This design comes from an exercise in tuning for small area, a short achievable clock period and few clock cycles on the open sky130 flow, not from production work. In this exercise RTL edits were held to simulation tests only and were not proved equivalent to the original. Not every run is shown, and edits may drop behaviour that the tests do not exercise.

==> design/flow/design.v <==
`timescale 1ns/10ps
module  CONV(
	input		clk,
	input		reset,
	output	reg	busy,	
	input		ready,	
	output reg [11:0] iaddr,
	input	[19:0]	idata,	
	output reg cwr,
	output reg [11:0] 	caddr_wr,
	output reg [19:0] 	cdata_wr,
	output reg crd,
	output reg [11:0] 	caddr_rd,
	input	 [19:0]	cdata_rd,
	output reg [2:0] 	csel
	);
  parameter RST   = 4'd0,
            READY = 4'd1,
            CONV_R0= 4'd2,
            CONV0  = 4'd3,
            CONV_W0  = 4'd4,
            MAX_R = 4'd5,
            MAX   = 4'd6,
            MAX_W   = 4'd7,
            WAIT = 4'd8,
            FC_R = 4'd9,
            FC = 4'd10,
            FC_W = 4'd11,
            DONE  = 4'd12;
  reg [3:0] state, n_state;
  reg [3:0] counter;
  reg signed [6:0] row, col;
  reg signed [19:0] ifmap;
  reg signed [19:0] weight;
  reg signed [39:0] answer_temp;
  reg signed [19:0] answer;
  reg conv0_done;
  reg conv1_done;
  reg max0_done;
  reg max1_done;
  reg signed [19:0] max_value;
  reg toggle;
  always@(posedge clk or posedge reset)begin
    if(reset)begin
      state <= RST;
    end else begin
      state <= n_state;
    end
  end
  always@(posedge clk or posedge reset)begin
    if(reset)begin
      counter <= 4'd0;
    end else if(state!=n_state || counter==4'd10)begin
      counter <= 4'd0;
    end else begin
      counter <= counter + 4'd1;
    end
  end
  always@(posedge clk or posedge reset)begin
    if(reset)begin
      row <= -7'd1;
      col <= 7'd63;
    end else if(state==CONV_R0)begin
      if(row==7'd63 && col==7'd63)begin
        row <= 7'd0;
        col <= 7'd0;
      end else if(col==7'd63)begin
        row <= row + 7'd1;
        col <= 7'd0;
      end else begin
        row <= row;
        col <= col + 7'd1;
      end
    end else if(state==WAIT)begin
      row <= 7'd0;
      col <= -7'd2;
    end else if(state==MAX_R)begin
      if(row==7'd62 && col==7'd62)begin
        row <= 7'd0;
        col <= 7'd0;
      end else if(col==7'd62)begin
        row <= row + 7'd2;
        col <= 7'd0;
      end else begin
        row <= row;
        col <= col + 7'd2;
      end
    end
  end
  always@(posedge clk)begin
    case(counter)
      4'd0:iaddr <= {row[5:0]-6'd1, col[5:0]-6'd1};
      4'd1:iaddr <= {row[5:0]-6'd1, col[5:0]     };
      4'd2:iaddr <= {row[5:0]-6'd1, col[5:0]+6'd1};
      4'd3:iaddr <= {row[5:0]     , col[5:0]-6'd1};
      4'd4:iaddr <= {row[5:0]     , col[5:0]     };
      4'd5:iaddr <= {row[5:0]     , col[5:0]+6'd1};
      4'd6:iaddr <= {row[5:0]+6'd1, col[5:0]-6'd1};
      4'd7:iaddr <= {row[5:0]+6'd1, col[5:0]     };
      4'd8:iaddr <= {row[5:0]+6'd1, col[5:0]+6'd1};
      default:iaddr <= 12'd0;
    endcase
  end
  always@(posedge clk)begin
    if(state==WAIT || state==FC_R)begin
      caddr_rd <= 12'd0;
    end else if(state==FC_W && ~toggle)begin
      caddr_rd <= caddr_rd + 12'd1;
    end else if(n_state>=FC)begin
      caddr_rd <= caddr_rd;
    end else begin
      case(counter)
        4'd0:caddr_rd <= {row[5:0]     , col[5:0]     };
        4'd1:caddr_rd <= {row[5:0]     , col[5:0]+6'd1};
        4'd2:caddr_rd <= {row[5:0]+6'd1, col[5:0]     };
        4'd3:caddr_rd <= {row[5:0]+6'd1, col[5:0]+6'd1};
        default:caddr_rd <= 12'd0;
      endcase
    end
  end
  always@(posedge clk)begin
    crd <= 1'b1;
  end
  always@(posedge clk)begin
    case(counter)
      4'd1:ifmap <= (row==7'd0  || col==7'd0 )?20'd0:idata;
      4'd2:ifmap <= (row==7'd0               )?20'd0:idata;
      4'd3:ifmap <= (row==7'd0  || col==7'd63)?20'd0:idata;
      4'd4:ifmap <= (              col==7'd0 )?20'd0:idata;
      4'd5:ifmap <=                                  idata;
      4'd6:ifmap <= (              col==7'd63)?20'd0:idata;
      4'd7:ifmap <= (row==7'd63 || col==7'd0 )?20'd0:idata;
      4'd8:ifmap <= (row==7'd63 || col==7'd0 )?20'd0:idata;
      4'd9:ifmap <= (row==7'd63 || col==7'd63)?20'd0:idata;
      default:ifmap <= idata;
    endcase
  end
  always@(posedge clk)begin
    if(counter==4'd1)begin
      max_value <= cdata_rd;
    end else begin
      max_value <= (cdata_rd>max_value)?cdata_rd:max_value;
    end
  end
  always@(*)begin
    answer <= (answer_temp[39] && answer_temp[15])?{answer_temp[39], answer_temp[34:16]}-20'd1:
              (~answer_temp[39] && answer_temp[15])?{answer_temp[39], answer_temp[34:16]}+20'd1:
              {answer_temp[39], answer_temp[34:16]};
  end
  always@(posedge clk)begin
    if(state==CONV_W0)begin
      cdata_wr <= (answer[19])?20'd0:answer;
    end else if(state==MAX_W)begin
      cdata_wr <= max_value;
    end else if(state==FC)begin
      cdata_wr <= cdata_rd;
    end
  end
  always@(posedge clk or posedge reset)begin
    if(reset)begin
      caddr_wr <= 12'b1111_1111_1111;
    end else if(state==CONV_W0)begin
      caddr_wr <= caddr_wr + 12'd1;
    end else if(state==MAX_W)begin
      if(caddr_wr==12'd1023)begin
        caddr_wr <= 12'd0;
      end else begin
        caddr_wr <= caddr_wr + 12'd1;
      end
    end else if(state==FC_R)begin
      caddr_wr <= 12'd0;
    end else if(state==FC_W)begin
      caddr_wr <= caddr_wr + 12'd1;
    end
  end
  always@(posedge clk)begin
    cwr <= (state==CONV_W0 || state==MAX_W || state==FC)?1'b1:1'b0;
  end
  always@(posedge clk)begin
    csel <= (~conv0_done)?3'b001:
            (~conv1_done)?3'b010:
            (n_state==MAX && ~max0_done)?3'b001:
            (n_state==MAX && max0_done)?3'b010:
            (~max0_done)?3'b011:
            (~max1_done)?3'b100:
            (n_state==FC && ~toggle)?3'b011:
            (n_state==FC &&  toggle)?3'b100:
            (n_state==FC_W)?3'b101:
            3'b000;
  end
  always@(posedge clk)begin
    if(~conv0_done)begin
      case(counter)
        4'd1:weight <= 20'h0A89E;
        4'd2:weight <= 20'h092D5;
        4'd3:weight <= 20'h06D43;
        4'd4:weight <= 20'h01004;
        4'd5:weight <= 20'hF8F71;
        4'd6:weight <= 20'hF6E54;
        4'd7:weight <= 20'hFA6D7;
        4'd8:weight <= 20'hFC834;
        4'd9:weight <= 20'hFAC19;
        default:weight <= 20'd0;
      endcase
    end else begin
      case(counter)
        4'd1:weight <= 20'hFDB55;
        4'd2:weight <= 20'h02992;
        4'd3:weight <= 20'hFC994;
        4'd4:weight <= 20'h050FD;
        4'd5:weight <= 20'h02F20;
        4'd6:weight <= 20'h0202D;
        4'd7:weight <= 20'h03BD7;
        4'd8:weight <= 20'hFD369;
        4'd9:weight <= 20'h05E68;
        default:weight <= 20'd0;
      endcase
    end
  end
  always@(posedge clk)begin
    if(counter==4'd0 && state==CONV0)begin
      answer_temp <= (~conv0_done)?$signed({20'h01310, 16'd0}):$signed({20'hF7295, 16'd0});
    end else begin
      answer_temp <= answer_temp + ifmap*weight;
    end
  end
  always@(posedge clk or posedge reset)begin
    if(reset)begin
      conv0_done <= 1'b0;
    end else if(n_state==CONV_R0 && row==7'd63 && col==7'd63)begin
      conv0_done <= 1'b1;
    end
  end
  always@(posedge clk or posedge reset)begin
    if(reset)begin
      conv1_done <= 1'b0;
    end else if(state==WAIT && row==7'd63 && col==7'd63)begin
      conv1_done <= 1'b1;
    end
  end
  always@(posedge clk or posedge reset)begin
    if(reset)begin
      max0_done <= 1'b0;
    end else if(state==MAX_R && row==7'd62 && col==7'd62)begin
      max0_done <= 1'b1;
    end
  end
  always@(posedge clk or posedge reset)begin
    if(reset)begin
      max1_done <= 1'b0;
    end else if(state==WAIT && row==7'd62 && col==7'd62)begin
      max1_done <= 1'b1;
    end
  end
  always@(posedge clk or posedge reset)begin
    if(reset)begin
      toggle <= 1'b0;
    end else if(state==FC_R)begin
      toggle <= 1'b1;
    end else if(state==FC_W)begin
      toggle <= ~toggle;
    end
  end
  always@(posedge clk or posedge reset)begin
    if(reset)begin
      busy <= 1'b0;
    end else if(n_state==CONV_R0)begin
      busy <= 1'b1;
    end else if(n_state==DONE)begin
      busy <= 1'b0;
    end else begin
      busy <= busy;
    end
  end
  always@(*)begin
    case(state)
      RST:begin
        n_state = (~reset)?READY:RST;
      end
      READY:begin
        n_state = (ready)?CONV_R0:READY;
      end
      CONV_R0:begin
        n_state = CONV0;
      end
      CONV0:begin
        n_state = (counter==4'd10)?CONV_W0:
                  CONV0;
      end
      CONV_W0:begin
        n_state = (row==7'd63 && col==7'd63 && conv0_done)?WAIT:
                  CONV_R0;
      end
      WAIT:begin
        n_state = (max0_done)?FC_R:
                  MAX_R;
      end
      MAX_R:begin
        n_state = MAX;
      end
      MAX:begin
        n_state = (counter==4'd4)?MAX_W:
                  MAX;
      end
      MAX_W:begin
        n_state = (row==7'd62 && col==7'd62 && max0_done)?WAIT:
                  MAX_R;
      end
      FC_R:begin
        n_state = FC;
      end
      FC:begin
        n_state = FC_W;
      end
      FC_W:begin
        n_state = (caddr_wr==12'd2047)?DONE:
                  FC;
      end
      DONE:begin
        n_state = DONE;
      end
      default:begin
        n_state = RST;
      end
    endcase
  end
endmodule
==> design/flow/run.sh <==
#!/bin/bash
# synth_recipe.tcl (not shown) runs the flow's synth.tcl, then flattens the netlist and writes it again
# the make line also repeats each setting of config.mk as NAME=value (left out here)
make -C /OpenROAD-flow-scripts/flow DESIGN_CONFIG=/design/flow/config.mk WORK_HOME=/design/flow/orfs CLKGATE_MAP_FILE= SYNTH_SCRIPT=/design/flow/synth_recipe.tcl finish
==> design/flow/config.mk <==
export PLATFORM = sky130hd
export DESIGN_NAME = CONV
export DESIGN_NICKNAME = CONV
export VERILOG_FILES = /design/flow/design.v
export SDC_FILE = /design/flow/constraint.sdc
export NUM_CORES = 4
export LEC_CHECK = 0
export CAP_MARGIN = 20
export CORE_MARGIN = 2
export CORE_UTILIZATION = 40
export SLEW_MARGIN = 20
==> design/flow/constraint.sdc <==
create_clock -name core_clock -period 9.0 [get_ports {clk}]
set_input_delay 1.8000 -clock core_clock [delete_from_list [all_inputs] [get_ports {clk}]]
set_output_delay 1.8000 -clock core_clock [all_outputs]
set_load 0.01 [all_outputs]
==> run_1/clock_tree.png <==
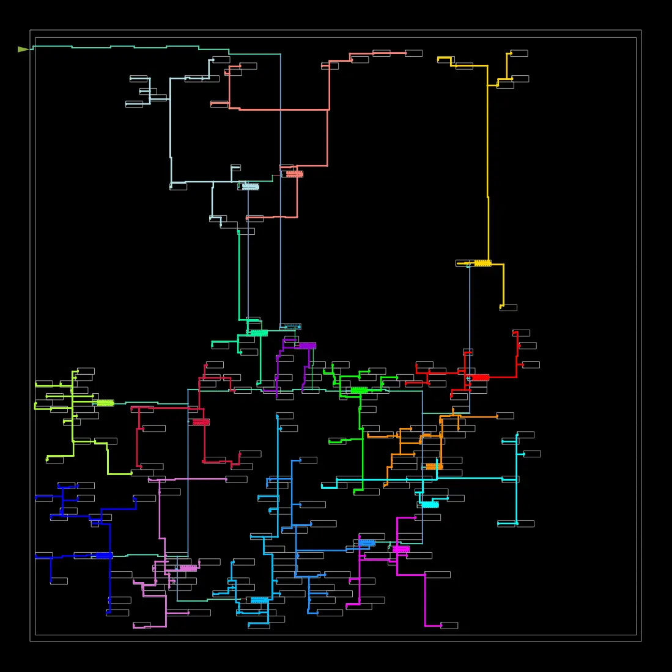
CTS root buffer: clkbuf_16
sequential cells: 185
CTS Sinks: 185

==> run_1/logic_types.png <==
Scale: 2 px per um.
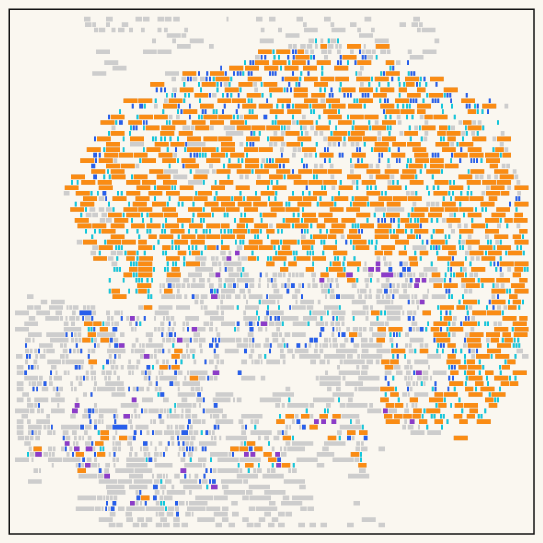
Key: orange = fa/ha/maj cells [cells 634, most used fa_1]; purple = non-inverting ao/oa cells [cells 44, most used a21o_1]; cyan = inv cells [cells 693, most used inv_1]; blue = nand cells [cells 404, most used nand2_1, where all over the die]

==> reports/metrics.yaml, run 1 <==
status: "complete, no violations"
drt_first_pass_iters: 5
die_h_um: 262
setup_violations: 0
ys_ff_latch: 185
cts_resized: 0
via_count: 19600
seqCellArea_sq_um: 4340
num_antenna_cells: 0
cp.arrival_ns: 8.09
fmax_mhz: 130
drtIter0Drc: 1190
slew_headroom_pct: 30.0
tightest_slew_ns: 1.05
ant_nets: 0
cts_tree: "built"
finClkSkew_ns: 0.0241
required_ns: 9.39
grt_max_degree: 50
netlist_area_sq_um: 26500
cp_max_fo: 20
pin_count: 105
worstSetupEndpointType: "flop"
area_delta_synth_final_pct: 8.97
grt_pass1_wl_um: 108000
startpoint_type: "flop"
synth_area_per_cell_sq_um: 8.87
cts_hold_buf: 0
drc: 0
cts_buffer_depth: 2
postCtsSetupBuffers: 0
async_reset_ff_share_pct: 21.6
die-area_sq_um: 68400
grt_overflow: 0
drive_gt1_share_pct: 4.11
coreArea_sq_um: 65700
syn_inst: 2993
viasPerCell: 5.04
grt_usage_pct: 20.2
slew_viol_final: 0
ys_warn_count: 1
start_util_pct: 40.4
synthTopCellsByArea: "fa_1 35%, inv_1 9.7%, ha_1 8.1%, dfxtp_1 7.9%, edfxtp_1 4.5%"
whs_ns: 0.486
wl_per_cell_um: 16.9
ys_dominant_reg_cell: "dfxtp_1"
rsz0062_at_grt: "no"
totalWireLength_um: 65700
synth_top_area_cell: "fa_1"
cts_buffers: 17
nFillCells: 6462
fin_tns_setup_ns: 0
placedCellCount: 3851
ctsHtreeMaxLevel: 4
min_period_over_period_pct: 85.6
io_buffers: 103
criticalPathCategory: "reg -> reg"
synth_top_area_share_pct: 34.8
ys_types: 97
multi_input_area_sq_um: 19100
grt_antenna_before_repair: 2
final_cells: 3883
Testbench counts for the RTL of run 1, summed over its fixed seeds: cycles 749,598.
==> run_1/detail.png <==
Region (50, 50) to (80, 80) um. Cells in gray, sequential cells in the stronger gray; small squares are vias.
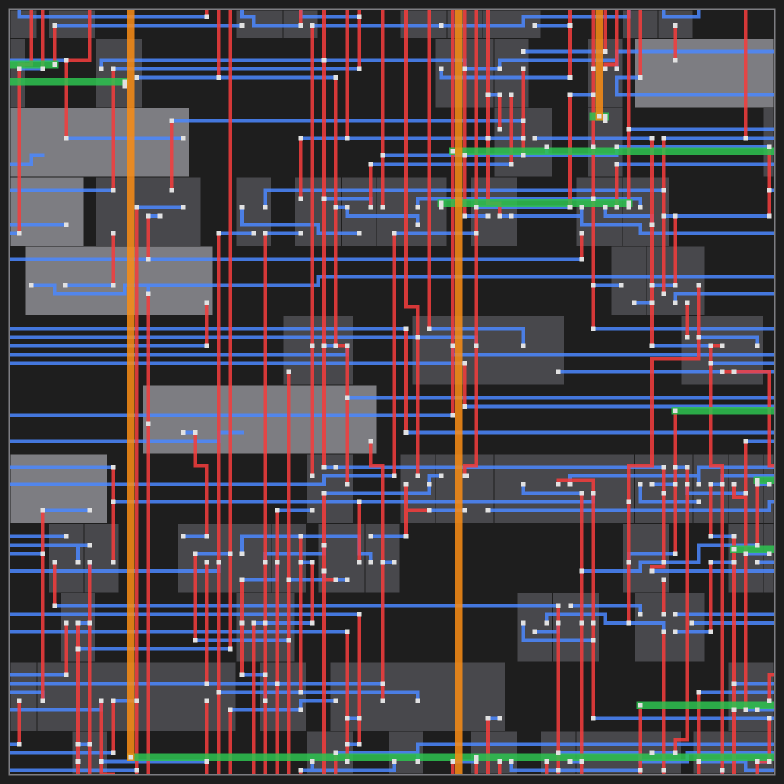
Key: blue = metal 1; green = metal 3; orange = metal 4; red = metal 2
Most frequent: nor2_1 (9), nand2_1 (9), a21oi_1 (7). 54 logic cells have their middle in the window. Sequential cells in the window: 4.

==> run_1/sizes.png <==
Scale: 2 px per um.
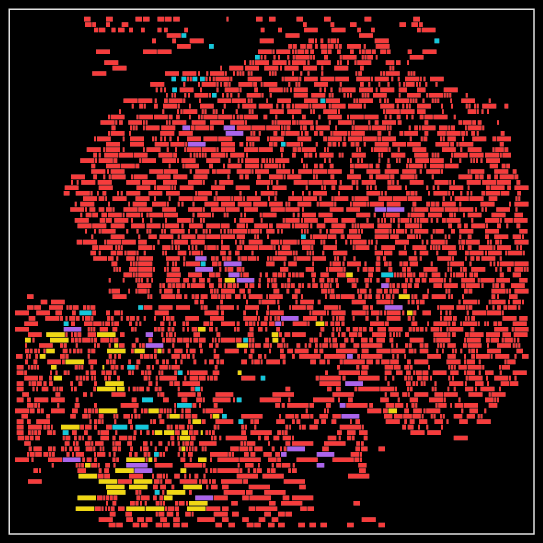
Key: cyan = _3 and _4 cells [cells 33, share 1.1%, most used buf_4]; yellow = _2 cells [cells 61, share 2.0%, most used dfstp_2]; purple = _6 and larger [cells 30, share 0.99%, most used clkbuf_16]; red = _0 and _1 cells [cells 2895, share 96%, most used inv_1]

==> run 1: path summary, 6_finish.rpt <==
path                       slack, ns               to          from  cells after the start
hold reg to reg                 0.49     caddr_rd[11]  caddr_rd[11]                      2
hold / removal                  0.49     caddr_rd[11]  caddr_rd[11]                      2
max in group asynchronous       6.31           row[5]         reset                      3
min in group asynchronous       1.84       conv1_done         reset                      2
setup reg to reg                1.30  answer_temp[39]     weight[2]                     21
setup / recovery                1.30  answer_temp[39]     weight[2]                     21
==> run 1: cells in the final DEF (no fill, tap or decap), types with 34 or more instances in the layout <==
| cell | count |
|---|---|
| nor2_1 | 131 |
| and2_1 | 168 |
| clkdlybuf4s50_1 | 103 |
| nor2b_1 | 41 |
| a21oi_1 | 102 |
| inv_1 | 689 |
| edfxtp_1 | 40 |
| o21ai_0 | 110 |
| fa_1 | 461 |
| nand2_1 | 318 |
| ha_1 | 171 |
| xnor2_1 | 65 |
| nand3_1 | 34 |
| dfxtp_1 | 105 |
==> run 1: per-layer routing <==
metal	share of wire (%)	track usage [%]	vias to the layer above
li1	-	-	9264
met1	43	26.2	9860
met2	52	35.9	408
met3	4.4	2.81	52
met4	1.3	4.25	0
met5	0	0	-
==> run 1: kinds of logic (layout without fill, tap and decap cells) <==
| group | count (synthesis) | count (layout) | synth area share [%] |
|---|---|---|---|
| mux | 10 | 10 | 0.391 |
| xor+xnor | 87 | 87 | 2.87 |
| other cells | 1 | 1 | 0.0141 |
| simple gates | 828 | 828 | 15.5 |
| flops | 185 | 185 | 16.3 |
| buf+inv | 826 | 852 | 11.8 |
| compound gates | 422 | 422 | 10.2 |
| fa+ha+maj | 634 | 634 | 42.9 |
==> run 1: layout make-up <==
class                      instances  area share, %
inverter                         693           8.99
timing repair buffer             127           4.19
tap                              864           3.74
sequential                       185           15.0
clock inverter                    15          0.662
clock buffer                      17           1.47
multi-input combinational       1982           66.0
==> run 1: through the flow <==
stage / instance area, sq um / setup WS [ns] / utilization (%)
floorplan: 26500 / 1.79 / -
global placement: 28300 / 1.51 / 43.1
detailed placement: 28300 / 1.39 / 43.1
CTS: 28900 / 1.36 / 44.0
global route: 28900 / 0.772 / 44.0
finish: 28900 / 1.30 / 44.0
==> run 1: Yosys cell counts, types with 22 or more instances <==
master / count
a21o_1: 22
a21oi_1: 102
a22oi_1: 29
and2_1: 168
clkbuf_1: 109
dfstp_2: 25
dfxtp_1: 105
edfxtp_1: 40
fa_1: 461
ha_1: 171
inv_1: 689
nand2_1: 318
nand2b_1: 23
nand3_1: 34
nor2_1: 131
nor2b_1: 41
nor3_1: 24
o21ai_0: 110
xnor2_1: 65
xor2_1: 22
==> run 1: sequential cells by signal (all words and copies together) (netlist names) <==
register,flops
caddr_wr,12
cdata_wr,20
ifmap,20
answer_temp,40
state,4
conv0_done,1
max_value,20
iaddr,12
max1_done,1
col,7
max0_done,1
counter,4
csel,3
busy,1
toggle,1
weight,17
cwr,1
row,7
caddr_rd,12
conv1_done,1
==> run 1: critical path, cell delays in order, from the launching register on <==
cell     delay [ns]
dfxtp_1        0.86
nand2_1        0.29
fa_1           0.66
fa_1           1.03
inv_1          0.17
fa_1           0.54
fa_1           0.44
fa_1           0.50
fa_1           0.50
inv_1          0.05
fa_1           0.47
inv_1          0.04
ha_1           0.34
nand2_1        0.11
o21ai_0        0.14
nor2_1         0.13
nand2_1        0.06
a21oi_1        0.33
nor2_1         0.17
a311o_1        0.35
mux2i_1        0.12
nor4_1         0.26
==> run_1/clk_routes.png <==
Scale: 2 px per um.
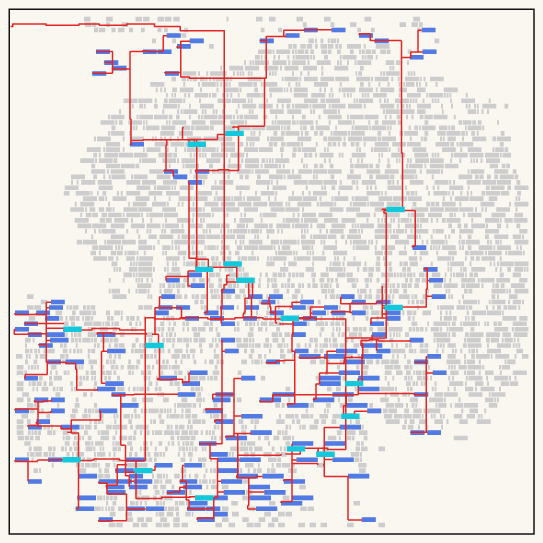

==> run 2: a larger rewrite; changed files in full <==
==> design/flow/design.v <==
`timescale 1ns/10ps
module CONV(
  input             clk,
  input             reset,
  output reg        busy,
  input             ready,
  output reg [11:0] iaddr,
  input      [19:0] idata,
  output reg        cwr,
  output reg [11:0] caddr_wr,
  output reg [19:0] cdata_wr,
  output            crd,
  output reg [11:0] caddr_rd,
  input      [19:0] cdata_rd,
  output reg [2:0]  csel
);
  assign crd = 1'b1;
  localparam S_IDLE = 2'd0, S_OPS = 2'd1, S_FLUSH = 2'd2, S_DONE = 2'd3;
  reg [1:0] st;
  reg [6:0] R;             
  reg [5:0] c;
  reg [1:0] ph;
  reg [6:0] n;             
  reg       op1, fl1;
  reg [6:0] R1; reg [5:0] c1; reg [1:0] ph1; reg [6:0] n1;
  reg       op2, fl2;
  reg [6:0] R2; reg [5:0] c2; reg [1:0] ph2; reg [6:0] n2;
  reg signed [19:0] X;
  reg [19:0] O1;           
  reg [19:0] m0, m1;       
  reg [19:0] b0, b1;       
  reg pcap0, pcap1, pev0, pev1, ccap0, ccap1, last;
  wire first2 = (ph2 == ((R2 == 7'd0) ? 2'd1 : 2'd0));
  wire col0   = (c2 == 6'd0);
  wire [1:0] slot2 = ph2 - ((R2 == 7'd0) ? 2'd1 : 2'd0);
  wire [6:0] WR = (c2 >= 6'd2) ? R2 : R2 - 7'd1;
  wire [5:0] WC = c2 - 6'd2;    
  wire WRok = ~WR[6] && (WR <= 7'd63);
  wire WRodd = WR[0];
  wire [6:0] rr1 = R1 + {5'd0, ph1} - 7'd1;
  wire [6:0] rr0 = R + {5'd0, ph} - 7'd1;
  wire signed [20:0] F0 = X;
  wire signed [23:0] F1 = F0 + (F0 <<< 2);  
  wire signed [22:0] F2 = F0 - (F0 <<< 2);  
  wire signed [25:0] F3 = F1 + (F0 <<< 4);  
  wire signed [24:0] F4 = F0 + (F0 <<< 3);  
  wire signed [27:0] F5 = F1 - (F1 <<< 4);  
  wire signed [23:0] F6 = F0 - (F0 <<< 3);  
  wire signed [28:0] F7 = F0 + (F0 <<< 7);  
  wire signed [35:0] F8 = F0 - (F3 <<< 10);  
  wire signed [30:0] F9 = F5 - (F0 <<< 9);  
  wire signed [31:0] F10 = F0 + (F0 <<< 10);  
  wire signed [37:0] M000 = (F1 <<< 5) -(F8 <<< 1);  
  wire signed [37:0] M001 = (F3 <<< 0) -(F9 <<< 6);  
  wire signed [37:0] M002 = (F0 <<< 15) -(F2 <<< 0) +(F5 <<< 6);  
  wire signed [37:0] M010 = (F10 <<< 2);  
  wire signed [37:0] M011 = (F0 <<< 0) -(F4 <<< 4) +(F6 <<< 12);  
  wire signed [37:0] M012 = -(F0 <<< 15) +(F3 <<< 2) -(F4 <<< 9);  
  wire signed [37:0] M020 = -(F0 <<< 0) -(F1 <<< 3) +(F1 <<< 11) -(F7 <<< 8);  
  wire signed [37:0] M021 = (F0 <<< 6) +(F2 <<< 2) +(F6 <<< 11);  
  wire signed [37:0] M022 = -(F2 <<< 3) +(F8 <<< 0);  
  wire signed [37:0] M100 = (F1 <<< 0) +(F9 <<< 4);  
  wire signed [37:0] M101 = -(F0 <<< 7) +(F3 <<< 9) +(F4 <<< 1);  
  wire signed [37:0] M102 = (F1 <<< 2) +(F1 <<< 9) -(F7 <<< 7);  
  wire signed [37:0] M110 = (F0 <<< 8) +(F1 <<< 12) +(F2 <<< 0);  
  wire signed [37:0] M111 = -(F2 <<< 12) +(F6 <<< 5);  
  wire signed [37:0] M112 = (F0 <<< 0) -(F1 <<< 2) +(F7 <<< 6);  
  wire signed [37:0] M120 = (F0 <<< 14) -(F1 <<< 3) -(F10 <<< 0);  
  wire signed [37:0] M121 = -(F0 <<< 14) -(F1 <<< 5) +(F1 <<< 10) +(F4 <<< 0);  
  wire signed [37:0] M122 = (F2 <<< 3) +(F2 <<< 7) -(F2 <<< 13);  
  reg signed [37:0] P00;
  always @* case (ph2) 2'd0: P00 = M000; 2'd1: P00 = M010; default: P00 = M020; endcase
  reg signed [37:0] P01;
  always @* case (ph2) 2'd0: P01 = M001; 2'd1: P01 = M011; default: P01 = M021; endcase
  reg signed [37:0] P02;
  always @* case (ph2) 2'd0: P02 = M002; 2'd1: P02 = M012; default: P02 = M022; endcase
  reg signed [37:0] P10;
  always @* case (ph2) 2'd0: P10 = M100; 2'd1: P10 = M110; default: P10 = M120; endcase
  reg signed [37:0] P11;
  always @* case (ph2) 2'd0: P11 = M101; 2'd1: P11 = M111; default: P11 = M121; endcase
  reg signed [37:0] P12;
  always @* case (ph2) 2'd0: P12 = M102; 2'd1: P12 = M112; default: P12 = M122; endcase
  wire signed [37:0] BIAS0 = 38'sh00_1310_0000;
  wire signed [37:0] BIAS1 = {{2{1'b1}}, 36'hF_7295_0000};
  reg signed [37:0] A0, B0, C0, A1, B1, C1;
  wire skipB = col0 && (ph2 == 2'd2);
  always @(posedge clk) begin
    A0 <= (first2 ? B0 : A0) + (col0 ? 38'sd0 : P02);
    B0 <= (first2 ? (col0 ? BIAS0 : C0) : B0) + (skipB ? 38'sd0 : P01);
    C0 <= (first2 ? BIAS0 : C0) + P00;
    A1 <= (first2 ? B1 : A1) + (col0 ? 38'sd0 : P12);
    B1 <= (first2 ? (col0 ? BIAS1 : C1) : B1) + (skipB ? 38'sd0 : P11);
    C1 <= (first2 ? BIAS1 : C1) + P10;
  end
  function [19:0] rnd;
    input [37:0] a;
    reg [19:0] t;
    begin
      t = {a[37], a[34:16]};
      if (a[15]) t = a[37] ? t - 20'd1 : t + 20'd1;
      rnd = t[19] ? 20'd0 : t;
    end
  endfunction
  wire [19:0] R0v = rnd(A0);
  wire [19:0] R1v = rnd(A1);
  reg        fc_do, ch_do, ch_rd;
  reg        fk;
  reg [4:0]  fj, fp;
  always @* begin
    fc_do = 1'b0; ch_do = 1'b0; ch_rd = 1'b0; fk = 1'b0; fj = 5'd0;
    fp = (WRodd && WC != 6'd0) ? WR[5:1] : WR[5:1] - 5'd1;
    if (fl2) fp = 5'd31;
    if (op2 && slot2 == 2'd2) begin
      if (WRok && WRodd && WC != 6'd0) begin
        fc_do = 1'b1; fk = ~WC[0]; fj = WC[0] ? WC[5:1] : WC[5:1] - 5'd1;
      end else if (WRok && !WRodd && WR >= 7'd2 && WC == 6'd0) begin
        fc_do = 1'b1; fk = 1'b1; fj = 5'd31;
      end else if (WRok && !WRodd && WR >= 7'd2) begin
        ch_do = 1'b1; fk = ~WC[0]; fj = WC[0] ? WC[5:1] : WC[5:1] - 5'd1;
        ch_rd = (fj != 5'd31);
      end else if (WRok && WRodd && WR >= 7'd3 && WC == 6'd0) begin
        ch_do = 1'b1; fk = 1'b1; fj = 5'd31;
      end
    end else if (fl2) begin
      if (n2 == 7'd0) begin
        fc_do = 1'b1; fk = 1'b1; fj = 5'd31;
      end else begin
        ch_do = 1'b1; fk = ~n2[0]; fj = n2[0] ? n2[5:1] : n2[5:1] - 5'd1;
        ch_rd = (fj != 5'd31);
      end
    end
  end
  wire [4:0] fj1 = fj + 5'd1;
  always @(posedge clk or posedge reset) begin
    if (reset) begin
      st <= S_IDLE; busy <= 1'b0; cwr <= 1'b0;
      R <= 7'd0; c <= 6'd0; ph <= 2'd0; n <= 7'd0;
      op1 <= 1'b0; fl1 <= 1'b0; op2 <= 1'b0; fl2 <= 1'b0;
      pcap0 <= 1'b0; pcap1 <= 1'b0; ccap0 <= 1'b0; ccap1 <= 1'b0; last <= 1'b0;
    end else begin
      case (st)
        S_IDLE: if (ready) begin
          st <= S_OPS; busy <= 1'b1; R <= 7'd0; c <= 6'd0; ph <= 2'd1;
        end
        S_OPS: begin
          if (ph == 2'd2) begin
            ph <= 2'd0;
            if ((R == 7'd64) ? (c == 6'd1) : (c == 6'd63)) begin
              c <= 6'd0; R <= R + 7'd1;
              if (R == 7'd64) begin st <= S_FLUSH; n <= 7'd0; end
            end else c <= c + 6'd1;
          end else ph <= ph + 2'd1;
        end
        S_FLUSH: begin
          if (n == 7'd64) st <= S_DONE;
          n <= n + 7'd1;
        end
        default: ;
      endcase
      op1 <= (st == S_OPS); fl1 <= (st == S_FLUSH);
      op2 <= op1; fl2 <= fl1;
      cwr <= 1'b0;
      pcap0 <= 1'b0; pcap1 <= 1'b0; ccap0 <= 1'b0; ccap1 <= 1'b0;
      if (op2 && WRok && slot2 == 2'd0) begin
        cwr <= 1'b1; pcap0 <= WRodd;
      end
      if (op2 && WRok && slot2 == 2'd1) begin
        cwr <= 1'b1; pcap1 <= WRodd;
      end
      if (fc_do || ch_do) cwr <= 1'b1;
      if (ch_do && ch_rd) begin ccap0 <= ~fk; ccap1 <= fk; end
      last <= fl2 && (n2 == 7'd64);
      if (last) busy <= 1'b0;
    end
  end
  always @(posedge clk) begin
    {R1, c1, ph1, n1} <= {R, c, ph, n};
    {R2, c2, ph2, n2} <= {R1, c1, ph1, n1};
    iaddr <= {rr0[5:0], c};
    X <= (op1 && !rr1[6] && rr1 <= 7'd63) ? idata : 20'sd0;
    if (op2 && slot2 == 2'd0) O1 <= R1v;
    if (op2 && slot2 == 2'd0) begin
      cdata_wr <= R0v; csel <= 3'd1; caddr_wr <= {WR[5:0], WC};
      caddr_rd <= {WR[5:0] - 6'd1, WC};
      pev0 <= ~WC[0];
    end else if (op2 && slot2 == 2'd1) begin
      cdata_wr <= O1; csel <= 3'd2; caddr_wr <= {WR[5:0], WC};
      pev1 <= ~WC[0];
    end else if (fc_do) begin
      cdata_wr <= fk ? m1 : m0;
      csel <= fj[0] ? 3'd5 : (fk ? 3'd4 : 3'd3);
      caddr_wr <= fj[0] ? {fp, fj, fk} : {2'd0, fp, fj};
      if (fj == 5'd0) begin
        if (fk) b1 <= m1; else b0 <= m0;
      end
    end else if (ch_do) begin
      cdata_wr <= fk ? b1 : b0;
      csel <= fj[0] ? (fk ? 3'd4 : 3'd3) : 3'd5;
      caddr_wr <= fj[0] ? {2'd0, fp, fj} : {fp, fj, fk};
      caddr_rd <= fj1[0] ? {fp, fj1, fk} : {2'd0, fp, fj1};
    end
    if (ccap0) b0 <= cdata_rd;
    if (ccap1) b1 <= cdata_rd;
    if (pcap0) m0 <= pev0 ? max2(cdata_rd, cdata_wr) : max2(m0, max2(cdata_rd, cdata_wr));
    if (pcap1) m1 <= pev1 ? max2(cdata_rd, cdata_wr) : max2(m1, max2(cdata_rd, cdata_wr));
  end
  function [19:0] max2;
    input [19:0] a, b;
    max2 = (a > b) ? a : b;
  endfunction
endmodule
==> run_2/clk_routes.png <==
Scale: 1 px per um.
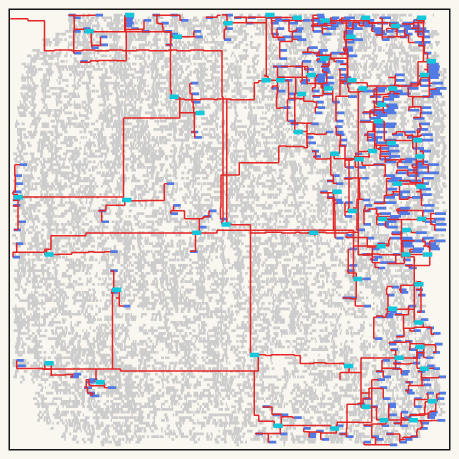
Key: red = clock wires [length 9610 um]; cyan = clock drivers [count 67]; blue = flip-flops [count 481]
There are 68 routed clock nets.

==> run_2/clock_tree.png <==
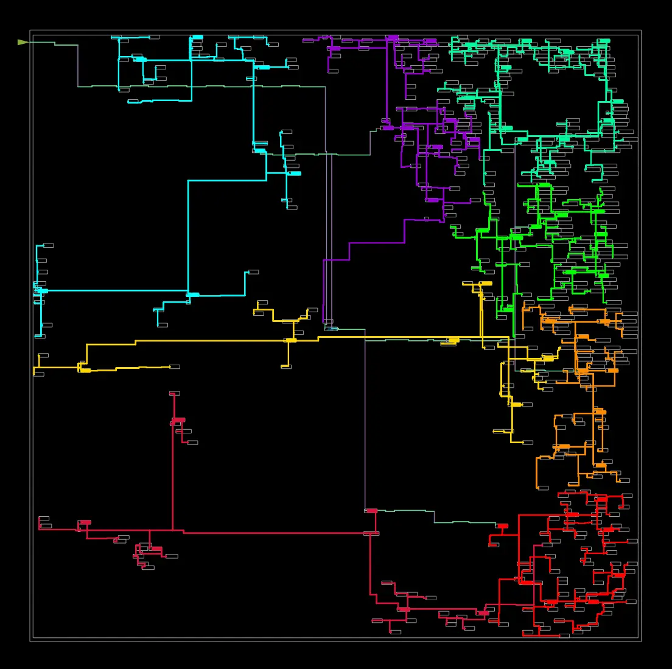
CTS Sinks: 481
sequential cells: 481
H-tree Lvls: 3
CTS buffer count: 67

==> run_2/detail.png <==
Region (95, 95) to (125, 125) um. Cells in gray, sequential cells in the stronger gray; small squares are vias.
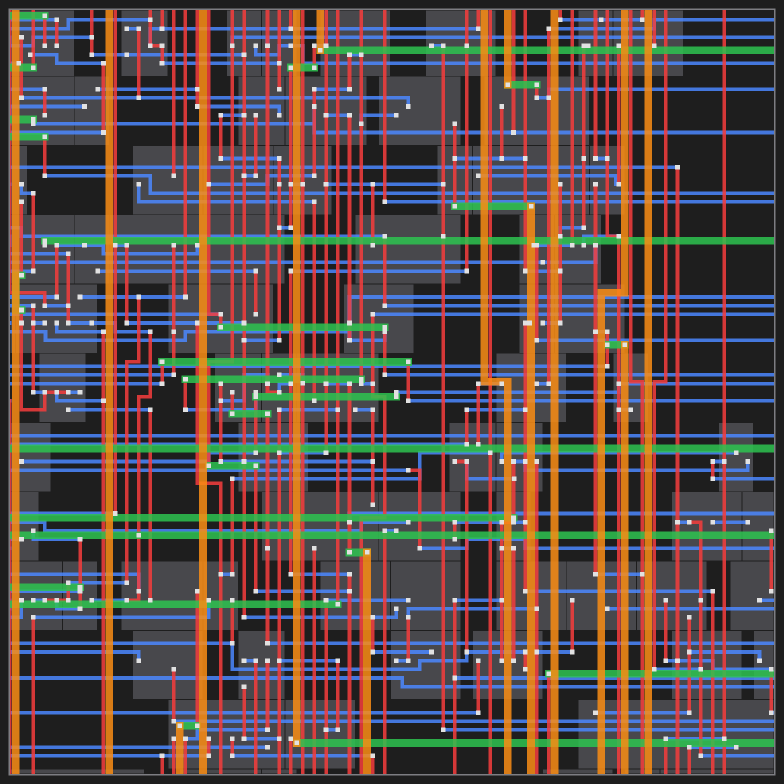
Key: green = metal 3; red = metal 2; blue = metal 1; orange = metal 4
63 logic cells have their middle in the window. Most frequent: buf_4 (19), inv_1 (5), nor2_1 (5). Sequential cells in the window: 0.

==> reports/metrics.yaml, run 2 <==
seqCellArea_sq_um: 11300  # was 4340 sq um
cp.arrival_ns: 9.68  # was 8.09 ns
required_ns: 9.58  # was 9.39 ns
die_h_um: 439  # was 262 um
clock_latency_ns: 0.74  # was 0.50 ns
multi_input_area_sq_um: 63300  # was 19100 sq um
via_count: 82800  # was 19.6k
hold_class: "reg -> reg"  # unchanged
place_area_sq_um: 94800  # was 28300 sq um
grt_max_degree: 113  # was 50
finClkSkew_ns: 0.0584  # was 0.0241 ns
slew_headroom_pct: 20.7  # was 30.0%
critPathTopFamily: "compound AO/OA/AOI/OAI gates"  # was adder cells
startpoint_type: "flop"  # unchanged
dp_hpwl_um: 320000  # was 53500 um
synth-edff-count: 145  # was 40
final_common_cell: "buf_4"  # was inv_1
slew_viol_final: 0  # unchanged
drtIter0Drc: 8250  # was 1190
ant_nets: 0  # unchanged
synthTopCellsByArea: "ha_1 20%, dfxtp_1 8.0%, xnor2_1 6.9%, fa_1 6.6%, a21oi_1 5.8%"  # was fa_1 35%, inv_1 9.7%, ha_1 8.1%, dfxtp_1 7.9%, edfxtp_1 4.5%
ys_dominant_reg_cell: "dfxtp_1"  # unchanged
wl_per_cell_um: 27.3  # was 16.9 um
setup_violations: 5  # was 0
grt_antenna_before_repair: 36  # was 2
grt_pass1_vias: 79800  # was 20.2k
cts_hold_buf: 0  # unchanged
netlist_area_sq_um: 75700  # was 26500 sq um
tightest_slew_ns: 1.18  # was 1.05 ns
coreArea_sq_um: 188000  # was 65700 sq um
final_area_sq_um: 101000  # was 28900 sq um
cp_max_fo: 7  # was 20
area_delta_synth_final_pct: 32.9  # was 8.97%
grt_pass1_wl_um: 546000  # was 108000 um
status: "complete, but fails checks"  # was complete, no violations
whs_ns: 0.327  # was 0.486 ns
fin_tns_setup_ns: -0.269  # was 0 ns
ys_ff_latch: 481  # was 185
die-area_sq_um: 193000  # was 68400 sq um
fmax_mhz: 110  # was 130 MHz
nFillCells: 18000  # was 6462
cts_buffer_depth: 3  # was 2
post-synth-top-count-cell: "ha_1"  # was inv_1
root_buffer: "clkbuf_16"  # unchanged
grt_overflow: 0  # unchanged
violations: "negative setup slack"
viasPerCell: 5.84  # was 5.04
async_reset_ff_share_pct: 7.28  # was 21.6%
grt_usage_pct: 38.9  # was 20.2%
min_period_over_period_pct: 101  # was 85.6%
clk_pin_slew_worst_paths_ns: 0.06  # was 0.08 ns
fin_ws_ns: -0.107  # was 1.30 ns
worstSetupEndpointType: "flop"  # unchanged
routabilityCongestion: 1.08  # was 0.875
drc: 0  # unchanged
synthTopCellsByCount: "1194 x ha_1, 882 x a21oi_1, 866 x nand2_1"  # was 689 x inv_1, 461 x fa_1, 318 x nand2_1
synth_top_area_cell: "ha_1"  # was fa_1
syn_inst: 9613  # was 2993
path_buf_inv: 6  # was 3
totalWireLength_um: 387000  # was 65700 um
pin_count: 105  # unchanged
rsz0062_at_grt: "yes"  # was no
worst_path_largest_cell_delay_ns: 0.51  # was 1.03 ns
pre_cts_slack_ns: -0.751  # was 1.39 ns
synth_area_per_cell_sq_um: 7.87  # was 8.87 sq um
synth_top_area_share_pct: 19.7  # was 34.8%
rows: 159  # was 94
criticalPathCategory: "reg -> reg"  # unchanged
cts_tree: "built"  # unchanged
critPathSlowestCell: "fa_1"  # unchanged
maxCapViolCount: 0  # unchanged
ys_types: 103  # was 97
layout.nets: 13100  # was 3681
io_buffers: 103  # unchanged
syn_nets: 11100  # was 3668
die-width_um: 439  # was 262 um
start_util_pct: 40.3  # was 40.4%
layout_common_cells: "2055 x buf_4, 1145 x ha_1, 853 x nand2_1"  # was 689 x inv_1, 461 x fa_1, 318 x nand2_1
drt_first_pass_iters: 17  # was 5
hold_viol: 0  # unchanged
layout_min_cycle_time_ns: 9.11  # was 7.70 ns
drive_gt1_share_pct: 24.6  # was 4.11%
ys_warn_count: 1  # unchanged
fin_util_pct: 53.5  # was 44.0%
final_cells: 14200  # was 3883
cpMostUsedCell: "buf_4"  # was fa_1
synth-seq-area-share_pct: 14.9  # was 16.3%
placedCellCount: 14000  # was 3851
Testbench counts for the RTL of run 2, summed over its fixed seeds: cycles 74,172.
==> run 2: changes by cell type after synthesis, moves of 128 or more <==
cell / delta
xor2_1: +274
nand3_1: +178
a21o_1: +324
o21ai_0: +434
fa_1: -210
a21oi_1: +780
nor2_1: +555
nand2b_1: +128
inv_1: +160
ha_1: +1023
nand2_1: +548
xnor2_1: +531
o21bai_1: +153
dfxtp_1: +196
==> run 2: logic make-up (layout without fill, tap and decap cells) <==
family | after synthesis | count (layout) | share of synthesized area (%)
simple gates | 2664 | 2664 | 16.5
compound gates | 2839 | 2839 | 23.9
xor+xnor | 895 | 895 | 10.4
other cells | 1 | 10 | 0.00496
buf+inv | 1126 | 3184 | 5.62
mux | 145 | 145 | 2.04
flops | 481 | 481 | 14.9
fa+ha+maj | 1462 | 1462 | 26.6
==> run 2: metal layers <==
| layer | vias up | track usage (%) | wire length (um) |
|---|---|---|---|
| li1 | 38100 | - | - |
| met1 | 40000 | 52.3 | 164000 |
| met2 | 3773 | 59.9 | 164000 |
| met3 | 846 | 7.33 | 36800 |
| met4 | 22 | 18.4 | 22000 |
| met5 | - | 0 | 154 |
==> run 2: final timing paths <==
path / cells past startpoint / slack [ns] / start / endpoint
min in group asynchronous: 3 / 1.49 / reset / cwr
max: 40 / -0.11 / X[10] / A0[37]
max in group asynchronous: 3 / 7.10 / reset / c[1]
min reg2reg: 0 / 0.33 / n1[3] / n2[3]
max reg2reg: 40 / -0.11 / X[10] / A0[37]
min: 0 / 0.33 / n1[3] / n2[3]
==> run 2: final cells by class <==
class / count / share of cell area (%)
clock buffers: 86 / 1.87
inverters: 856 / 3.23
multi-input cells: 8006 / 63.0
diodes: 9 / 0.0224
flip-flops and latches: 481 / 11.2
well taps: 2495 / 3.10
clock inverters: 36 / 0.484
repair buffers: 2206 / 17.1
==> run 2: repair_timing <==
action                     4_1_cts  5_1_grt
buffers inserted                35       61
pin swaps                       74      194
setup endpoints to repair       42       49
gates resized for setup        154      408
## Run 3: files that changed since run 2, shown whole
==> design/flow/design.v <==
`timescale 1ns/10ps
module CONV(
  input             clk,
  input             reset,
  output reg        busy,
  input             ready,
  output reg [11:0] iaddr,
  input      [19:0] idata,
  output reg        cwr,
  output reg [11:0] caddr_wr,
  output reg [19:0] cdata_wr,
  output            crd,
  output reg [11:0] caddr_rd,
  input      [19:0] cdata_rd,
  output reg [2:0]  csel
);
  assign crd = 1'b1;
  localparam S_IDLE = 2'd0, S_OPS = 2'd1, S_FLUSH = 2'd2, S_DONE = 2'd3;
  reg [1:0] st;
  reg [6:0] R;             
  reg [5:0] c;
  reg [1:0] ph;
  reg [6:0] n;             
  reg       op1, fl1;
  reg [6:0] R1; reg [5:0] c1; reg [1:0] ph1; reg [6:0] n1;
  reg       op2, fl2;
  reg [6:0] R2; reg [5:0] c2; reg [1:0] ph2; reg [6:0] n2;
  wire signed [19:0] Xin = (op1 && !rr1[6] && rr1 <= 7'd63) ? idata : 20'sd0;
  reg [19:0] O1;           
  reg [19:0] m0, m1;       
  reg [19:0] b0, b1;       
  reg pcap0, pcap1, pev0, pev1, ccap0, ccap1, last;
  wire first2 = (ph2 == ((R2 == 7'd0) ? 2'd1 : 2'd0));
  wire col0   = (c2 == 6'd0);
  wire [1:0] slot2 = ph2 - ((R2 == 7'd0) ? 2'd1 : 2'd0);
  wire [6:0] WR = (c2 >= 6'd2) ? R2 : R2 - 7'd1;
  wire [5:0] WC = c2 - 6'd2;    
  wire WRok = ~WR[6] && (WR <= 7'd63);
  wire WRodd = WR[0];
  wire [6:0] rr1 = R1 + {5'd0, ph1} - 7'd1;
  wire [6:0] rr0 = R + {5'd0, ph} - 7'd1;
  wire signed [37:0] G1 = Xin;
  reg signed [19:0] F1r;
  wire signed [37:0] F1 = F1r;
  wire signed [37:0] G3 = G1 + (G1 <<< 1);  
  reg signed [21:0] F3r;
  wire signed [37:0] F3 = F3r;
  wire signed [37:0] G5 = G1 + (G1 <<< 2);  
  reg signed [22:0] F5r;
  wire signed [37:0] F5 = F5r;
  wire signed [37:0] G9 = G1 + (G1 <<< 3);  
  wire signed [37:0] G13 = G1 + (G3 <<< 2);  
  reg signed [23:0] F13r;
  wire signed [37:0] F13 = F13r;
  wire signed [37:0] G169 = G9 + (G5 <<< 5);  
  reg signed [27:0] F169r;
  wire signed [37:0] F169 = F169r;
  wire signed [37:0] G1169 = G1 + (G9 <<< 4) + (G1 <<< 10);  
  reg signed [30:0] F1169r;
  wire signed [37:0] F1169 = F1169r;
  always @(posedge clk) begin
    F1r <= Xin;
    F3r <= G3[21:0];
    F5r <= G5[22:0];
    F13r <= G13[23:0];
    F169r <= G169[27:0];
    F1169r <= G1169[30:0];
  end
  wire skipA = col0;
  wire skipB = col0 && (ph2 == 2'd2);
  reg signed [37:0] T00_0; reg N00_0;
  always @* begin
    T00_0 = 38'sd0; N00_0 = 1'b0;
    if (!1'b0) case (ph2)
      2'd0: T00_0 = (F169 <<< 8);
      2'd1: T00_0 = (F1 <<< 12);
      default: begin T00_0 = ~(F169 <<< 7); N00_0 = 1'b1; end
    endcase
  end
  reg signed [37:0] T00_1; reg N00_1;
  always @* begin
    T00_1 = 38'sd0; N00_1 = 1'b0;
    if (!1'b0) case (ph2)
      2'd0: begin T00_1 = ~(F1 <<< 1); N00_1 = 1'b1; end
      2'd1: ;
      default: begin T00_1 = ~(F1 <<< 10); N00_1 = 1'b1; end
    endcase
  end
  reg signed [37:0] T00_2; reg N00_2;
  always @* begin
    T00_2 = 38'sd0; N00_2 = 1'b0;
    if (!1'b0) case (ph2)
      2'd0: begin T00_2 = ~(F3 <<< 5); N00_2 = 1'b1; end
      2'd1: T00_2 = (F1 <<< 2);
      default: begin T00_2 = ~(F169 <<< 0); N00_2 = 1'b1; end
    endcase
  end
  reg signed [37:0] T01_0; reg N01_0;
  always @* begin
    T01_0 = 38'sd0; N01_0 = 1'b0;
    if (!skipB) case (ph2)
      2'd0: T01_0 = (F169 <<< 0);
      2'd1: begin T01_0 = ~(F3 <<< 13); N01_0 = 1'b1; end
      default: begin T01_0 = ~(F3 <<< 13); N01_0 = 1'b1; end
    endcase
  end
  reg signed [37:0] T01_1; reg N01_1;
  always @* begin
    T01_1 = 38'sd0; N01_1 = 1'b0;
    if (!skipB) case (ph2)
      2'd0: T01_1 = (F3 <<< 2);
      2'd1: begin T01_1 = ~(F169 <<< 5); N01_1 = 1'b1; end
      default: T01_1 = (F5 <<< 11);
    endcase
  end
  reg signed [37:0] T01_2; reg N01_2;
  always @* begin
    T01_2 = 38'sd0; N01_2 = 1'b0;
    if (!skipB) case (ph2)
      2'd0: T01_2 = (F1169 <<< 5);
      2'd1: T01_2 = (F1169 <<< 0);
      default: T01_2 = (F13 <<< 2);
    endcase
  end
  reg signed [37:0] T02_0; reg N02_0;
  always @* begin
    T02_0 = 38'sd0; N02_0 = 1'b0;
    if (!skipA) case (ph2)
      2'd0: T02_0 = (F13 <<< 11);
      2'd1: T02_0 = (F1 <<< 6);
      default: begin T02_0 = ~(F1 <<< 4); N02_0 = 1'b1; end
    endcase
  end
  reg signed [37:0] T02_1; reg N02_1;
  always @* begin
    T02_1 = 38'sd0; N02_1 = 1'b0;
    if (!skipA) case (ph2)
      2'd0: begin T02_1 = ~(F5 <<< 0); N02_1 = 1'b1; end
      2'd1: begin T02_1 = ~(F1169 <<< 5); N02_1 = 1'b1; end
      default: begin T02_1 = ~(F169 <<< 7); N02_1 = 1'b1; end
    endcase
  end
  reg signed [37:0] T02_2; reg N02_2;
  always @* begin
    T02_2 = 38'sd0; N02_2 = 1'b0;
    if (!skipA) case (ph2)
      2'd0: T02_2 = (F169 <<< 3);
      2'd1: T02_2 = (F13 <<< 2);
      default: T02_2 = (F169 <<< 0);
    endcase
  end
  reg signed [37:0] T10_0; reg N10_0;
  always @* begin
    T10_0 = 38'sd0; N10_0 = 1'b0;
    if (!1'b0) case (ph2)
      2'd0: begin T10_0 = ~(F3 <<< 0); N10_0 = 1'b1; end
      2'd1: begin T10_0 = ~(F3 <<< 0); N10_0 = 1'b1; end
      default: begin T10_0 = ~(F1169 <<< 0); N10_0 = 1'b1; end
    endcase
  end
  reg signed [37:0] T10_1; reg N10_1;
  always @* begin
    T10_1 = 38'sd0; N10_1 = 1'b0;
    if (!1'b0) case (ph2)
      2'd0: begin T10_1 = ~(F1169 <<< 3); N10_1 = 1'b1; end
      2'd1: T10_1 = (F5 <<< 12);
      default: T10_1 = (F1 <<< 14);
    endcase
  end
  reg signed [37:0] T10_2; reg N10_2;
  always @* begin
    T10_2 = 38'sd0; N10_2 = 1'b0;
    if (!1'b0) case (ph2)
      2'd0: begin T10_2 = ~(F1 <<< 5); N10_2 = 1'b1; end
      2'd1: T10_2 = (F1 <<< 8);
      default: T10_2 = (F13 <<< 3);
    endcase
  end
  reg signed [37:0] T11_0; reg N11_0;
  always @* begin
    T11_0 = 38'sd0; N11_0 = 1'b0;
    if (!skipB) case (ph2)
      2'd0: begin T11_0 = ~(F5 <<< 0); N11_0 = 1'b1; end
      2'd1: ;
      default: begin T11_0 = ~(F3 <<< 8); N11_0 = 1'b1; end
    endcase
  end
  reg signed [37:0] T11_1; reg N11_1;
  always @* begin
    T11_1 = 38'sd0; N11_1 = 1'b0;
    if (!skipB) case (ph2)
      2'd0: begin T11_1 = ~(F169 <<< 0); N11_1 = 1'b1; end
      2'd1: T11_1 = (F13 <<< 9);
      default: T11_1 = (F169 <<< 0);
    endcase
  end
  reg signed [37:0] T11_2; reg N11_2;
  always @* begin
    T11_2 = 38'sd0; N11_2 = 1'b0;
    if (!skipB) case (ph2)
      2'd0: T11_2 = (F169 <<< 6);
      2'd1: T11_2 = (F169 <<< 5);
      default: begin T11_2 = ~(F169 <<< 6); N11_2 = 1'b1; end
    endcase
  end
  reg signed [37:0] T12_0; reg N12_0;
  always @* begin
    T12_0 = 38'sd0; N12_0 = 1'b0;
    if (!skipA) case (ph2)
      2'd0: begin T12_0 = ~(F13 <<< 10); N12_0 = 1'b1; end
      2'd1: T12_0 = (F5 <<< 0);
      default: T12_0 = (F13 <<< 10);
    endcase
  end
  reg signed [37:0] T12_1; reg N12_1;
  always @* begin
    T12_1 = 38'sd0; N12_1 = 1'b0;
    if (!skipA) case (ph2)
      2'd0: begin T12_1 = ~(F5 <<< 7); N12_1 = 1'b1; end
      2'd1: T12_1 = (F1 <<< 13);
      default: T12_1 = (F169 <<< 6);
    endcase
  end
  reg signed [37:0] T12_2; reg N12_2;
  always @* begin
    T12_2 = 38'sd0; N12_2 = 1'b0;
    if (!skipA) case (ph2)
      2'd0: T12_2 = (F5 <<< 2);
      2'd1: T12_2 = (F5 <<< 3);
      default: T12_2 = (F5 <<< 3);
    endcase
  end
  wire signed [37:0] BIAS0 = 38'sh00_1310_0000;
  wire signed [37:0] BIAS1 = {{2{1'b1}}, 36'hF_7295_0000};
  reg signed [37:0] A0, B0, C0, A1, B1, C1;
  always @(posedge clk) begin
    A0 <= (first2 ? B0 : A0) + T02_0 + T02_1 + T02_2 + {37'd0, N02_0} + {37'd0, N02_1} + {37'd0, N02_2};
    B0 <= (first2 ? (col0 ? BIAS0 : C0) : B0) + T01_0 + T01_1 + T01_2 + {37'd0, N01_0} + {37'd0, N01_1} + {37'd0, N01_2};
    C0 <= (first2 ? BIAS0 : C0) + T00_0 + T00_1 + T00_2 + {37'd0, N00_0} + {37'd0, N00_1} + {37'd0, N00_2};
    A1 <= (first2 ? B1 : A1) + T12_0 + T12_1 + T12_2 + {37'd0, N12_0} + {37'd0, N12_1} + {37'd0, N12_2};
    B1 <= (first2 ? (col0 ? BIAS1 : C1) : B1) + T11_0 + T11_1 + T11_2 + {37'd0, N11_0} + {37'd0, N11_1} + {37'd0, N11_2};
    C1 <= (first2 ? BIAS1 : C1) + T10_0 + T10_1 + T10_2 + {37'd0, N10_0} + {37'd0, N10_1} + {37'd0, N10_2};
  end
  function [19:0] rnd;
    input [37:0] a;
    reg [19:0] t;
    begin
      t = {a[37], a[34:16]};
      if (a[15]) t = a[37] ? t - 20'd1 : t + 20'd1;
      rnd = t[19] ? 20'd0 : t;
    end
  endfunction
  wire [19:0] R0v = rnd(A0);
  wire [19:0] R1v = rnd(A1);
  reg        fc_do, ch_do, ch_rd;
  reg        fk;
  reg [4:0]  fj, fp;
  always @* begin
    fc_do = 1'b0; ch_do = 1'b0; ch_rd = 1'b0; fk = 1'b0; fj = 5'd0;
    fp = (WRodd && WC != 6'd0) ? WR[5:1] : WR[5:1] - 5'd1;
    if (fl2) fp = 5'd31;
    if (op2 && slot2 == 2'd2) begin
      if (WRok && WRodd && WC != 6'd0) begin
        fc_do = 1'b1; fk = ~WC[0]; fj = WC[0] ? WC[5:1] : WC[5:1] - 5'd1;
      end else if (WRok && !WRodd && WR >= 7'd2 && WC == 6'd0) begin
        fc_do = 1'b1; fk = 1'b1; fj = 5'd31;
      end else if (WRok && !WRodd && WR >= 7'd2) begin
        ch_do = 1'b1; fk = ~WC[0]; fj = WC[0] ? WC[5:1] : WC[5:1] - 5'd1;
        ch_rd = (fj != 5'd31);
      end else if (WRok && WRodd && WR >= 7'd3 && WC == 6'd0) begin
        ch_do = 1'b1; fk = 1'b1; fj = 5'd31;
      end
    end else if (fl2) begin
      if (n2 == 7'd0) begin
        fc_do = 1'b1; fk = 1'b1; fj = 5'd31;
      end else begin
        ch_do = 1'b1; fk = ~n2[0]; fj = n2[0] ? n2[5:1] : n2[5:1] - 5'd1;
        ch_rd = (fj != 5'd31);
      end
    end
  end
  wire [4:0] fj1 = fj + 5'd1;
  always @(posedge clk or posedge reset) begin
    if (reset) begin
      st <= S_IDLE; busy <= 1'b0; cwr <= 1'b0;
      R <= 7'd0; c <= 6'd0; ph <= 2'd0; n <= 7'd0;
      op1 <= 1'b0; fl1 <= 1'b0; op2 <= 1'b0; fl2 <= 1'b0;
      pcap0 <= 1'b0; pcap1 <= 1'b0; ccap0 <= 1'b0; ccap1 <= 1'b0; last <= 1'b0;
    end else begin
      case (st)
        S_IDLE: if (ready) begin
          st <= S_OPS; busy <= 1'b1; R <= 7'd0; c <= 6'd0; ph <= 2'd1;
        end
        S_OPS: begin
          if (ph == 2'd2) begin
            ph <= 2'd0;
            if ((R == 7'd64) ? (c == 6'd1) : (c == 6'd63)) begin
              c <= 6'd0; R <= R + 7'd1;
              if (R == 7'd64) begin st <= S_FLUSH; n <= 7'd0; end
            end else c <= c + 6'd1;
          end else ph <= ph + 2'd1;
        end
        S_FLUSH: begin
          if (n == 7'd64) st <= S_DONE;
          n <= n + 7'd1;
        end
        default: ;
      endcase
      op1 <= (st == S_OPS); fl1 <= (st == S_FLUSH);
      op2 <= op1; fl2 <= fl1;
      cwr <= 1'b0;
      pcap0 <= 1'b0; pcap1 <= 1'b0; ccap0 <= 1'b0; ccap1 <= 1'b0;
      if (op2 && WRok && slot2 == 2'd0) begin
        cwr <= 1'b1; pcap0 <= WRodd;
      end
      if (op2 && WRok && slot2 == 2'd1) begin
        cwr <= 1'b1; pcap1 <= WRodd;
      end
      if (fc_do || ch_do) cwr <= 1'b1;
      if (ch_do && ch_rd) begin ccap0 <= ~fk; ccap1 <= fk; end
      last <= fl2 && (n2 == 7'd64);
      if (last) busy <= 1'b0;
    end
  end
  always @(posedge clk) begin
    {R1, c1, ph1, n1} <= {R, c, ph, n};
    {R2, c2, ph2, n2} <= {R1, c1, ph1, n1};
    iaddr <= {rr0[5:0], c};
    if (op2 && slot2 == 2'd0) O1 <= R1v;
    if (op2 && slot2 == 2'd0) begin
      cdata_wr <= R0v; csel <= 3'd1; caddr_wr <= {WR[5:0], WC};
      caddr_rd <= {WR[5:0] - 6'd1, WC};
      pev0 <= ~WC[0];
    end else if (op2 && slot2 == 2'd1) begin
      cdata_wr <= O1; csel <= 3'd2; caddr_wr <= {WR[5:0], WC};
      pev1 <= ~WC[0];
    end else if (fc_do) begin
      cdata_wr <= fk ? m1 : m0;
      csel <= fj[0] ? 3'd5 : (fk ? 3'd4 : 3'd3);
      caddr_wr <= fj[0] ? {fp, fj, fk} : {2'd0, fp, fj};
      if (fj == 5'd0) begin
        if (fk) b1 <= m1; else b0 <= m0;
      end
    end else if (ch_do) begin
      cdata_wr <= fk ? b1 : b0;
      csel <= fj[0] ? (fk ? 3'd4 : 3'd3) : 3'd5;
      caddr_wr <= fj[0] ? {2'd0, fp, fj} : {fp, fj, fk};
      caddr_rd <= fj1[0] ? {fp, fj1, fk} : {2'd0, fp, fj1};
    end
    if (ccap0) b0 <= cdata_rd;
    if (ccap1) b1 <= cdata_rd;
    if (pcap0) m0 <= pev0 ? max2(cdata_rd, cdata_wr) : max2(m0, max2(cdata_rd, cdata_wr));
    if (pcap1) m1 <= pev1 ? max2(cdata_rd, cdata_wr) : max2(m1, max2(cdata_rd, cdata_wr));
  end
  function [19:0] max2;
    input [19:0] a, b;
    max2 = (a > b) ? a : b;
  endfunction
endmodule
==> run_3/clock_tree.png <==
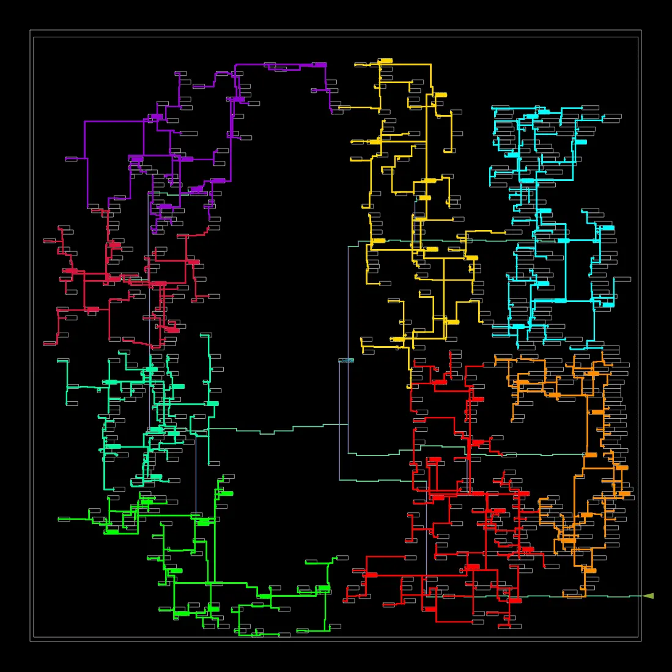
CTS Sinks: 594
sequential cells: 594

==> run_3/detail.png <==
Region (82, 82) to (112, 112) um. Cells in gray, sequential cells in the stronger gray; small squares are vias.
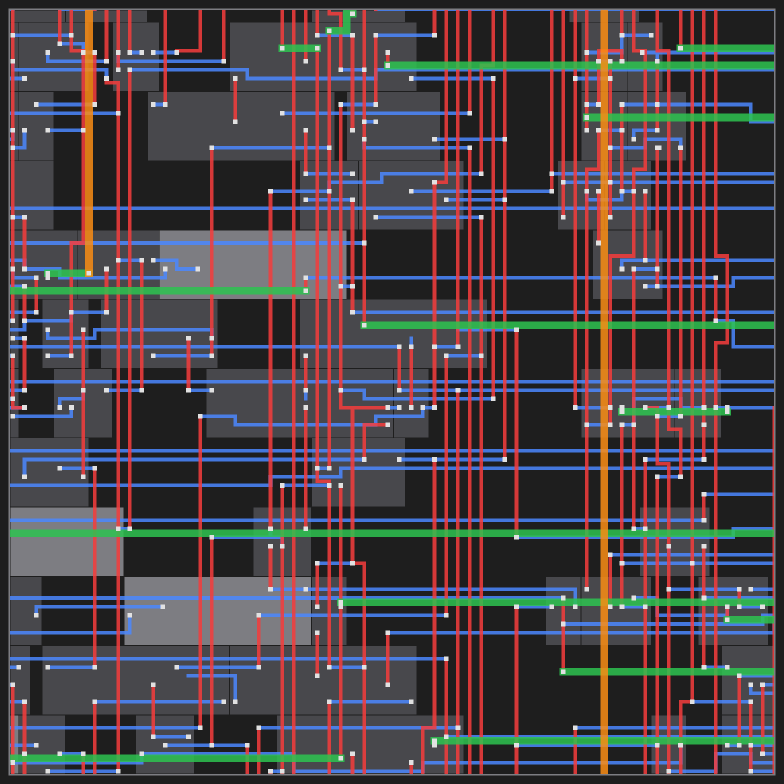
Key: blue = metal 1; green = metal 3; red = metal 2; orange = metal 4
Netlist names of flops here include C1 (2), F1r (1). Sequential cells in the window: 3. 45 logic cells have their middle in the window. Most frequent: fa_1 (7), a21o_1 (6), a21oi_1 (5).

==> reports/metrics.yaml, run 3 <==
nFillCells: 14500  # was 18.0k
layout.nets: 8053  # was 13.1k
coreArea_sq_um: 146000  # was 188000 sq um
grt_pass1_vias: 52000  # was 79.8k
cpMostUsedCell: "inv_1"  # was buf_4
ys_ff_latch: 594  # was 481
slew_headroom_pct: 24.0  # was 20.7%
final_common_cell: "nand2_1"  # was buf_4
drc: 0  # unchanged
cts_tree: "built"  # unchanged
min_period_over_period_pct: 85.7  # was 101%
cp.arrival_ns: 8.28  # was 9.68 ns
hold_viol: 0  # unchanged
r2r_cells: 30  # was 40
grt_max_degree: 196  # was 113
syn_nets: 8098  # was 11.1k
startpoint: "R1[1]"  # was X[10]
worst_path_largest_cell_delay_ns: 0.55  # was 0.51 ns
r2r_start: "R1[1]"  # was X[10]
place_area_sq_um: 62000  # was 94800 sq um
startpoint_type: "flop"  # unchanged
start_util_pct: 40.4  # was 40.3%
synthTopCellsByArea: "fa_1 15%, dfxtp_1 14%, ha_1 11%, edfxtp_1 7.4%, nand2_1 5.9%"  # was ha_1 20%, dfxtp_1 8.0%, xnor2_1 6.9%, fa_1 6.6%, a21oi_1 5.8%
viasPerCell: 5.84  # about the same
cts_buffer_depth: 3  # unchanged
rsz0062_at_grt: "no"  # was yes
fin_tns_setup_ns: 0  # was -0.269 ns
synth-edff-count: 145  # unchanged
cp_max_fo: 32  # was 7
finClkSkew_ns: 0.0430  # was 0.0584 ns
grt_antenna_before_repair: 3  # was 36
ys_dominant_reg_cell: "dfxtp_1"  # unchanged
slew_viol_final: 0  # unchanged
required_ns: 9.56  # was 9.58 ns
status: "complete, no violations"  # was complete, but fails checks
postCtsSetupBuffers: 0  # was 35
grt_pass1_wl_um: 324000  # was 546000 um
setup_violations: 0  # was 5
hold_class: "reg -> reg"  # unchanged
ys_types: 92  # was 103
worstSetupEndpointType: "flop"  # unchanged
area_delta_synth_final_pct: 9.69  # was 32.9%
rows: 140  # was 159
reg2reg_setup_slack_ns: 1.29  # was -0.11 ns
syn_inst: 7108  # was 9613
pin_count: 105  # unchanged
synth_top_area_share_pct: 15.0  # was 19.7%
cts_buffers: 78  # was 67
ctsHtreeMaxLevel: 3  # unchanged
root_buffer: "clkbuf_16"  # unchanged
via_count: 52800  # was 82.8k
layout_common_cells: "932 x nand2_1, 665 x inv_1, 529 x o21ai_0"  # was 2055 x buf_4, 1145 x ha_1, 853 x nand2_1
clk_pin_slew_worst_paths_ns: 0.06  # about the same
synth_area_per_cell_sq_um: 8.30  # was 7.87 sq um
netlist_area_sq_um: 59000  # was 75700 sq um
ys_warn_count: 1  # unchanged
r2r-end: "F169r[26]"  # was A0[37]
final_area_sq_um: 64700  # was 101000 sq um
io_buffers: 103  # unchanged
tightest_slew_ns: 1.13  # was 1.18 ns
worstSetupEndpoint: "F169r[26]"  # was A0[37]
layout_min_cycle_time_ns: 7.71  # was 9.11 ns
totalWireLength_um: 217000  # was 387000 um
synthTopCellsByCount: "934 x nand2_1, 669 x inv_1, 530 x o21ai_0"  # was 1194 x ha_1, 882 x a21oi_1, 866 x nand2_1
fmax_mhz: 130  # was 110 MHz
die-width_um: 388  # was 439 um
ant_nets: 0  # unchanged
cts_hold_buf: 0  # unchanged
drt_first_pass_iters: 6  # was 17
die-area_sq_um: 151000  # was 193000 sq um
cts_resized: 0  # was 154
async_reset_ff_share_pct: 5.89  # was 7.28%
critPathSlowestCell: "a311oi_1"  # was fa_1
Testbench counts for the RTL of run 3, summed over its fixed seeds: cycles 74,172.
==> run_3/clk_routes.png <==
Scale: 1.5 px per um.
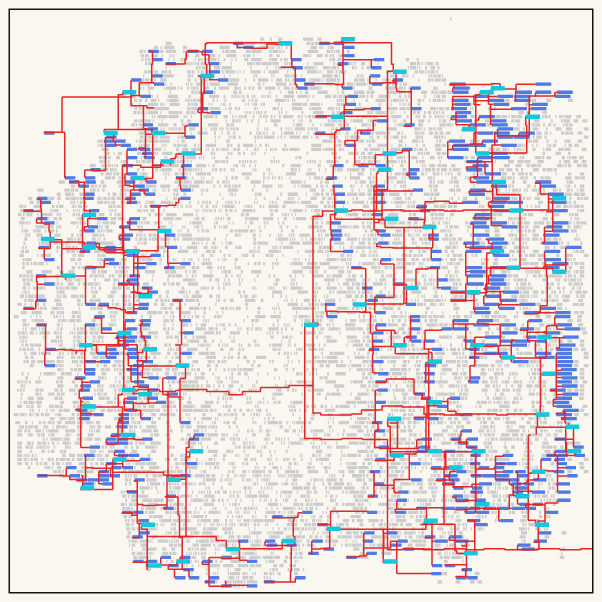
Key: cyan = clock drivers [count 78]; blue = flip-flops [count 594]; red = clock wires [length 9920 um]
Position of the flops: all over the die.
Clk Latency, worst-skew pair: 0.73 ns

run 3: cell type report:
| class | count | area (sq um) | share of cell area (%) |
|---|---|---|---|
| antenna | 2 | 5.00 | 0.00773 |
| clock buffer | 100 | 2120 | 3.27 |
| clock inverter | 43 | 574 | 0.888 |
| inverter | 671 | 2520 | 3.90 |
| multi-input combinational | 5531 | 41900 | 64.7 |
| sequential | 594 | 13500 | 20.9 |
| tap | 1917 | 2400 | 3.71 |
| timing repair buffer | 187 | 1700 | 2.63 |
run 3: per-stage QoR:
| stage | std cells | worst slack (ns) | hold WS [ns] | utilization [%] |
|---|---|---|---|---|
| after floorplan | 7108 | 0.479 | 0.310 | - |
| after global placement | 8900 | 1.00 | 0.312 | 42.4 |
| after detailed placement | 8900 | 0.891 | 0.312 | 42.4 |
| after CTS | 9043 | 1.33 | 0.326 | 44.3 |
| after global routing | 9043 | 0.548 | 0.331 | 44.3 |
| final | 9045 | 1.29 | 0.326 | 44.3 |
run 3: how the worst min path moves through the flow:
stage                     start  endpoint  depth (start not counted)
final                     n1[1]     n2[1]                          0
after global routing      n1[2]     n2[2]                          0
after CTS                 n1[1]     n2[1]                          0
after detailed placement  n1[1]     n2[1]                          0
after global placement    n1[3]     n2[3]                          0
after floorplan           n1[0]     n2[0]                          0
run 3: routing by layer:
| layer | vias to the layer above | share of wire [%] | track usage, % |
|---|---|---|---|
| met5 | - | 0.022 | 0 |
| met4 | 6 | 4.8 | 12.4 |
| met3 | 514 | 9.0 | 4.97 |
| met2 | 2502 | 44 | 44.2 |
| met1 | 25500 | 42 | 38.1 |
| li1 | 24300 | - | - |
run 3: logic make-up after synthesis:
group | after synthesis | share of synthesized area [%]
xor+xnor | 368 | 5.48
flops | 594 | 22.9
compound gates | 1860 | 19.8
other cells | 1 | 0.00636
fa+ha+maj | 951 | 25.8
buf+inv | 983 | 6.31
simple gates | 2190 | 16.9
mux | 161 | 2.87
run 3: worst max-delay path, delay by kind of cell, from the launching register on:
family                     cells  cell delay [ns]
xor gates and xnor gates       1             0.29
buffers and inverters          6             0.65
AOI/OAI and AO/OA             11             3.02
DFF                            1             0.32
adders and majority gates      7             1.95
and+or+nand+nor                5             1.33
## Run 4: files that changed since run 3, shown whole
==> design/flow/design.v <==
`timescale 1ns/10ps
module CONV(
  input             clk,
  input             reset,
  output reg        busy,
  input             ready,
  output reg [11:0] iaddr,
  input      [19:0] idata,
  output reg        cwr,
  output reg [11:0] caddr_wr,
  output reg [19:0] cdata_wr,
  output            crd,
  output reg [11:0] caddr_rd,
  input      [19:0] cdata_rd,
  output reg [2:0]  csel
);
  assign crd = 1'b1;
  localparam S_IDLE = 2'd0, S_OPS = 2'd1, S_FLUSH = 2'd2, S_DONE = 2'd3;
  reg [1:0] st;
  reg [6:0] R;             
  reg [5:0] c;
  reg [1:0] ph;
  reg [6:0] n;             
  reg       op1, fl1;
  reg [6:0] R1; reg [5:0] c1; reg [1:0] ph1; reg [6:0] n1;
  reg       opm, flm;
  reg [6:0] Rm; reg [5:0] cm; reg [1:0] phm; reg [6:0] nm;
  reg       op2, fl2;
  reg [6:0] R2; reg [5:0] c2; reg [1:0] ph2; reg [6:0] n2;
  reg v1;   
  wire signed [19:0] Xin = v1 ? idata : 20'sd0;
  reg [19:0] O1;           
  reg [19:0] m0, m1;       
  reg [19:0] b0, b1;       
  reg pcap0, pcap1, pev0, pev1, ccap0, ccap1, last;
  wire first2 = (ph2 == ((R2 == 7'd0) ? 2'd1 : 2'd0));
  wire col0   = (c2 == 6'd0);
  wire [1:0] slot2 = ph2 - ((R2 == 7'd0) ? 2'd1 : 2'd0);
  wire [6:0] WR = (c2 >= 6'd2) ? R2 : R2 - 7'd1;
  wire [5:0] WC = c2 - 6'd2;    
  wire WRok = ~WR[6] && (WR <= 7'd63);
  wire WRodd = WR[0];
  wire [6:0] rr1 = R1 + {5'd0, ph1} - 7'd1;
  wire [6:0] rr0 = R + {5'd0, ph} - 7'd1;
  reg signed [19:0] Xr;
  reg signed [19:0] F1r;
  wire signed [37:0] F1 = F1r;
  wire signed [21:0] G3x = Xr;
  wire [21:0] G3 = (G3x <<< 0) + (G3x <<< 1);  
  reg signed [21:0] F3r;
  wire signed [37:0] F3 = F3r;
  wire signed [22:0] G5x = Xr;
  wire [22:0] G5 = (G5x <<< 0) + (G5x <<< 2);  
  reg signed [22:0] F5r;
  wire signed [37:0] F5 = F5r;
  wire signed [23:0] G13x = Xr;
  wire [23:0] cs1a = (G13x <<< 0);
  wire [23:0] cs1b = (G13x <<< 2);
  wire [23:0] cs1c = (G13x <<< 3);
  wire [23:0] cs1s = cs1a ^ cs1b ^ cs1c;
  wire [23:0] cs1m = (cs1a & cs1b) | (cs1a & cs1c) | (cs1b & cs1c);
  wire [23:0] cs1k = {cs1m[22:0], 1'b0};
  wire [23:0] G13 = cs1s + cs1k;  
  reg signed [23:0] F13r;
  wire signed [37:0] F13 = F13r;
  wire signed [27:0] G169x = Xr;
  wire [27:0] cs2a = (G169x <<< 0);
  wire [27:0] cs2b = (G169x <<< 3);
  wire [27:0] cs2c = (G169x <<< 5);
  wire [27:0] cs2s = cs2a ^ cs2b ^ cs2c;
  wire [27:0] cs2m = (cs2a & cs2b) | (cs2a & cs2c) | (cs2b & cs2c);
  wire [27:0] cs2k = {cs2m[26:0], 1'b0};
  wire [27:0] cs3a = (G169x <<< 7);
  wire [27:0] cs3b = cs2s;
  wire [27:0] cs3c = cs2k;
  wire [27:0] cs3s = cs3a ^ cs3b ^ cs3c;
  wire [27:0] cs3m = (cs3a & cs3b) | (cs3a & cs3c) | (cs3b & cs3c);
  wire [27:0] cs3k = {cs3m[26:0], 1'b0};
  wire [27:0] G169 = cs3s + cs3k;  
  reg signed [27:0] F169r;
  wire signed [37:0] F169 = F169r;
  wire signed [30:0] G1169x = Xr;
  wire [30:0] cs4a = (G1169x <<< 0);
  wire [30:0] cs4b = (G1169x <<< 4);
  wire [30:0] cs4c = (G1169x <<< 7);
  wire [30:0] cs4s = cs4a ^ cs4b ^ cs4c;
  wire [30:0] cs4m = (cs4a & cs4b) | (cs4a & cs4c) | (cs4b & cs4c);
  wire [30:0] cs4k = {cs4m[29:0], 1'b0};
  wire [30:0] cs5a = (G1169x <<< 10);
  wire [30:0] cs5b = cs4s;
  wire [30:0] cs5c = cs4k;
  wire [30:0] cs5s = cs5a ^ cs5b ^ cs5c;
  wire [30:0] cs5m = (cs5a & cs5b) | (cs5a & cs5c) | (cs5b & cs5c);
  wire [30:0] cs5k = {cs5m[29:0], 1'b0};
  wire [30:0] G1169 = cs5s + cs5k;  
  reg signed [30:0] F1169r;
  wire signed [37:0] F1169 = F1169r;
  always @(posedge clk) begin
    Xr <= Xin;
    F1r <= Xr;
    F3r <= G3;
    F5r <= G5;
    F13r <= G13;
    F169r <= G169;
    F1169r <= G1169;
  end
  wire skipA = col0;
  wire skipB = col0 && (ph2 == 2'd2);
  reg signed [37:0] T00_0; reg N00_0;
  always @* begin
    T00_0 = 38'sd0; N00_0 = 1'b0;
    if (!1'b0) case (ph2)
      2'd0: T00_0 = (F169 <<< 8);
      2'd1: T00_0 = (F1 <<< 2);
      default: begin T00_0 = ~(F169 <<< 7); N00_0 = 1'b1; end
    endcase
  end
  reg signed [37:0] T00_1; reg N00_1;
  always @* begin
    T00_1 = 38'sd0; N00_1 = 1'b0;
    if (!1'b0) case (ph2)
      2'd0: begin T00_1 = ~(F1 <<< 1); N00_1 = 1'b1; end
      2'd1: T00_1 = (F1 <<< 12);
      default: begin T00_1 = ~(F1 <<< 10); N00_1 = 1'b1; end
    endcase
  end
  reg signed [37:0] T00_2; reg N00_2;
  always @* begin
    T00_2 = 38'sd0; N00_2 = 1'b0;
    if (!1'b0) case (ph2)
      2'd0: begin T00_2 = ~(F3 <<< 5); N00_2 = 1'b1; end
      2'd1: ;
      default: begin T00_2 = ~(F169 <<< 0); N00_2 = 1'b1; end
    endcase
  end
  reg signed [37:0] T01_0; reg N01_0;
  always @* begin
    T01_0 = 38'sd0; N01_0 = 1'b0;
    if (!skipB) case (ph2)
      2'd0: T01_0 = (F169 <<< 0);
      2'd1: begin T01_0 = ~(F3 <<< 13); N01_0 = 1'b1; end
      default: begin T01_0 = ~(F3 <<< 13); N01_0 = 1'b1; end
    endcase
  end
  reg signed [37:0] T01_1; reg N01_1;
  always @* begin
    T01_1 = 38'sd0; N01_1 = 1'b0;
    if (!skipB) case (ph2)
      2'd0: T01_1 = (F3 <<< 2);
      2'd1: begin T01_1 = ~(F169 <<< 5); N01_1 = 1'b1; end
      default: T01_1 = (F5 <<< 11);
    endcase
  end
  reg signed [37:0] T01_2; reg N01_2;
  always @* begin
    T01_2 = 38'sd0; N01_2 = 1'b0;
    if (!skipB) case (ph2)
      2'd0: T01_2 = (F1169 <<< 5);
      2'd1: T01_2 = (F1169 <<< 0);
      default: T01_2 = (F13 <<< 2);
    endcase
  end
  reg signed [37:0] T02_0; reg N02_0;
  always @* begin
    T02_0 = 38'sd0; N02_0 = 1'b0;
    if (!skipA) case (ph2)
      2'd0: T02_0 = (F13 <<< 11);
      2'd1: T02_0 = (F1 <<< 6);
      default: begin T02_0 = ~(F1 <<< 4); N02_0 = 1'b1; end
    endcase
  end
  reg signed [37:0] T02_1; reg N02_1;
  always @* begin
    T02_1 = 38'sd0; N02_1 = 1'b0;
    if (!skipA) case (ph2)
      2'd0: begin T02_1 = ~(F5 <<< 0); N02_1 = 1'b1; end
      2'd1: begin T02_1 = ~(F1169 <<< 5); N02_1 = 1'b1; end
      default: begin T02_1 = ~(F169 <<< 7); N02_1 = 1'b1; end
    endcase
  end
  reg signed [37:0] T02_2; reg N02_2;
  always @* begin
    T02_2 = 38'sd0; N02_2 = 1'b0;
    if (!skipA) case (ph2)
      2'd0: T02_2 = (F169 <<< 3);
      2'd1: T02_2 = (F13 <<< 2);
      default: T02_2 = (F169 <<< 0);
    endcase
  end
  reg signed [37:0] T10_0; reg N10_0;
  always @* begin
    T10_0 = 38'sd0; N10_0 = 1'b0;
    if (!1'b0) case (ph2)
      2'd0: begin T10_0 = ~(F3 <<< 0); N10_0 = 1'b1; end
      2'd1: begin T10_0 = ~(F3 <<< 0); N10_0 = 1'b1; end
      default: begin T10_0 = ~(F1169 <<< 0); N10_0 = 1'b1; end
    endcase
  end
  reg signed [37:0] T10_1; reg N10_1;
  always @* begin
    T10_1 = 38'sd0; N10_1 = 1'b0;
    if (!1'b0) case (ph2)
      2'd0: begin T10_1 = ~(F1169 <<< 3); N10_1 = 1'b1; end
      2'd1: T10_1 = (F5 <<< 12);
      default: T10_1 = (F1 <<< 14);
    endcase
  end
  reg signed [37:0] T10_2; reg N10_2;
  always @* begin
    T10_2 = 38'sd0; N10_2 = 1'b0;
    if (!1'b0) case (ph2)
      2'd0: begin T10_2 = ~(F1 <<< 5); N10_2 = 1'b1; end
      2'd1: T10_2 = (F1 <<< 8);
      default: T10_2 = (F13 <<< 3);
    endcase
  end
  reg signed [37:0] T11_0; reg N11_0;
  always @* begin
    T11_0 = 38'sd0; N11_0 = 1'b0;
    if (!skipB) case (ph2)
      2'd0: begin T11_0 = ~(F5 <<< 0); N11_0 = 1'b1; end
      2'd1: ;
      default: begin T11_0 = ~(F3 <<< 8); N11_0 = 1'b1; end
    endcase
  end
  reg signed [37:0] T11_1; reg N11_1;
  always @* begin
    T11_1 = 38'sd0; N11_1 = 1'b0;
    if (!skipB) case (ph2)
      2'd0: begin T11_1 = ~(F169 <<< 0); N11_1 = 1'b1; end
      2'd1: T11_1 = (F169 <<< 5);
      default: T11_1 = (F169 <<< 0);
    endcase
  end
  reg signed [37:0] T11_2; reg N11_2;
  always @* begin
    T11_2 = 38'sd0; N11_2 = 1'b0;
    if (!skipB) case (ph2)
      2'd0: T11_2 = (F169 <<< 6);
      2'd1: T11_2 = (F13 <<< 9);
      default: begin T11_2 = ~(F169 <<< 6); N11_2 = 1'b1; end
    endcase
  end
  reg signed [37:0] T12_0; reg N12_0;
  always @* begin
    T12_0 = 38'sd0; N12_0 = 1'b0;
    if (!skipA) case (ph2)
      2'd0: begin T12_0 = ~(F13 <<< 10); N12_0 = 1'b1; end
      2'd1: T12_0 = (F5 <<< 0);
      default: T12_0 = (F13 <<< 10);
    endcase
  end
  reg signed [37:0] T12_1; reg N12_1;
  always @* begin
    T12_1 = 38'sd0; N12_1 = 1'b0;
    if (!skipA) case (ph2)
      2'd0: begin T12_1 = ~(F5 <<< 7); N12_1 = 1'b1; end
      2'd1: T12_1 = (F1 <<< 13);
      default: T12_1 = (F169 <<< 6);
    endcase
  end
  reg signed [37:0] T12_2; reg N12_2;
  always @* begin
    T12_2 = 38'sd0; N12_2 = 1'b0;
    if (!skipA) case (ph2)
      2'd0: T12_2 = (F5 <<< 2);
      2'd1: T12_2 = (F5 <<< 3);
      default: T12_2 = (F5 <<< 3);
    endcase
  end
  wire signed [37:0] BIAS0 = 38'sh00_1310_0000;
  wire signed [37:0] BIAS1 = {{2{1'b1}}, 36'hF_7295_0000};
  reg signed [37:0] A0, B0, C0, A1, B1, C1;
  wire [37:0] cs6a = (first2 ? BIAS0 : C0);
  wire [37:0] cs6b = T00_0;
  wire [37:0] cs6c = T00_1;
  wire [37:0] cs6s = cs6a ^ cs6b ^ cs6c;
  wire [37:0] cs6m = (cs6a & cs6b) | (cs6a & cs6c) | (cs6b & cs6c);
  wire [37:0] cs6k = {cs6m[36:0], N00_0};
  wire [37:0] cs7a = T00_2;
  wire [37:0] cs7b = cs6s;
  wire [37:0] cs7c = cs6k;
  wire [37:0] cs7s = cs7a ^ cs7b ^ cs7c;
  wire [37:0] cs7m = (cs7a & cs7b) | (cs7a & cs7c) | (cs7b & cs7c);
  wire [37:0] cs7k = {cs7m[36:0], N00_1};
  wire [37:0] NX00 = cs7s + cs7k + N00_2;
  wire [37:0] cs8a = (first2 ? (col0 ? BIAS0 : C0) : B0);
  wire [37:0] cs8b = T01_0;
  wire [37:0] cs8c = T01_1;
  wire [37:0] cs8s = cs8a ^ cs8b ^ cs8c;
  wire [37:0] cs8m = (cs8a & cs8b) | (cs8a & cs8c) | (cs8b & cs8c);
  wire [37:0] cs8k = {cs8m[36:0], N01_0};
  wire [37:0] cs9a = T01_2;
  wire [37:0] cs9b = cs8s;
  wire [37:0] cs9c = cs8k;
  wire [37:0] cs9s = cs9a ^ cs9b ^ cs9c;
  wire [37:0] cs9m = (cs9a & cs9b) | (cs9a & cs9c) | (cs9b & cs9c);
  wire [37:0] cs9k = {cs9m[36:0], N01_1};
  wire [37:0] NX01 = cs9s + cs9k + N01_2;
  wire [37:0] cs10a = (first2 ? B0 : A0);
  wire [37:0] cs10b = T02_0;
  wire [37:0] cs10c = T02_1;
  wire [37:0] cs10s = cs10a ^ cs10b ^ cs10c;
  wire [37:0] cs10m = (cs10a & cs10b) | (cs10a & cs10c) | (cs10b & cs10c);
  wire [37:0] cs10k = {cs10m[36:0], N02_0};
  wire [37:0] cs11a = T02_2;
  wire [37:0] cs11b = cs10s;
  wire [37:0] cs11c = cs10k;
  wire [37:0] cs11s = cs11a ^ cs11b ^ cs11c;
  wire [37:0] cs11m = (cs11a & cs11b) | (cs11a & cs11c) | (cs11b & cs11c);
  wire [37:0] cs11k = {cs11m[36:0], N02_1};
  wire [37:0] NX02 = cs11s + cs11k + N02_2;
  wire [37:0] cs12a = (first2 ? BIAS1 : C1);
  wire [37:0] cs12b = T10_0;
  wire [37:0] cs12c = T10_1;
  wire [37:0] cs12s = cs12a ^ cs12b ^ cs12c;
  wire [37:0] cs12m = (cs12a & cs12b) | (cs12a & cs12c) | (cs12b & cs12c);
  wire [37:0] cs12k = {cs12m[36:0], N10_0};
  wire [37:0] cs13a = T10_2;
  wire [37:0] cs13b = cs12s;
  wire [37:0] cs13c = cs12k;
  wire [37:0] cs13s = cs13a ^ cs13b ^ cs13c;
  wire [37:0] cs13m = (cs13a & cs13b) | (cs13a & cs13c) | (cs13b & cs13c);
  wire [37:0] cs13k = {cs13m[36:0], N10_1};
  wire [37:0] NX10 = cs13s + cs13k + N10_2;
  wire [37:0] cs14a = (first2 ? (col0 ? BIAS1 : C1) : B1);
  wire [37:0] cs14b = T11_0;
  wire [37:0] cs14c = T11_1;
  wire [37:0] cs14s = cs14a ^ cs14b ^ cs14c;
  wire [37:0] cs14m = (cs14a & cs14b) | (cs14a & cs14c) | (cs14b & cs14c);
  wire [37:0] cs14k = {cs14m[36:0], N11_0};
  wire [37:0] cs15a = T11_2;
  wire [37:0] cs15b = cs14s;
  wire [37:0] cs15c = cs14k;
  wire [37:0] cs15s = cs15a ^ cs15b ^ cs15c;
  wire [37:0] cs15m = (cs15a & cs15b) | (cs15a & cs15c) | (cs15b & cs15c);
  wire [37:0] cs15k = {cs15m[36:0], N11_1};
  wire [37:0] NX11 = cs15s + cs15k + N11_2;
  wire [37:0] cs16a = (first2 ? B1 : A1);
  wire [37:0] cs16b = T12_0;
  wire [37:0] cs16c = T12_1;
  wire [37:0] cs16s = cs16a ^ cs16b ^ cs16c;
  wire [37:0] cs16m = (cs16a & cs16b) | (cs16a & cs16c) | (cs16b & cs16c);
  wire [37:0] cs16k = {cs16m[36:0], N12_0};
  wire [37:0] cs17a = T12_2;
  wire [37:0] cs17b = cs16s;
  wire [37:0] cs17c = cs16k;
  wire [37:0] cs17s = cs17a ^ cs17b ^ cs17c;
  wire [37:0] cs17m = (cs17a & cs17b) | (cs17a & cs17c) | (cs17b & cs17c);
  wire [37:0] cs17k = {cs17m[36:0], N12_1};
  wire [37:0] NX12 = cs17s + cs17k + N12_2;
  always @(posedge clk) begin
    A0 <= NX02;
    B0 <= NX01;
    C0 <= NX00;
    A1 <= NX12;
    B1 <= NX11;
    C1 <= NX10;
  end
  function [19:0] rnd;
    input [37:0] a;
    reg [19:0] t;
    begin
      t = {a[37], a[34:16]};
      if (a[15]) t = a[37] ? t - 20'd1 : t + 20'd1;
      rnd = t[19] ? 20'd0 : t;
    end
  endfunction
  wire [19:0] R0v = rnd(A0);
  wire [19:0] R1v = rnd(A1);
  reg        fc_do, ch_do, ch_rd;
  reg        fk;
  reg [4:0]  fj, fp;
  always @* begin
    fc_do = 1'b0; ch_do = 1'b0; ch_rd = 1'b0; fk = 1'b0; fj = 5'd0;
    fp = (WRodd && WC != 6'd0) ? WR[5:1] : WR[5:1] - 5'd1;
    if (fl2) fp = 5'd31;
    if (op2 && slot2 == 2'd2) begin
      if (WRok && WRodd && WC != 6'd0) begin
        fc_do = 1'b1; fk = ~WC[0]; fj = WC[0] ? WC[5:1] : WC[5:1] - 5'd1;
      end else if (WRok && !WRodd && WR >= 7'd2 && WC == 6'd0) begin
        fc_do = 1'b1; fk = 1'b1; fj = 5'd31;
      end else if (WRok && !WRodd && WR >= 7'd2) begin
        ch_do = 1'b1; fk = ~WC[0]; fj = WC[0] ? WC[5:1] : WC[5:1] - 5'd1;
        ch_rd = (fj != 5'd31);
      end else if (WRok && WRodd && WR >= 7'd3 && WC == 6'd0) begin
        ch_do = 1'b1; fk = 1'b1; fj = 5'd31;
      end
    end else if (fl2) begin
      if (n2 == 7'd0) begin
        fc_do = 1'b1; fk = 1'b1; fj = 5'd31;
      end else begin
        ch_do = 1'b1; fk = ~n2[0]; fj = n2[0] ? n2[5:1] : n2[5:1] - 5'd1;
        ch_rd = (fj != 5'd31);
      end
    end
  end
  wire [4:0] fj1 = fj + 5'd1;
  always @(posedge clk or posedge reset) begin
    if (reset) begin
      st <= S_IDLE; busy <= 1'b0; cwr <= 1'b0;
      R <= 7'd0; c <= 6'd0; ph <= 2'd0; n <= 7'd0;
      op1 <= 1'b0; fl1 <= 1'b0; opm <= 1'b0; flm <= 1'b0; op2 <= 1'b0; fl2 <= 1'b0;
      pcap0 <= 1'b0; pcap1 <= 1'b0; ccap0 <= 1'b0; ccap1 <= 1'b0; last <= 1'b0;
    end else begin
      case (st)
        S_IDLE: if (ready) begin
          st <= S_OPS; busy <= 1'b1; R <= 7'd0; c <= 6'd0; ph <= 2'd1;
        end
        S_OPS: begin
          if (ph == 2'd2) begin
            ph <= 2'd0;
            if ((R == 7'd64) ? (c == 6'd1) : (c == 6'd63)) begin
              c <= 6'd0; R <= R + 7'd1;
              if (R == 7'd64) begin st <= S_FLUSH; n <= 7'd0; end
            end else c <= c + 6'd1;
          end else ph <= ph + 2'd1;
        end
        S_FLUSH: begin
          if (n == 7'd64) st <= S_DONE;
          n <= n + 7'd1;
        end
        default: ;
      endcase
      op1 <= (st == S_OPS); fl1 <= (st == S_FLUSH);
      opm <= op1; flm <= fl1; op2 <= opm; fl2 <= flm;
      cwr <= 1'b0;
      pcap0 <= 1'b0; pcap1 <= 1'b0; ccap0 <= 1'b0; ccap1 <= 1'b0;
      if (op2 && WRok && slot2 == 2'd0) begin
        cwr <= 1'b1; pcap0 <= WRodd;
      end
      if (op2 && WRok && slot2 == 2'd1) begin
        cwr <= 1'b1; pcap1 <= WRodd;
      end
      if (fc_do || ch_do) cwr <= 1'b1;
      if (ch_do && ch_rd) begin ccap0 <= ~fk; ccap1 <= fk; end
      last <= fl2 && (n2 == 7'd64);
      if (last) busy <= 1'b0;
    end
  end
  always @(posedge clk) begin
    {R1, c1, ph1, n1} <= {R, c, ph, n};
    {Rm, cm, phm, nm} <= {R1, c1, ph1, n1};
    {R2, c2, ph2, n2} <= {Rm, cm, phm, nm};
    iaddr <= {rr0[5:0], c};
    v1 <= (st == S_OPS) && !rr0[6] && rr0 <= 7'd63;
    if (op2 && slot2 == 2'd0) O1 <= R1v;
    if (op2 && slot2 == 2'd0) begin
      cdata_wr <= R0v; csel <= 3'd1; caddr_wr <= {WR[5:0], WC};
      caddr_rd <= {WR[5:0] - 6'd1, WC};
      pev0 <= ~WC[0];
    end else if (op2 && slot2 == 2'd1) begin
      cdata_wr <= O1; csel <= 3'd2; caddr_wr <= {WR[5:0], WC};
      pev1 <= ~WC[0];
    end else if (fc_do) begin
      cdata_wr <= fk ? m1 : m0;
      csel <= fj[0] ? 3'd5 : (fk ? 3'd4 : 3'd3);
      caddr_wr <= fj[0] ? {fp, fj, fk} : {2'd0, fp, fj};
      if (fj == 5'd0) begin
        if (fk) b1 <= m1; else b0 <= m0;
      end
    end else if (ch_do) begin
      cdata_wr <= fk ? b1 : b0;
      csel <= fj[0] ? (fk ? 3'd4 : 3'd3) : 3'd5;
      caddr_wr <= fj[0] ? {2'd0, fp, fj} : {fp, fj, fk};
      caddr_rd <= fj1[0] ? {fp, fj1, fk} : {2'd0, fp, fj1};
    end
    if (ccap0) b0 <= cdata_rd;
    if (ccap1) b1 <= cdata_rd;
    if (pcap0) m0 <= max3(pev0, m0, cdata_rd, cdata_wr);
    if (pcap1) m1 <= max3(pev1, m1, cdata_rd, cdata_wr);
  end
  function [19:0] max3;
    input fresh;
    input [19:0] m, r, v;
    reg rv, rm, vm;
    begin
      rv = r > v; rm = fresh || r > m; vm = fresh || v > m;
      max3 = (rv && rm) ? r : (!rv && vm) ? v : m;
    end
  endfunction
  function [19:0] max2;
    input [19:0] a, b;
    max2 = (a > b) ? a : b;
  endfunction
endmodule
==> run_4/detail.png <==
Region (84, 84) to (114, 114) um. Cells in gray, sequential cells in the stronger gray; small squares are vias.
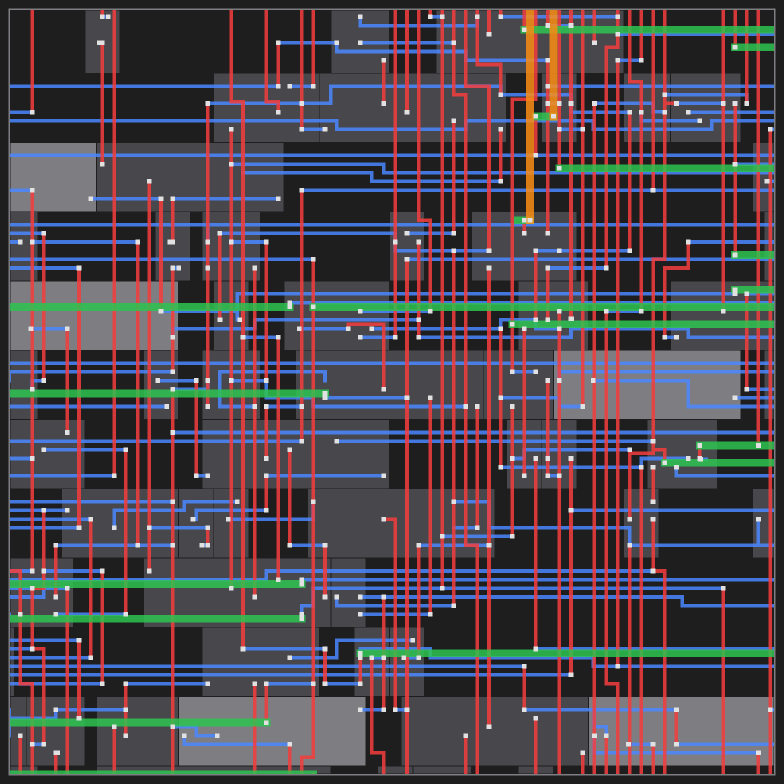
Key: red = metal 2; blue = metal 1; green = metal 3; orange = metal 4
Most frequent: fa_1 (9), nand2_1 (8), inv_1 (7). Sequential cells in the window: 4. 47 logic cells have their middle in the window. Netlist names of flops here include C1 (2).

==> run_4/clk_routes.png <==
Scale: 1.5 px per um.
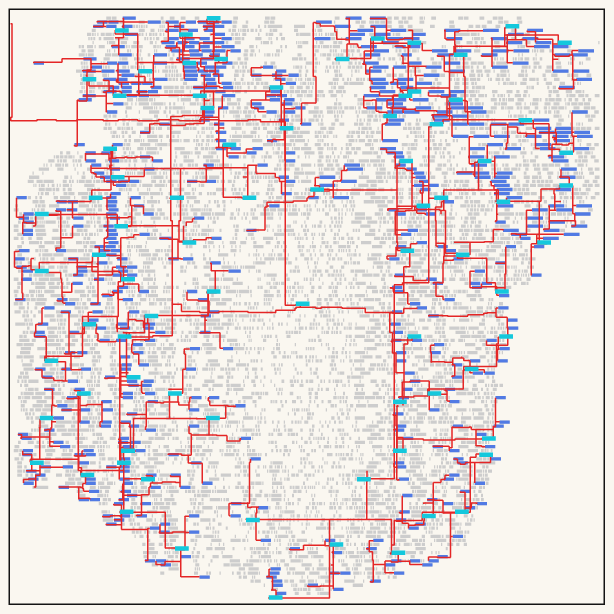
Key: red = clock wires [length 10800 um]; blue = flip-flops [count 639]; cyan = clock drivers [count 81]
Position of the flops: all over the die. There are 82 routed clock nets.

==> run_4/clock_tree.png <==
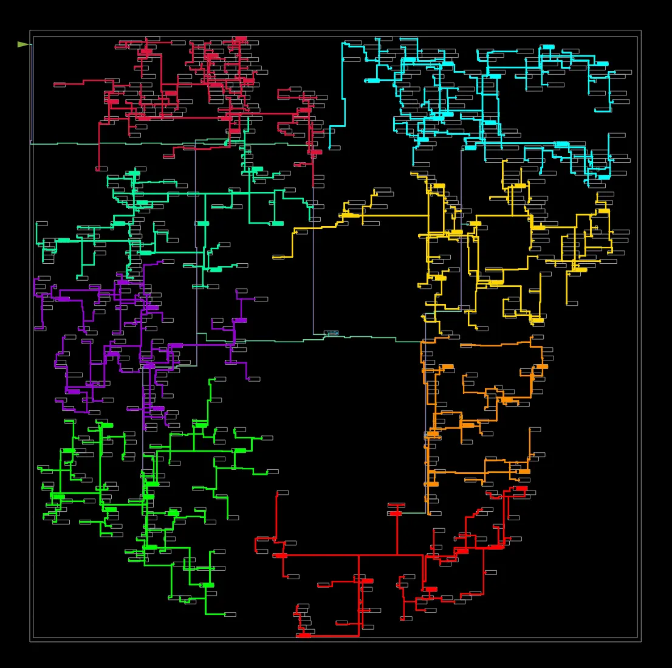
sequential cells: 639
CTS buffer count: 81
CTS Sinks: 639

==> reports/metrics.yaml, run 4 <==
root_buffer: "clkbuf_16"  # unchanged
wl_per_cell_um: 25.0  # was 24.0 um
grt_pass1_wl_um: 341000  # was 324000 um
met3_usage_pct: 7.48  # was 4.97%
grt_antenna_before_repair: 9  # was 3
syn_nets: 8239  # was 8098
postCtsSetupBuffers: 0  # unchanged
die-area_sq_um: 157000  # was 151000 sq um
fin_util_pct: 44.4  # was 44.3%
r2r_cells: 23  # was 30
criticalPathCategory: "reg -> reg"  # unchanged
fin_tns_setup_ns: 0  # unchanged
required_ns: 9.61  # was 9.56 ns
seqCellArea_sq_um: 14400  # was 13500 sq um
post-synth-top-count-cell: "nand2_1"  # unchanged
drive_gt1_share_pct: 4.77  # was 5.14%
netlist_area_sq_um: 61400  # was 59000 sq um
start_util_pct: 40.4  # about the same
layout.nets: 8233  # was 8053
coreArea_sq_um: 152000  # was 146000 sq um
setup_violations: 0  # unchanged
synth_top_area_share_pct: 17.3  # was 15.0%
cts_tree: "built"  # unchanged
grt_overflow: 0  # unchanged
drtIter0Drc: 6601  # was 5840
r2r-end: "B1[36]"  # was F169r[26]
rsz0062_at_grt: "no"  # unchanged
top_usage_layer: "met2"  # unchanged
synthTopCellsByArea: "fa_1 17%, dfxtp_1 15%, ha_1 11%, edfxtp_1 7.1%, a21oi_1 4.9%"  # was fa_1 15%, dfxtp_1 14%, ha_1 11%, edfxtp_1 7.4%, nand2_1 5.9%
synth-seq-area-share_pct: 23.5  # was 22.9%
layout_common_cells: "749 x nand2_1, 725 x inv_1, 599 x a21oi_1"  # was 932 x nand2_1, 665 x inv_1, 529 x o21ai_0
drc: 0  # unchanged
cp.arrival_ns: 8.96  # was 8.28 ns
cts_buffer_depth: 3  # unchanged
grt_pass1_vias: 53500  # was 52.0k
area_delta_synth_final_pct: 10.0  # was 9.69%
ys_types: 94  # was 92
clk_pin_slew_worst_paths_ns: 0.06  # about the same
cts_hold_buf: 0  # unchanged
ctsHtreeMaxLevel: 3  # unchanged
nFillCells: 15000  # was 14.5k
status: "complete, no violations"  # unchanged
multi_input_area_sq_um: 43100  # was 41900 sq um
ys_warn_count: 1  # unchanged
cp_max_fo: 33  # was 32
startpoint_type: "flop"  # unchanged
synth-edff-count: 145  # unchanged
holdPathStages: 0  # unchanged
cts_resized: 0  # unchanged
ys_dominant_reg_cell: "dfxtp_1"  # unchanged
pin_count: 105  # unchanged
die_h_um: 396  # was 388 um
layout_min_cycle_time_ns: 8.35  # was 7.71 ns
min_period_over_period_pct: 92.8  # was 85.7%
grt_usage_pct: 28.9  # was 28.2%
grt_util_met2_pct: 42.1  # was 44.2%
worstSetupEndpointType: "flop"  # unchanged
synthTopCellsByCount: "750 x nand2_1, 729 x inv_1, 599 x a21oi_1"  # was 934 x nand2_1, 669 x inv_1, 530 x o21ai_0
fin_ws_ns: 0.651  # was 1.29 ns
grtUsageMet1_pct: 41.0  # was 38.1%
final_common_cell: "nand2_1"  # unchanged
slew_viol_final: 0  # unchanged
drt_first_pass_iters: 7  # was 6
min_from: "R1[2]"  # was n1[1]
tightest_slew_ns: 1.21  # was 1.13 ns
rows: 143  # was 140
fmax_mhz: 120  # was 130 MHz
clock_latency_ns: 0.72  # was 0.73 ns
hold_class: "reg -> reg"  # unchanged
synth_area_per_cell_sq_um: 8.59  # was 8.30 sq um
viasPerCell: 5.91  # was 5.84
hold_viol: 0  # unchanged
ys_ff_latch: 639  # was 594
startpoint: "c2[1]"  # was R1[1]
r2r_start: "c2[1]"  # was R1[1]
totalWireLength_um: 231000  # was 217000 um
maxCapViolCount: 0  # unchanged
via_count: 54600  # was 52.8k
finClkSkew_ns: 0.0535  # was 0.0430 ns
slew_headroom_pct: 19.7  # was 24.0%
ant_nets: 0  # unchanged
pre_cts_slack_ns: 0.910  # was 0.891 ns
dp_hpwl_um: 181000  # was 171000 um
die-width_um: 396  # was 388 um
synth_top_area_cell: "fa_1"  # unchanged
async_reset_ff_share_pct: 5.79  # was 5.89%
hold_path_end: "Rm[2]"  # was n2[1]
reg2reg_setup_slack_ns: 0.65  # was 1.29 ns
syn_inst: 7146  # was 7108
Testbench counts for the RTL of run 4, summed over its fixed seeds: cycles 74,178.
## run 4: metrics by stage
step / area, sq um / instances / hold slack [ns]
after detailed placement: 64600 / 9087 / 0.313
after floorplan: 61400 / 7146 / 0.310
after global placement: 64600 / 9086 / 0.313
final: 67500 / 9241 / 0.323
after CTS: 67500 / 9238 / 0.327
after global routing: 67500 / 9238 / 0.335
## run 4: how the worst max path moves through the flow
stage | depth (start not counted) | end
floorplan | 30 | B1[36]
global placement | 21 | A1[37]
detailed placement | 23 | B1[36]
CTS | 23 | B1[36]
global route | 23 | B1[36]
finish | 23 | B1[36]
## run 4: per-layer routing
layer / share of wire [%] / vias to the layer above
met2: 41 / 2851
li1: - / 24500
met4: 4.3 / 8
met3: 11 / 571
met5: 0.022 / -
met1: 44 / 26600
## run 4: layout make-up
type,count,share of cell area [%]
clock inverters,48,0.924
well taps,2030,3.76
inverters,735,4.10
repair buffers,198,2.58
flip-flops and latches,639,21.4
clock buffers,103,3.38
multi-input cells,5485,63.9
diodes,3,0.0111
## run 4: cells by family after synthesis
| logic type | count (synthesis) | share of synthesized area [%] |
|---|---|---|
| AO/OA/AOI/OAI | 1949 | 19.4 |
| XOR/XNOR | 377 | 5.41 |
| adder cells (fa/ha/maj) | 1050 | 27.9 |
| buffers and inverters | 1022 | 6.32 |
| flip-flops | 639 | 23.5 |
| multiplexers | 176 | 3.00 |
| other | 1 | 0.00611 |
| AND/OR/NAND/NOR | 1932 | 14.5 |
## run 4: worst max-delay path, stage by stage (launching register included)
cell       delay, ns
dfxtp_1         0.55
inv_1           0.12
ha_1            0.25
and3_4          0.28
inv_4           0.32
buf_4           0.47
nor2_1          0.07
buf_4           0.23
nand2_1         0.11
buf_4           0.33
nand3_1         0.21
fa_1            0.55
inv_1           0.07
fa_1            0.46
ha_1            0.38
nand3_1         0.16
a2111oi_0       0.92
o311ai_0        0.42
a21boi_0        1.01
a21boi_0        0.28
a21o_1          0.28
a21boi_0        0.32
nor2_1          0.10
o311ai_0        0.26
==> run 5, diff against run 4 <==
--- a/design/flow/config.mk
+++ b/design/flow/config.mk
@@ -8,4 +8,5 @@
 export CAP_MARGIN = 20
 export CORE_MARGIN = 2
 export CORE_UTILIZATION = 40
+export SETUP_SLACK_MARGIN = 4.0
 export SLEW_MARGIN = 20
==> run_5/clock_tree.png <==
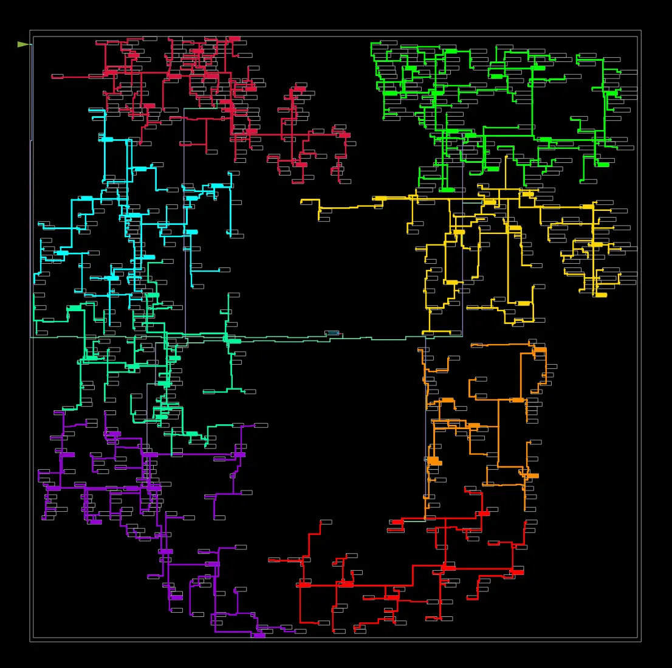
CTS buffer count: 83

==> run_5/detail.png <==
Region (84, 84) to (114, 114) um. Cells in gray, sequential cells in the stronger gray; small squares are vias.
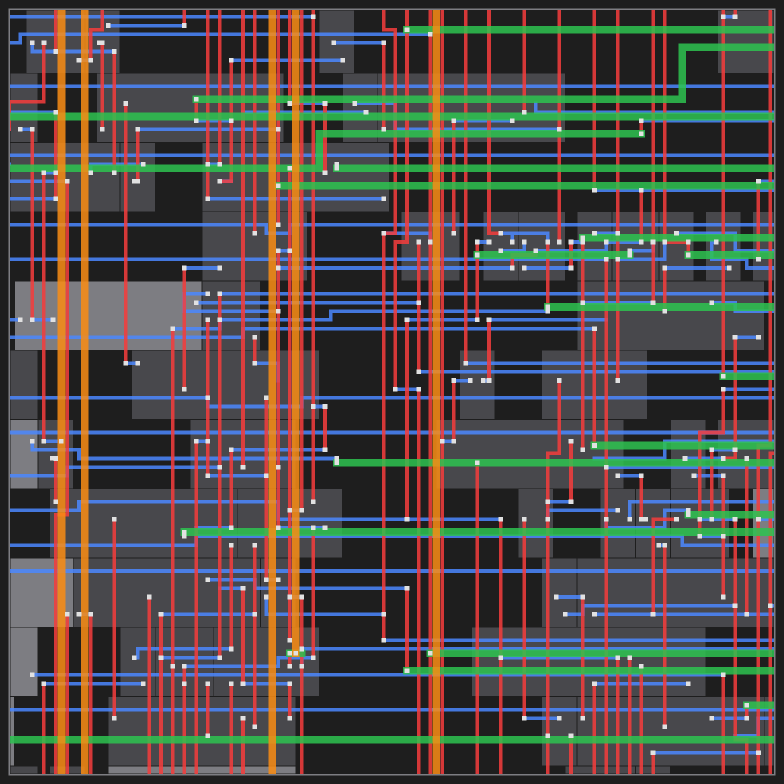
Key: green = metal 3; red = metal 2; blue = metal 1; orange = metal 4
45 logic cells have their middle in the window. Most frequent: inv_1 (11), fa_1 (10). Sequential cells in the window: 1. Netlist names of flops here include C1 (1).

==> run_5/clk_routes.png <==
Scale: 1.5 px per um.
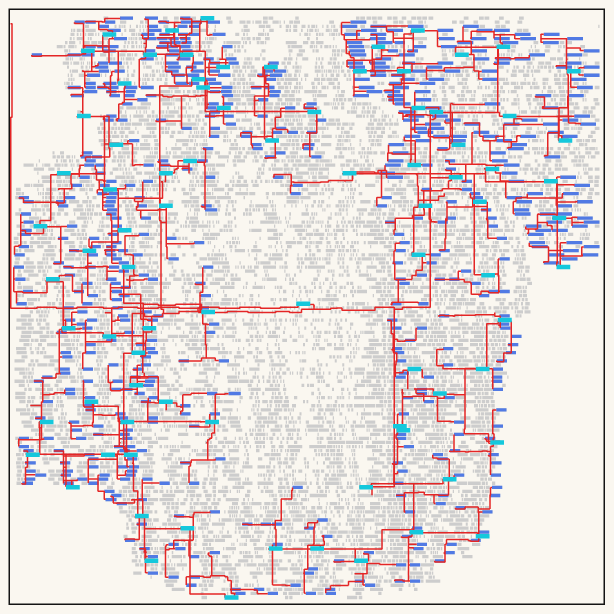
Key: blue = flip-flops [count 639]; red = clock wires [length 10600 um]; cyan = clock drivers [count 83]
Position of the flops: all over the die.

==> reports/metrics.yaml, run 5 <==
status: "complete, no violations"  # unchanged
viasPerCell: 5.99  # was 5.91
area_delta_synth_final_pct: 23.6  # was 10.0%
seqCellArea_sq_um: 14500  # was 14400 sq um
setup_violations: 0  # unchanged
synth-seq-area-share_pct: 23.5  # unchanged
clk_pin_slew_worst_paths_ns: 0.06  # about the same
totalWireLength_um: 256000  # was 231000 um
criticalPathCategory: "reg -> reg"  # unchanged
hold_viol: 0  # unchanged
synth_area_per_cell_sq_um: 8.59  # unchanged
drc: 0  # unchanged
cts_tree: "built"  # unchanged
pin_count: 105  # unchanged
die_h_um: 396  # unchanged
synth_top_area_share_pct: 17.3  # unchanged
drtIter0Drc: 6590  # was 6601
async_reset_ff_share_pct: 5.79  # unchanged
cp.arrival_ns: 6.22  # was 8.96 ns
r2r_cells: 18  # was 23
root_buffer: "clkbuf_16"  # unchanged
ctsHtreeMaxLevel: 3  # unchanged
r2r_start: "ph2[1]"  # was c2[1]
synthTopCellsByArea: "fa_1 17%, dfxtp_1 15%, ha_1 11%, edfxtp_1 7.1%, a21oi_1 4.9%"  # unchanged
drt_first_pass_iters: 13  # was 7
hold_path_end: "c2[1]"  # was Rm[2]
die-area_sq_um: 157000  # unchanged
required_ns: 9.61  # about the same
clock_latency_ns: 0.73  # was 0.72 ns
grt_pass1_wl_um: 370000  # was 341000 um
wl_per_cell_um: 26.7  # was 25.0 um
grt_pass1_vias: 55900  # was 53.5k
grt_overflow: 0  # unchanged
maxCapViolCount: 0  # unchanged
layout_min_cycle_time_ns: 5.61  # was 8.35 ns
tightest_slew_ns: 1.21  # about the same
die-width_um: 396  # unchanged
coreArea_sq_um: 152000  # unchanged
ant_nets: 0  # unchanged
num_antenna_cells: 0  # was 3
netlist_area_sq_um: 61400  # unchanged
io_buffers: 103  # unchanged
cts.sinks: 639  # unchanged
startpoint_type: "flop"  # unchanged
synth-edff-count: 145  # unchanged
cts_buffer_depth: 3  # unchanged
rows: 143  # unchanged
synthTopCellsByCount: "750 x nand2_1, 729 x inv_1, 599 x a21oi_1"  # unchanged
hold_class: "reg -> reg"  # unchanged
ys_ff_latch: 639  # unchanged
fmax_mhz: 178  # was 120 MHz
holdPathStages: 0  # unchanged
multi_input_area_sq_um: 47100  # was 43100 sq um
synth_top_area_cell: "fa_1"  # unchanged
ys_warn_count: 1  # unchanged
start_util_pct: 40.4  # unchanged
fin_tns_setup_ns: 0  # unchanged
layout.nets: 8591  # was 8233
ys_types: 94  # unchanged
cp_max_fo: 71  # was 33
reg2reg_setup_slack_ns: 3.39  # was 0.65 ns
grt_max_degree: 89  # was 92
finClkSkew_ns: 0.0597  # was 0.0535 ns
worstSetupEndpointType: "flop"  # unchanged
ys_dominant_reg_cell: "dfxtp_1"  # unchanged
nFillCells: 14200  # was 15.0k
## run 5: changes by cell type in the layout (fill, tap and decap cells not counted), moves of 37 or more
cell     delta
ha_1      -103
a21oi_2    +89
a21oi_1   -122
buf_12     +37
ha_4       +90
inv_1      -44
o21ai_1    +48
nand2_1    -38
buf_4     +193
o21ai_0    -96
inv_2      +37
buf_6      +68
## run 5: through the flow
stage	setup slack [ns]	cell area (sq um)	hold WS (ns)	cells
final	3.39	75900	0.323	9597
after detailed placement	1.59	64800	0.312	9077
after global placement	1.70	64800	0.311	9077
after floorplan	3.61	61800	0.310	7146
after CTS	3.55	73300	0.325	9464
after global routing	3.32	75900	0.329	9597
## run 5: worst max-delay path by stage
| stage | from | endpoint | slack [ns] | depth (start not counted) |
|---|---|---|---|---|
| CTS | R2[0] | B1[25] | 3.55 | 26 |
| detailed placement | c2[1] | B1[34] | 1.59 | 24 |
| global placement | c2[1] | B1[34] | 1.70 | 24 |
| global route | R2[0] | B1[24] | 3.32 | 30 |
| floorplan | ph2[0] | B1[34] | 3.61 | 30 |
| finish | ph2[1] | A1[37] | 3.39 | 18 |
## run 5: worst max-delay path, stage by stage, from the launching register on
cell	delay, ns
dfxtp_4	0.51
inv_16	0.15
nor2_1	0.82
nor3b_1	0.29
fa_1	0.60
inv_1	0.06
fa_1	0.49
inv_1	0.06
ha_4	0.30
and4_4	0.24
nand4_1	0.21
o211ai_1	0.63
a21oi_2	0.11
buf_6	0.16
o31ai_4	0.25
a2111oi_2	0.11
o21bai_1	0.22
a21oi_2	0.08
xnor2_1	0.12
## run 5: cell type report
type	count	share of cell area [%]
repair buffers	543	7.82
clock inverters	49	0.824
inverters	735	3.76
clock buffers	105	3.03
repair inverters	4	0.0659
multi-input cells	5492	62.1
well taps	2030	3.35
flip-flops and latches	639	19.1
## run 5: timing repair
item                                    in CTS  in global routing
setup buffers                              199                129
pin swaps                                  228                327
hold buffers                                 0                  0
resized for setup                          680                364
endpoints found under the setup margin     351                283
cloned                                      34                  3
## run 5: layer usage
layer	GRT usage (%)	vias up	share of wire, %
met5	0.708	-	0.082
met4	15.2	12	6.1
met3	9.23	879	12
met2	45.9	3299	41
met1	43.1	28000	41
li1	-	25300	-
## run 5: cells by family (layout without fill, tap and decap cells)
family                   count (synthesis)  count (layout)  share of synthesized area [%]
AO/OA/AOI/OAI                         1949            1951                           19.4
AND/OR/NAND/NOR                       1932            1937                           14.5
adder cells (fa/ha/maj)               1050            1050                           27.9
buffers and inverters                 1022            1436                           6.32
flip-flops                             639             639                           23.5
XOR/XNOR                               377             377                           5.41
multiplexers                           176             176                           3.00
other                                    1               1                        0.00611
--- run 6: outline of the changes from run 5 ---
design/flow/design.v: 486 -> 713 lines; modules unchanged: 0
  CONV: edited, 485 -> 712 lines
--- a/design/flow/config.mk
+++ b/design/flow/config.mk
@@ -9,4 +9,4 @@
 export CORE_MARGIN = 2
 export CORE_UTILIZATION = 40
-export SETUP_SLACK_MARGIN = 4.0
+export SETUP_SLACK_MARGIN = 5.0
 export SLEW_MARGIN = 20
==> run_6/clk_routes.png <==
Scale: 1.5 px per um.
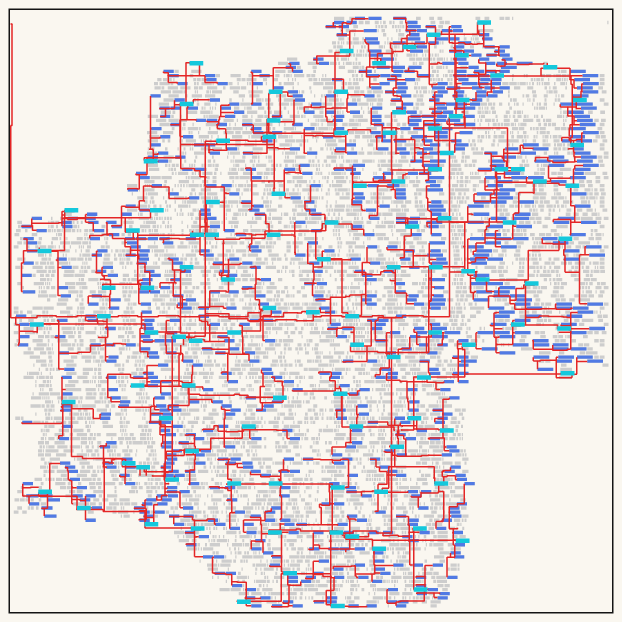
Key: red = clock wires [length 13600 um]; cyan = clock drivers [count 107]; blue = flip-flops [count 924]
Position of the flops: all over the die.
Clock Skews: 0.0659 ns
Clk Latency, worst-skew pair: 0.78 ns

==> run_6/detail.png <==
Region (85, 85) to (115, 115) um. Cells in gray, sequential cells in the stronger gray; small squares are vias.
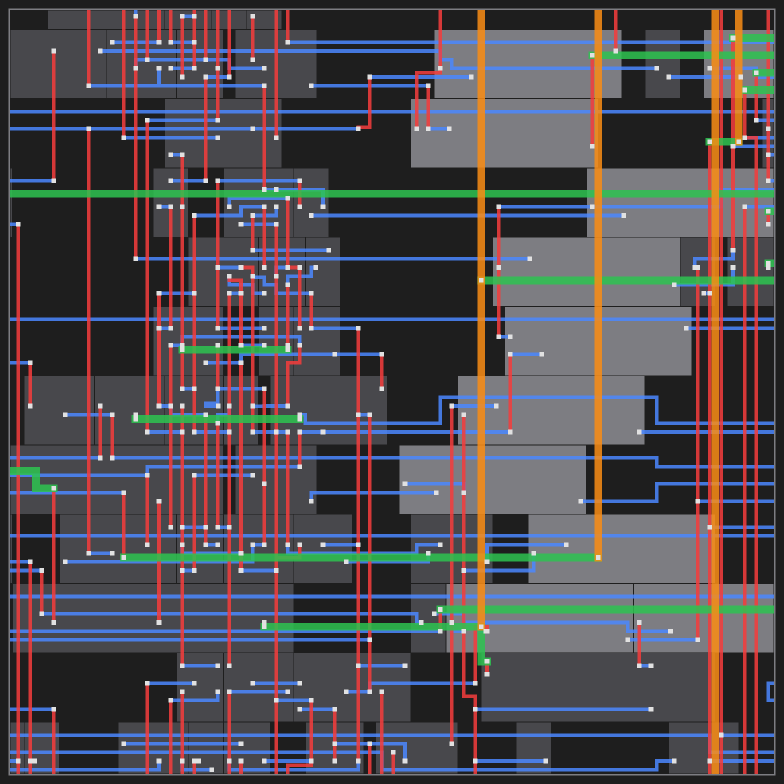
Key: green = metal 3; orange = metal 4; blue = metal 1; red = metal 2
Sequential cells in the window: 10. Most frequent: dfxtp_1 (10), inv_1 (6). Netlist names of flops here include F3r (6), F1r (3). 53 logic cells have their middle in the window.

==> reports/metrics.yaml, run 6 <==
async_reset_ff_share_pct: 4.22  # was 5.79%
wl_per_cell_um: 23.4  # was 26.7 um
min_period_over_period_pct: 43.5  # was 62.4%
drc: 0  # unchanged
layout.nets: 7279  # was 8591
slew_viol_final: 0  # unchanged
fmax_mhz: 255  # was 178 MHz
routabilityCongestion: 0.923  # was 1.05
setup_violations: 0  # unchanged
fin_tns_setup_ns: 0  # unchanged
ys_types: 94  # unchanged
synth-seq-area-share_pct: 31.9  # was 23.5%
hold_class: "reg -> reg"  # unchanged
final_common_cell: "inv_1"  # was nand2_1
area_delta_synth_final_pct: 12.0  # was 23.6%
netlist_area_sq_um: 63200  # was 61400 sq um
r2r-end: "BS0[34]"  # was A1[37]
worstSetupEndpointType: "flop"  # unchanged
ctsHtreeMaxLevel: 3  # unchanged
grt_overflow: 0  # unchanged
synth-edff-count: 147  # was 145
io_buffers: 103  # unchanged
grt_pass1_vias: 48000  # was 55.9k
pin_count: 105  # unchanged
pre_cts_slack_ns: 3.93  # was 1.59 ns
startpoint_type: "flop"  # unchanged
synthTopCellsByCount: "940 x inv_1, 758 x fa_1, 738 x dfxtp_1"  # was 750 x nand2_1, 729 x inv_1, 599 x a21oi_1
layout_common_cells: "935 x inv_1, 757 x fa_1, 721 x dfxtp_1"  # was 711 x nand2_1, 681 x inv_1, 517 x fa_1
via_count: 46500  # was 57.5k
drt_first_pass_iters: 12  # was 13
ys_dominant_reg_cell: "dfxtp_1"  # unchanged
cp_max_fo: 49  # was 71
hold_viol: 0  # unchanged
r2r_cells: 8  # was 18
hold_path_end: "n3[1]"  # was c2[1]
cts_buffer_depth: 3  # unchanged
required_ns: 9.61  # about the same
drtIter0Drc: 5033  # was 6590
min_from: "n2[1]"  # was cm[1]
syn_inst: 6127  # was 7146
viasPerCell: 5.59  # was 5.99
die-width_um: 401  # was 396 um
die-area_sq_um: 161000  # was 157000 sq um
grt_max_degree: 97  # was 89
synth_top_area_cell: "fa_1"  # unchanged
slew_headroom_pct: 27.2  # was 18.8%
ant_nets: 0  # unchanged
root_buffer: "clkbuf_16"  # unchanged
layout_min_cycle_time_ns: 3.91  # was 5.61 ns
grt_usage_pct: 24.1  # was 31.7%
syn_nets: 7244  # was 8239
die_h_um: 401  # was 396 um
ys_warn_count: 1  # unchanged
cp.arrival_ns: 4.52  # was 6.22 ns
grt_antenna_before_repair: 9  # was 13
drive_gt1_share_pct: 9.83  # was 17.2%
clk_pin_slew_worst_paths_ns: 0.06  # about the same
status: "complete, no violations"  # unchanged
totalWireLength_um: 195000  # was 256000 um
r2r_start: "SEL1[2]"  # was ph2[1]
dp_hpwl_um: 141000  # was 184000 um
rsz0062_at_grt: "yes"  # unchanged
reg2reg_setup_slack_ns: 5.09  # was 3.39 ns
holdPathStages: 0  # unchanged
post-synth-top-count-cell: "inv_1"  # was nand2_1
startpoint: "SEL1[2]"  # was ph2[1]
grt_pass1_wl_um: 297000  # was 370000 um
fin_ws_ns: 5.09  # was 3.39 ns
criticalPathCategory: "reg -> reg"  # unchanged
synthTopCellsByArea: "fa_1 24%, dfxtp_1 23%, edfxtp_1 7.0%, ha_1 6.3%, inv_1 5.6%"  # was fa_1 17%, dfxtp_1 15%, ha_1 11%, edfxtp_1 7.1%, a21oi_1 4.9%
synth_top_area_share_pct: 24.0  # was 17.3%
coreArea_sq_um: 157000  # was 152000 sq um
rows: 145  # was 143
synth_area_per_cell_sq_um: 10.3  # was 8.59 sq um
ys_ff_latch: 924  # was 639
cts_tree: "built"  # unchanged
tightest_slew_ns: 1.09  # was 1.21 ns
start_util_pct: 40.3  # was 40.4%
maxCapViolCount: 0  # unchanged
Testbench counts for the RTL of run 6, summed over its fixed seeds: cycles 74,184.
==> run_6/clock_tree.png <==
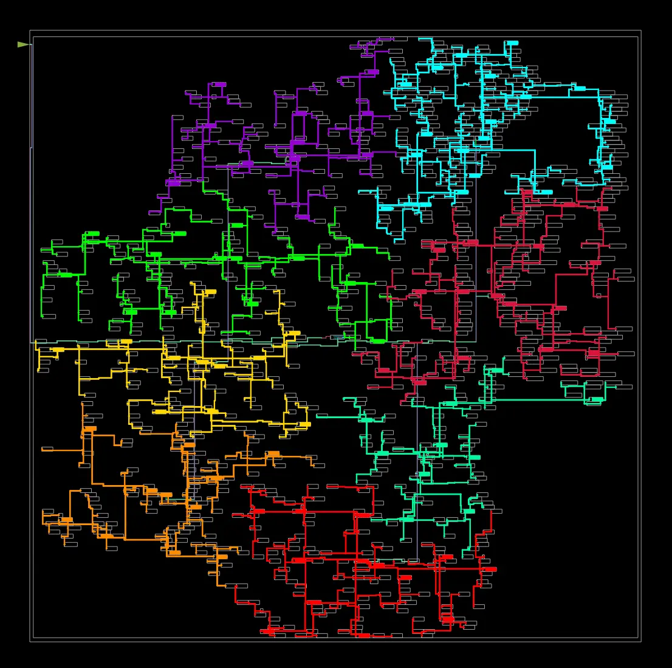
CTS Sinks: 924
sequential cells: 924
CTS buffer count: 107

run 6: how the worst max path moves through the flow:
stage,end
2_1_floorplan,cdata_wr[18]
3_3_place_gp,m0[16]
3_5_place_dp,m0[13]
4_1_cts,cdata_wr[6]
5_1_grt,cdata_wr[18]
6_report,BS0[34]
run 6: critical path, stage by stage, from the launching register on:
cell and delay, ns:
dfxtp_4 0.80, inv_1 0.41, buf_4 0.38, nand2_1 0.63
a21o_1 0.27, inv_1 0.14, fa_1 0.51, inv_1 0.06
fa_1 0.44
run 6: repair_timing:
item / 4_1_cts / 5_1_grt
hold buffers: 0 / 0
gates resized for setup: 33 / 42
pin swaps: 3 / 9
setup endpoints to repair: 293 / 187
setup buffers: 10 / 22
gates cloned: 1 / 0
run 6: layout make-up:
class                           instances  area [sq um]
Multi-Input combinational cell       3968         38600
Inverter                              942          3550
Clock buffer                          150          3120
Timing Repair inverter                  1          7.51
Fill cell                           14600         85800
Sequential cell                       924         20200
Clock inverter                         53           659
Timing Repair Buffer                  218          2070
Antenna cell                            6          15.0
Tap cell                             2058          2570
run 6: cell families after synthesis:
logic type               after synthesis  share of synthesized area [%]
AO/OA/AOI/OAI                       1235                           12.9
buffers and inverters               1235                           7.41
AND/OR/NAND/NOR                     1124                           8.61
adder cells (fa/ha/maj)             1074                           30.3
flip-flops                           924                           31.9
multiplexers                         338                           6.13
XOR/XNOR                             196                           2.73
other                                  1                        0.00594
run 6: layer usage:
metal / up-vias / part of all wire [%] / GRT usage, %
met4: 4 / 4.1 / 9.51
met5: - / 0.011 / 0
met1: 23100 / 42 / 33.2
met2: 2391 / 43 / 36.4
li1: 20500 / - / -
met3: 477 / 11 / 5.96
run 6: per-stage QoR:
stage	hold slack [ns]	cell area, sq um	util (%)	std cells
after global placement	0.310	66300	42.4	8077
after floorplan	0.310	63200	-	6127
after global routing	0.329	70800	45.2	8315
after detailed placement	0.312	66300	42.4	8078
after CTS	0.326	70300	44.9	8292
final	0.324	70800	45.2	8320

[what the ideal ports hide]
Ports are ideal in the flow. The routed layouts listed here were re-timed in OpenROAD.
Step 1 assumes that a clkbuf_16 drives the clock port and a buf_2 every other input.
Step 2, shift: input delay + t, output delay - t, t = (earliest + latest rising clock arrival at the registers) / 2. This alone moves slack from input paths to output paths.
Slacks: ideal ports / drivers / drivers and shift; pairs: ideal ports / drivers.
| run | t (ns) | slack for setup (ns) | latest minus earliest clock arrival (ns) | slew at the worst register clock pin (ns) | pins driven straight from the clock port |
|---|---|---|---|---|---|
| run 1 | 0.543 | 1.295 / 1.295 / 1.295 | 0.025 / 0.026 | 0.09 / 0.09 | 1 |
| run 2 | 0.803 | -0.107 / -0.107 / -0.107 | 0.059 / 0.058 | 0.08 / 0.08 | 1 |
| run 3 | 0.792 | 1.287 / 1.287 / 0.849 | 0.046 / 0.046 | 0.06 / 0.06 | 1 |
| run 4 | 0.778 | 0.651 / 0.651 / 0.651 | 0.054 / 0.053 | 0.07 / 0.07 | 1 |
| run 5 | 0.787 | 3.385 / 3.385 / 3.385 | 0.066 / 0.065 | 0.07 / 0.07 | 1 |
| run 6 | 0.833 | 5.085 / 5.085 / 4.311 | 0.072 / 0.072 | 0.07 / 0.07 | 1 |
For run 6, which loses most, drivers alone change the setup slack by 0.000 ns; drivers and shift together by -0.774 ns.
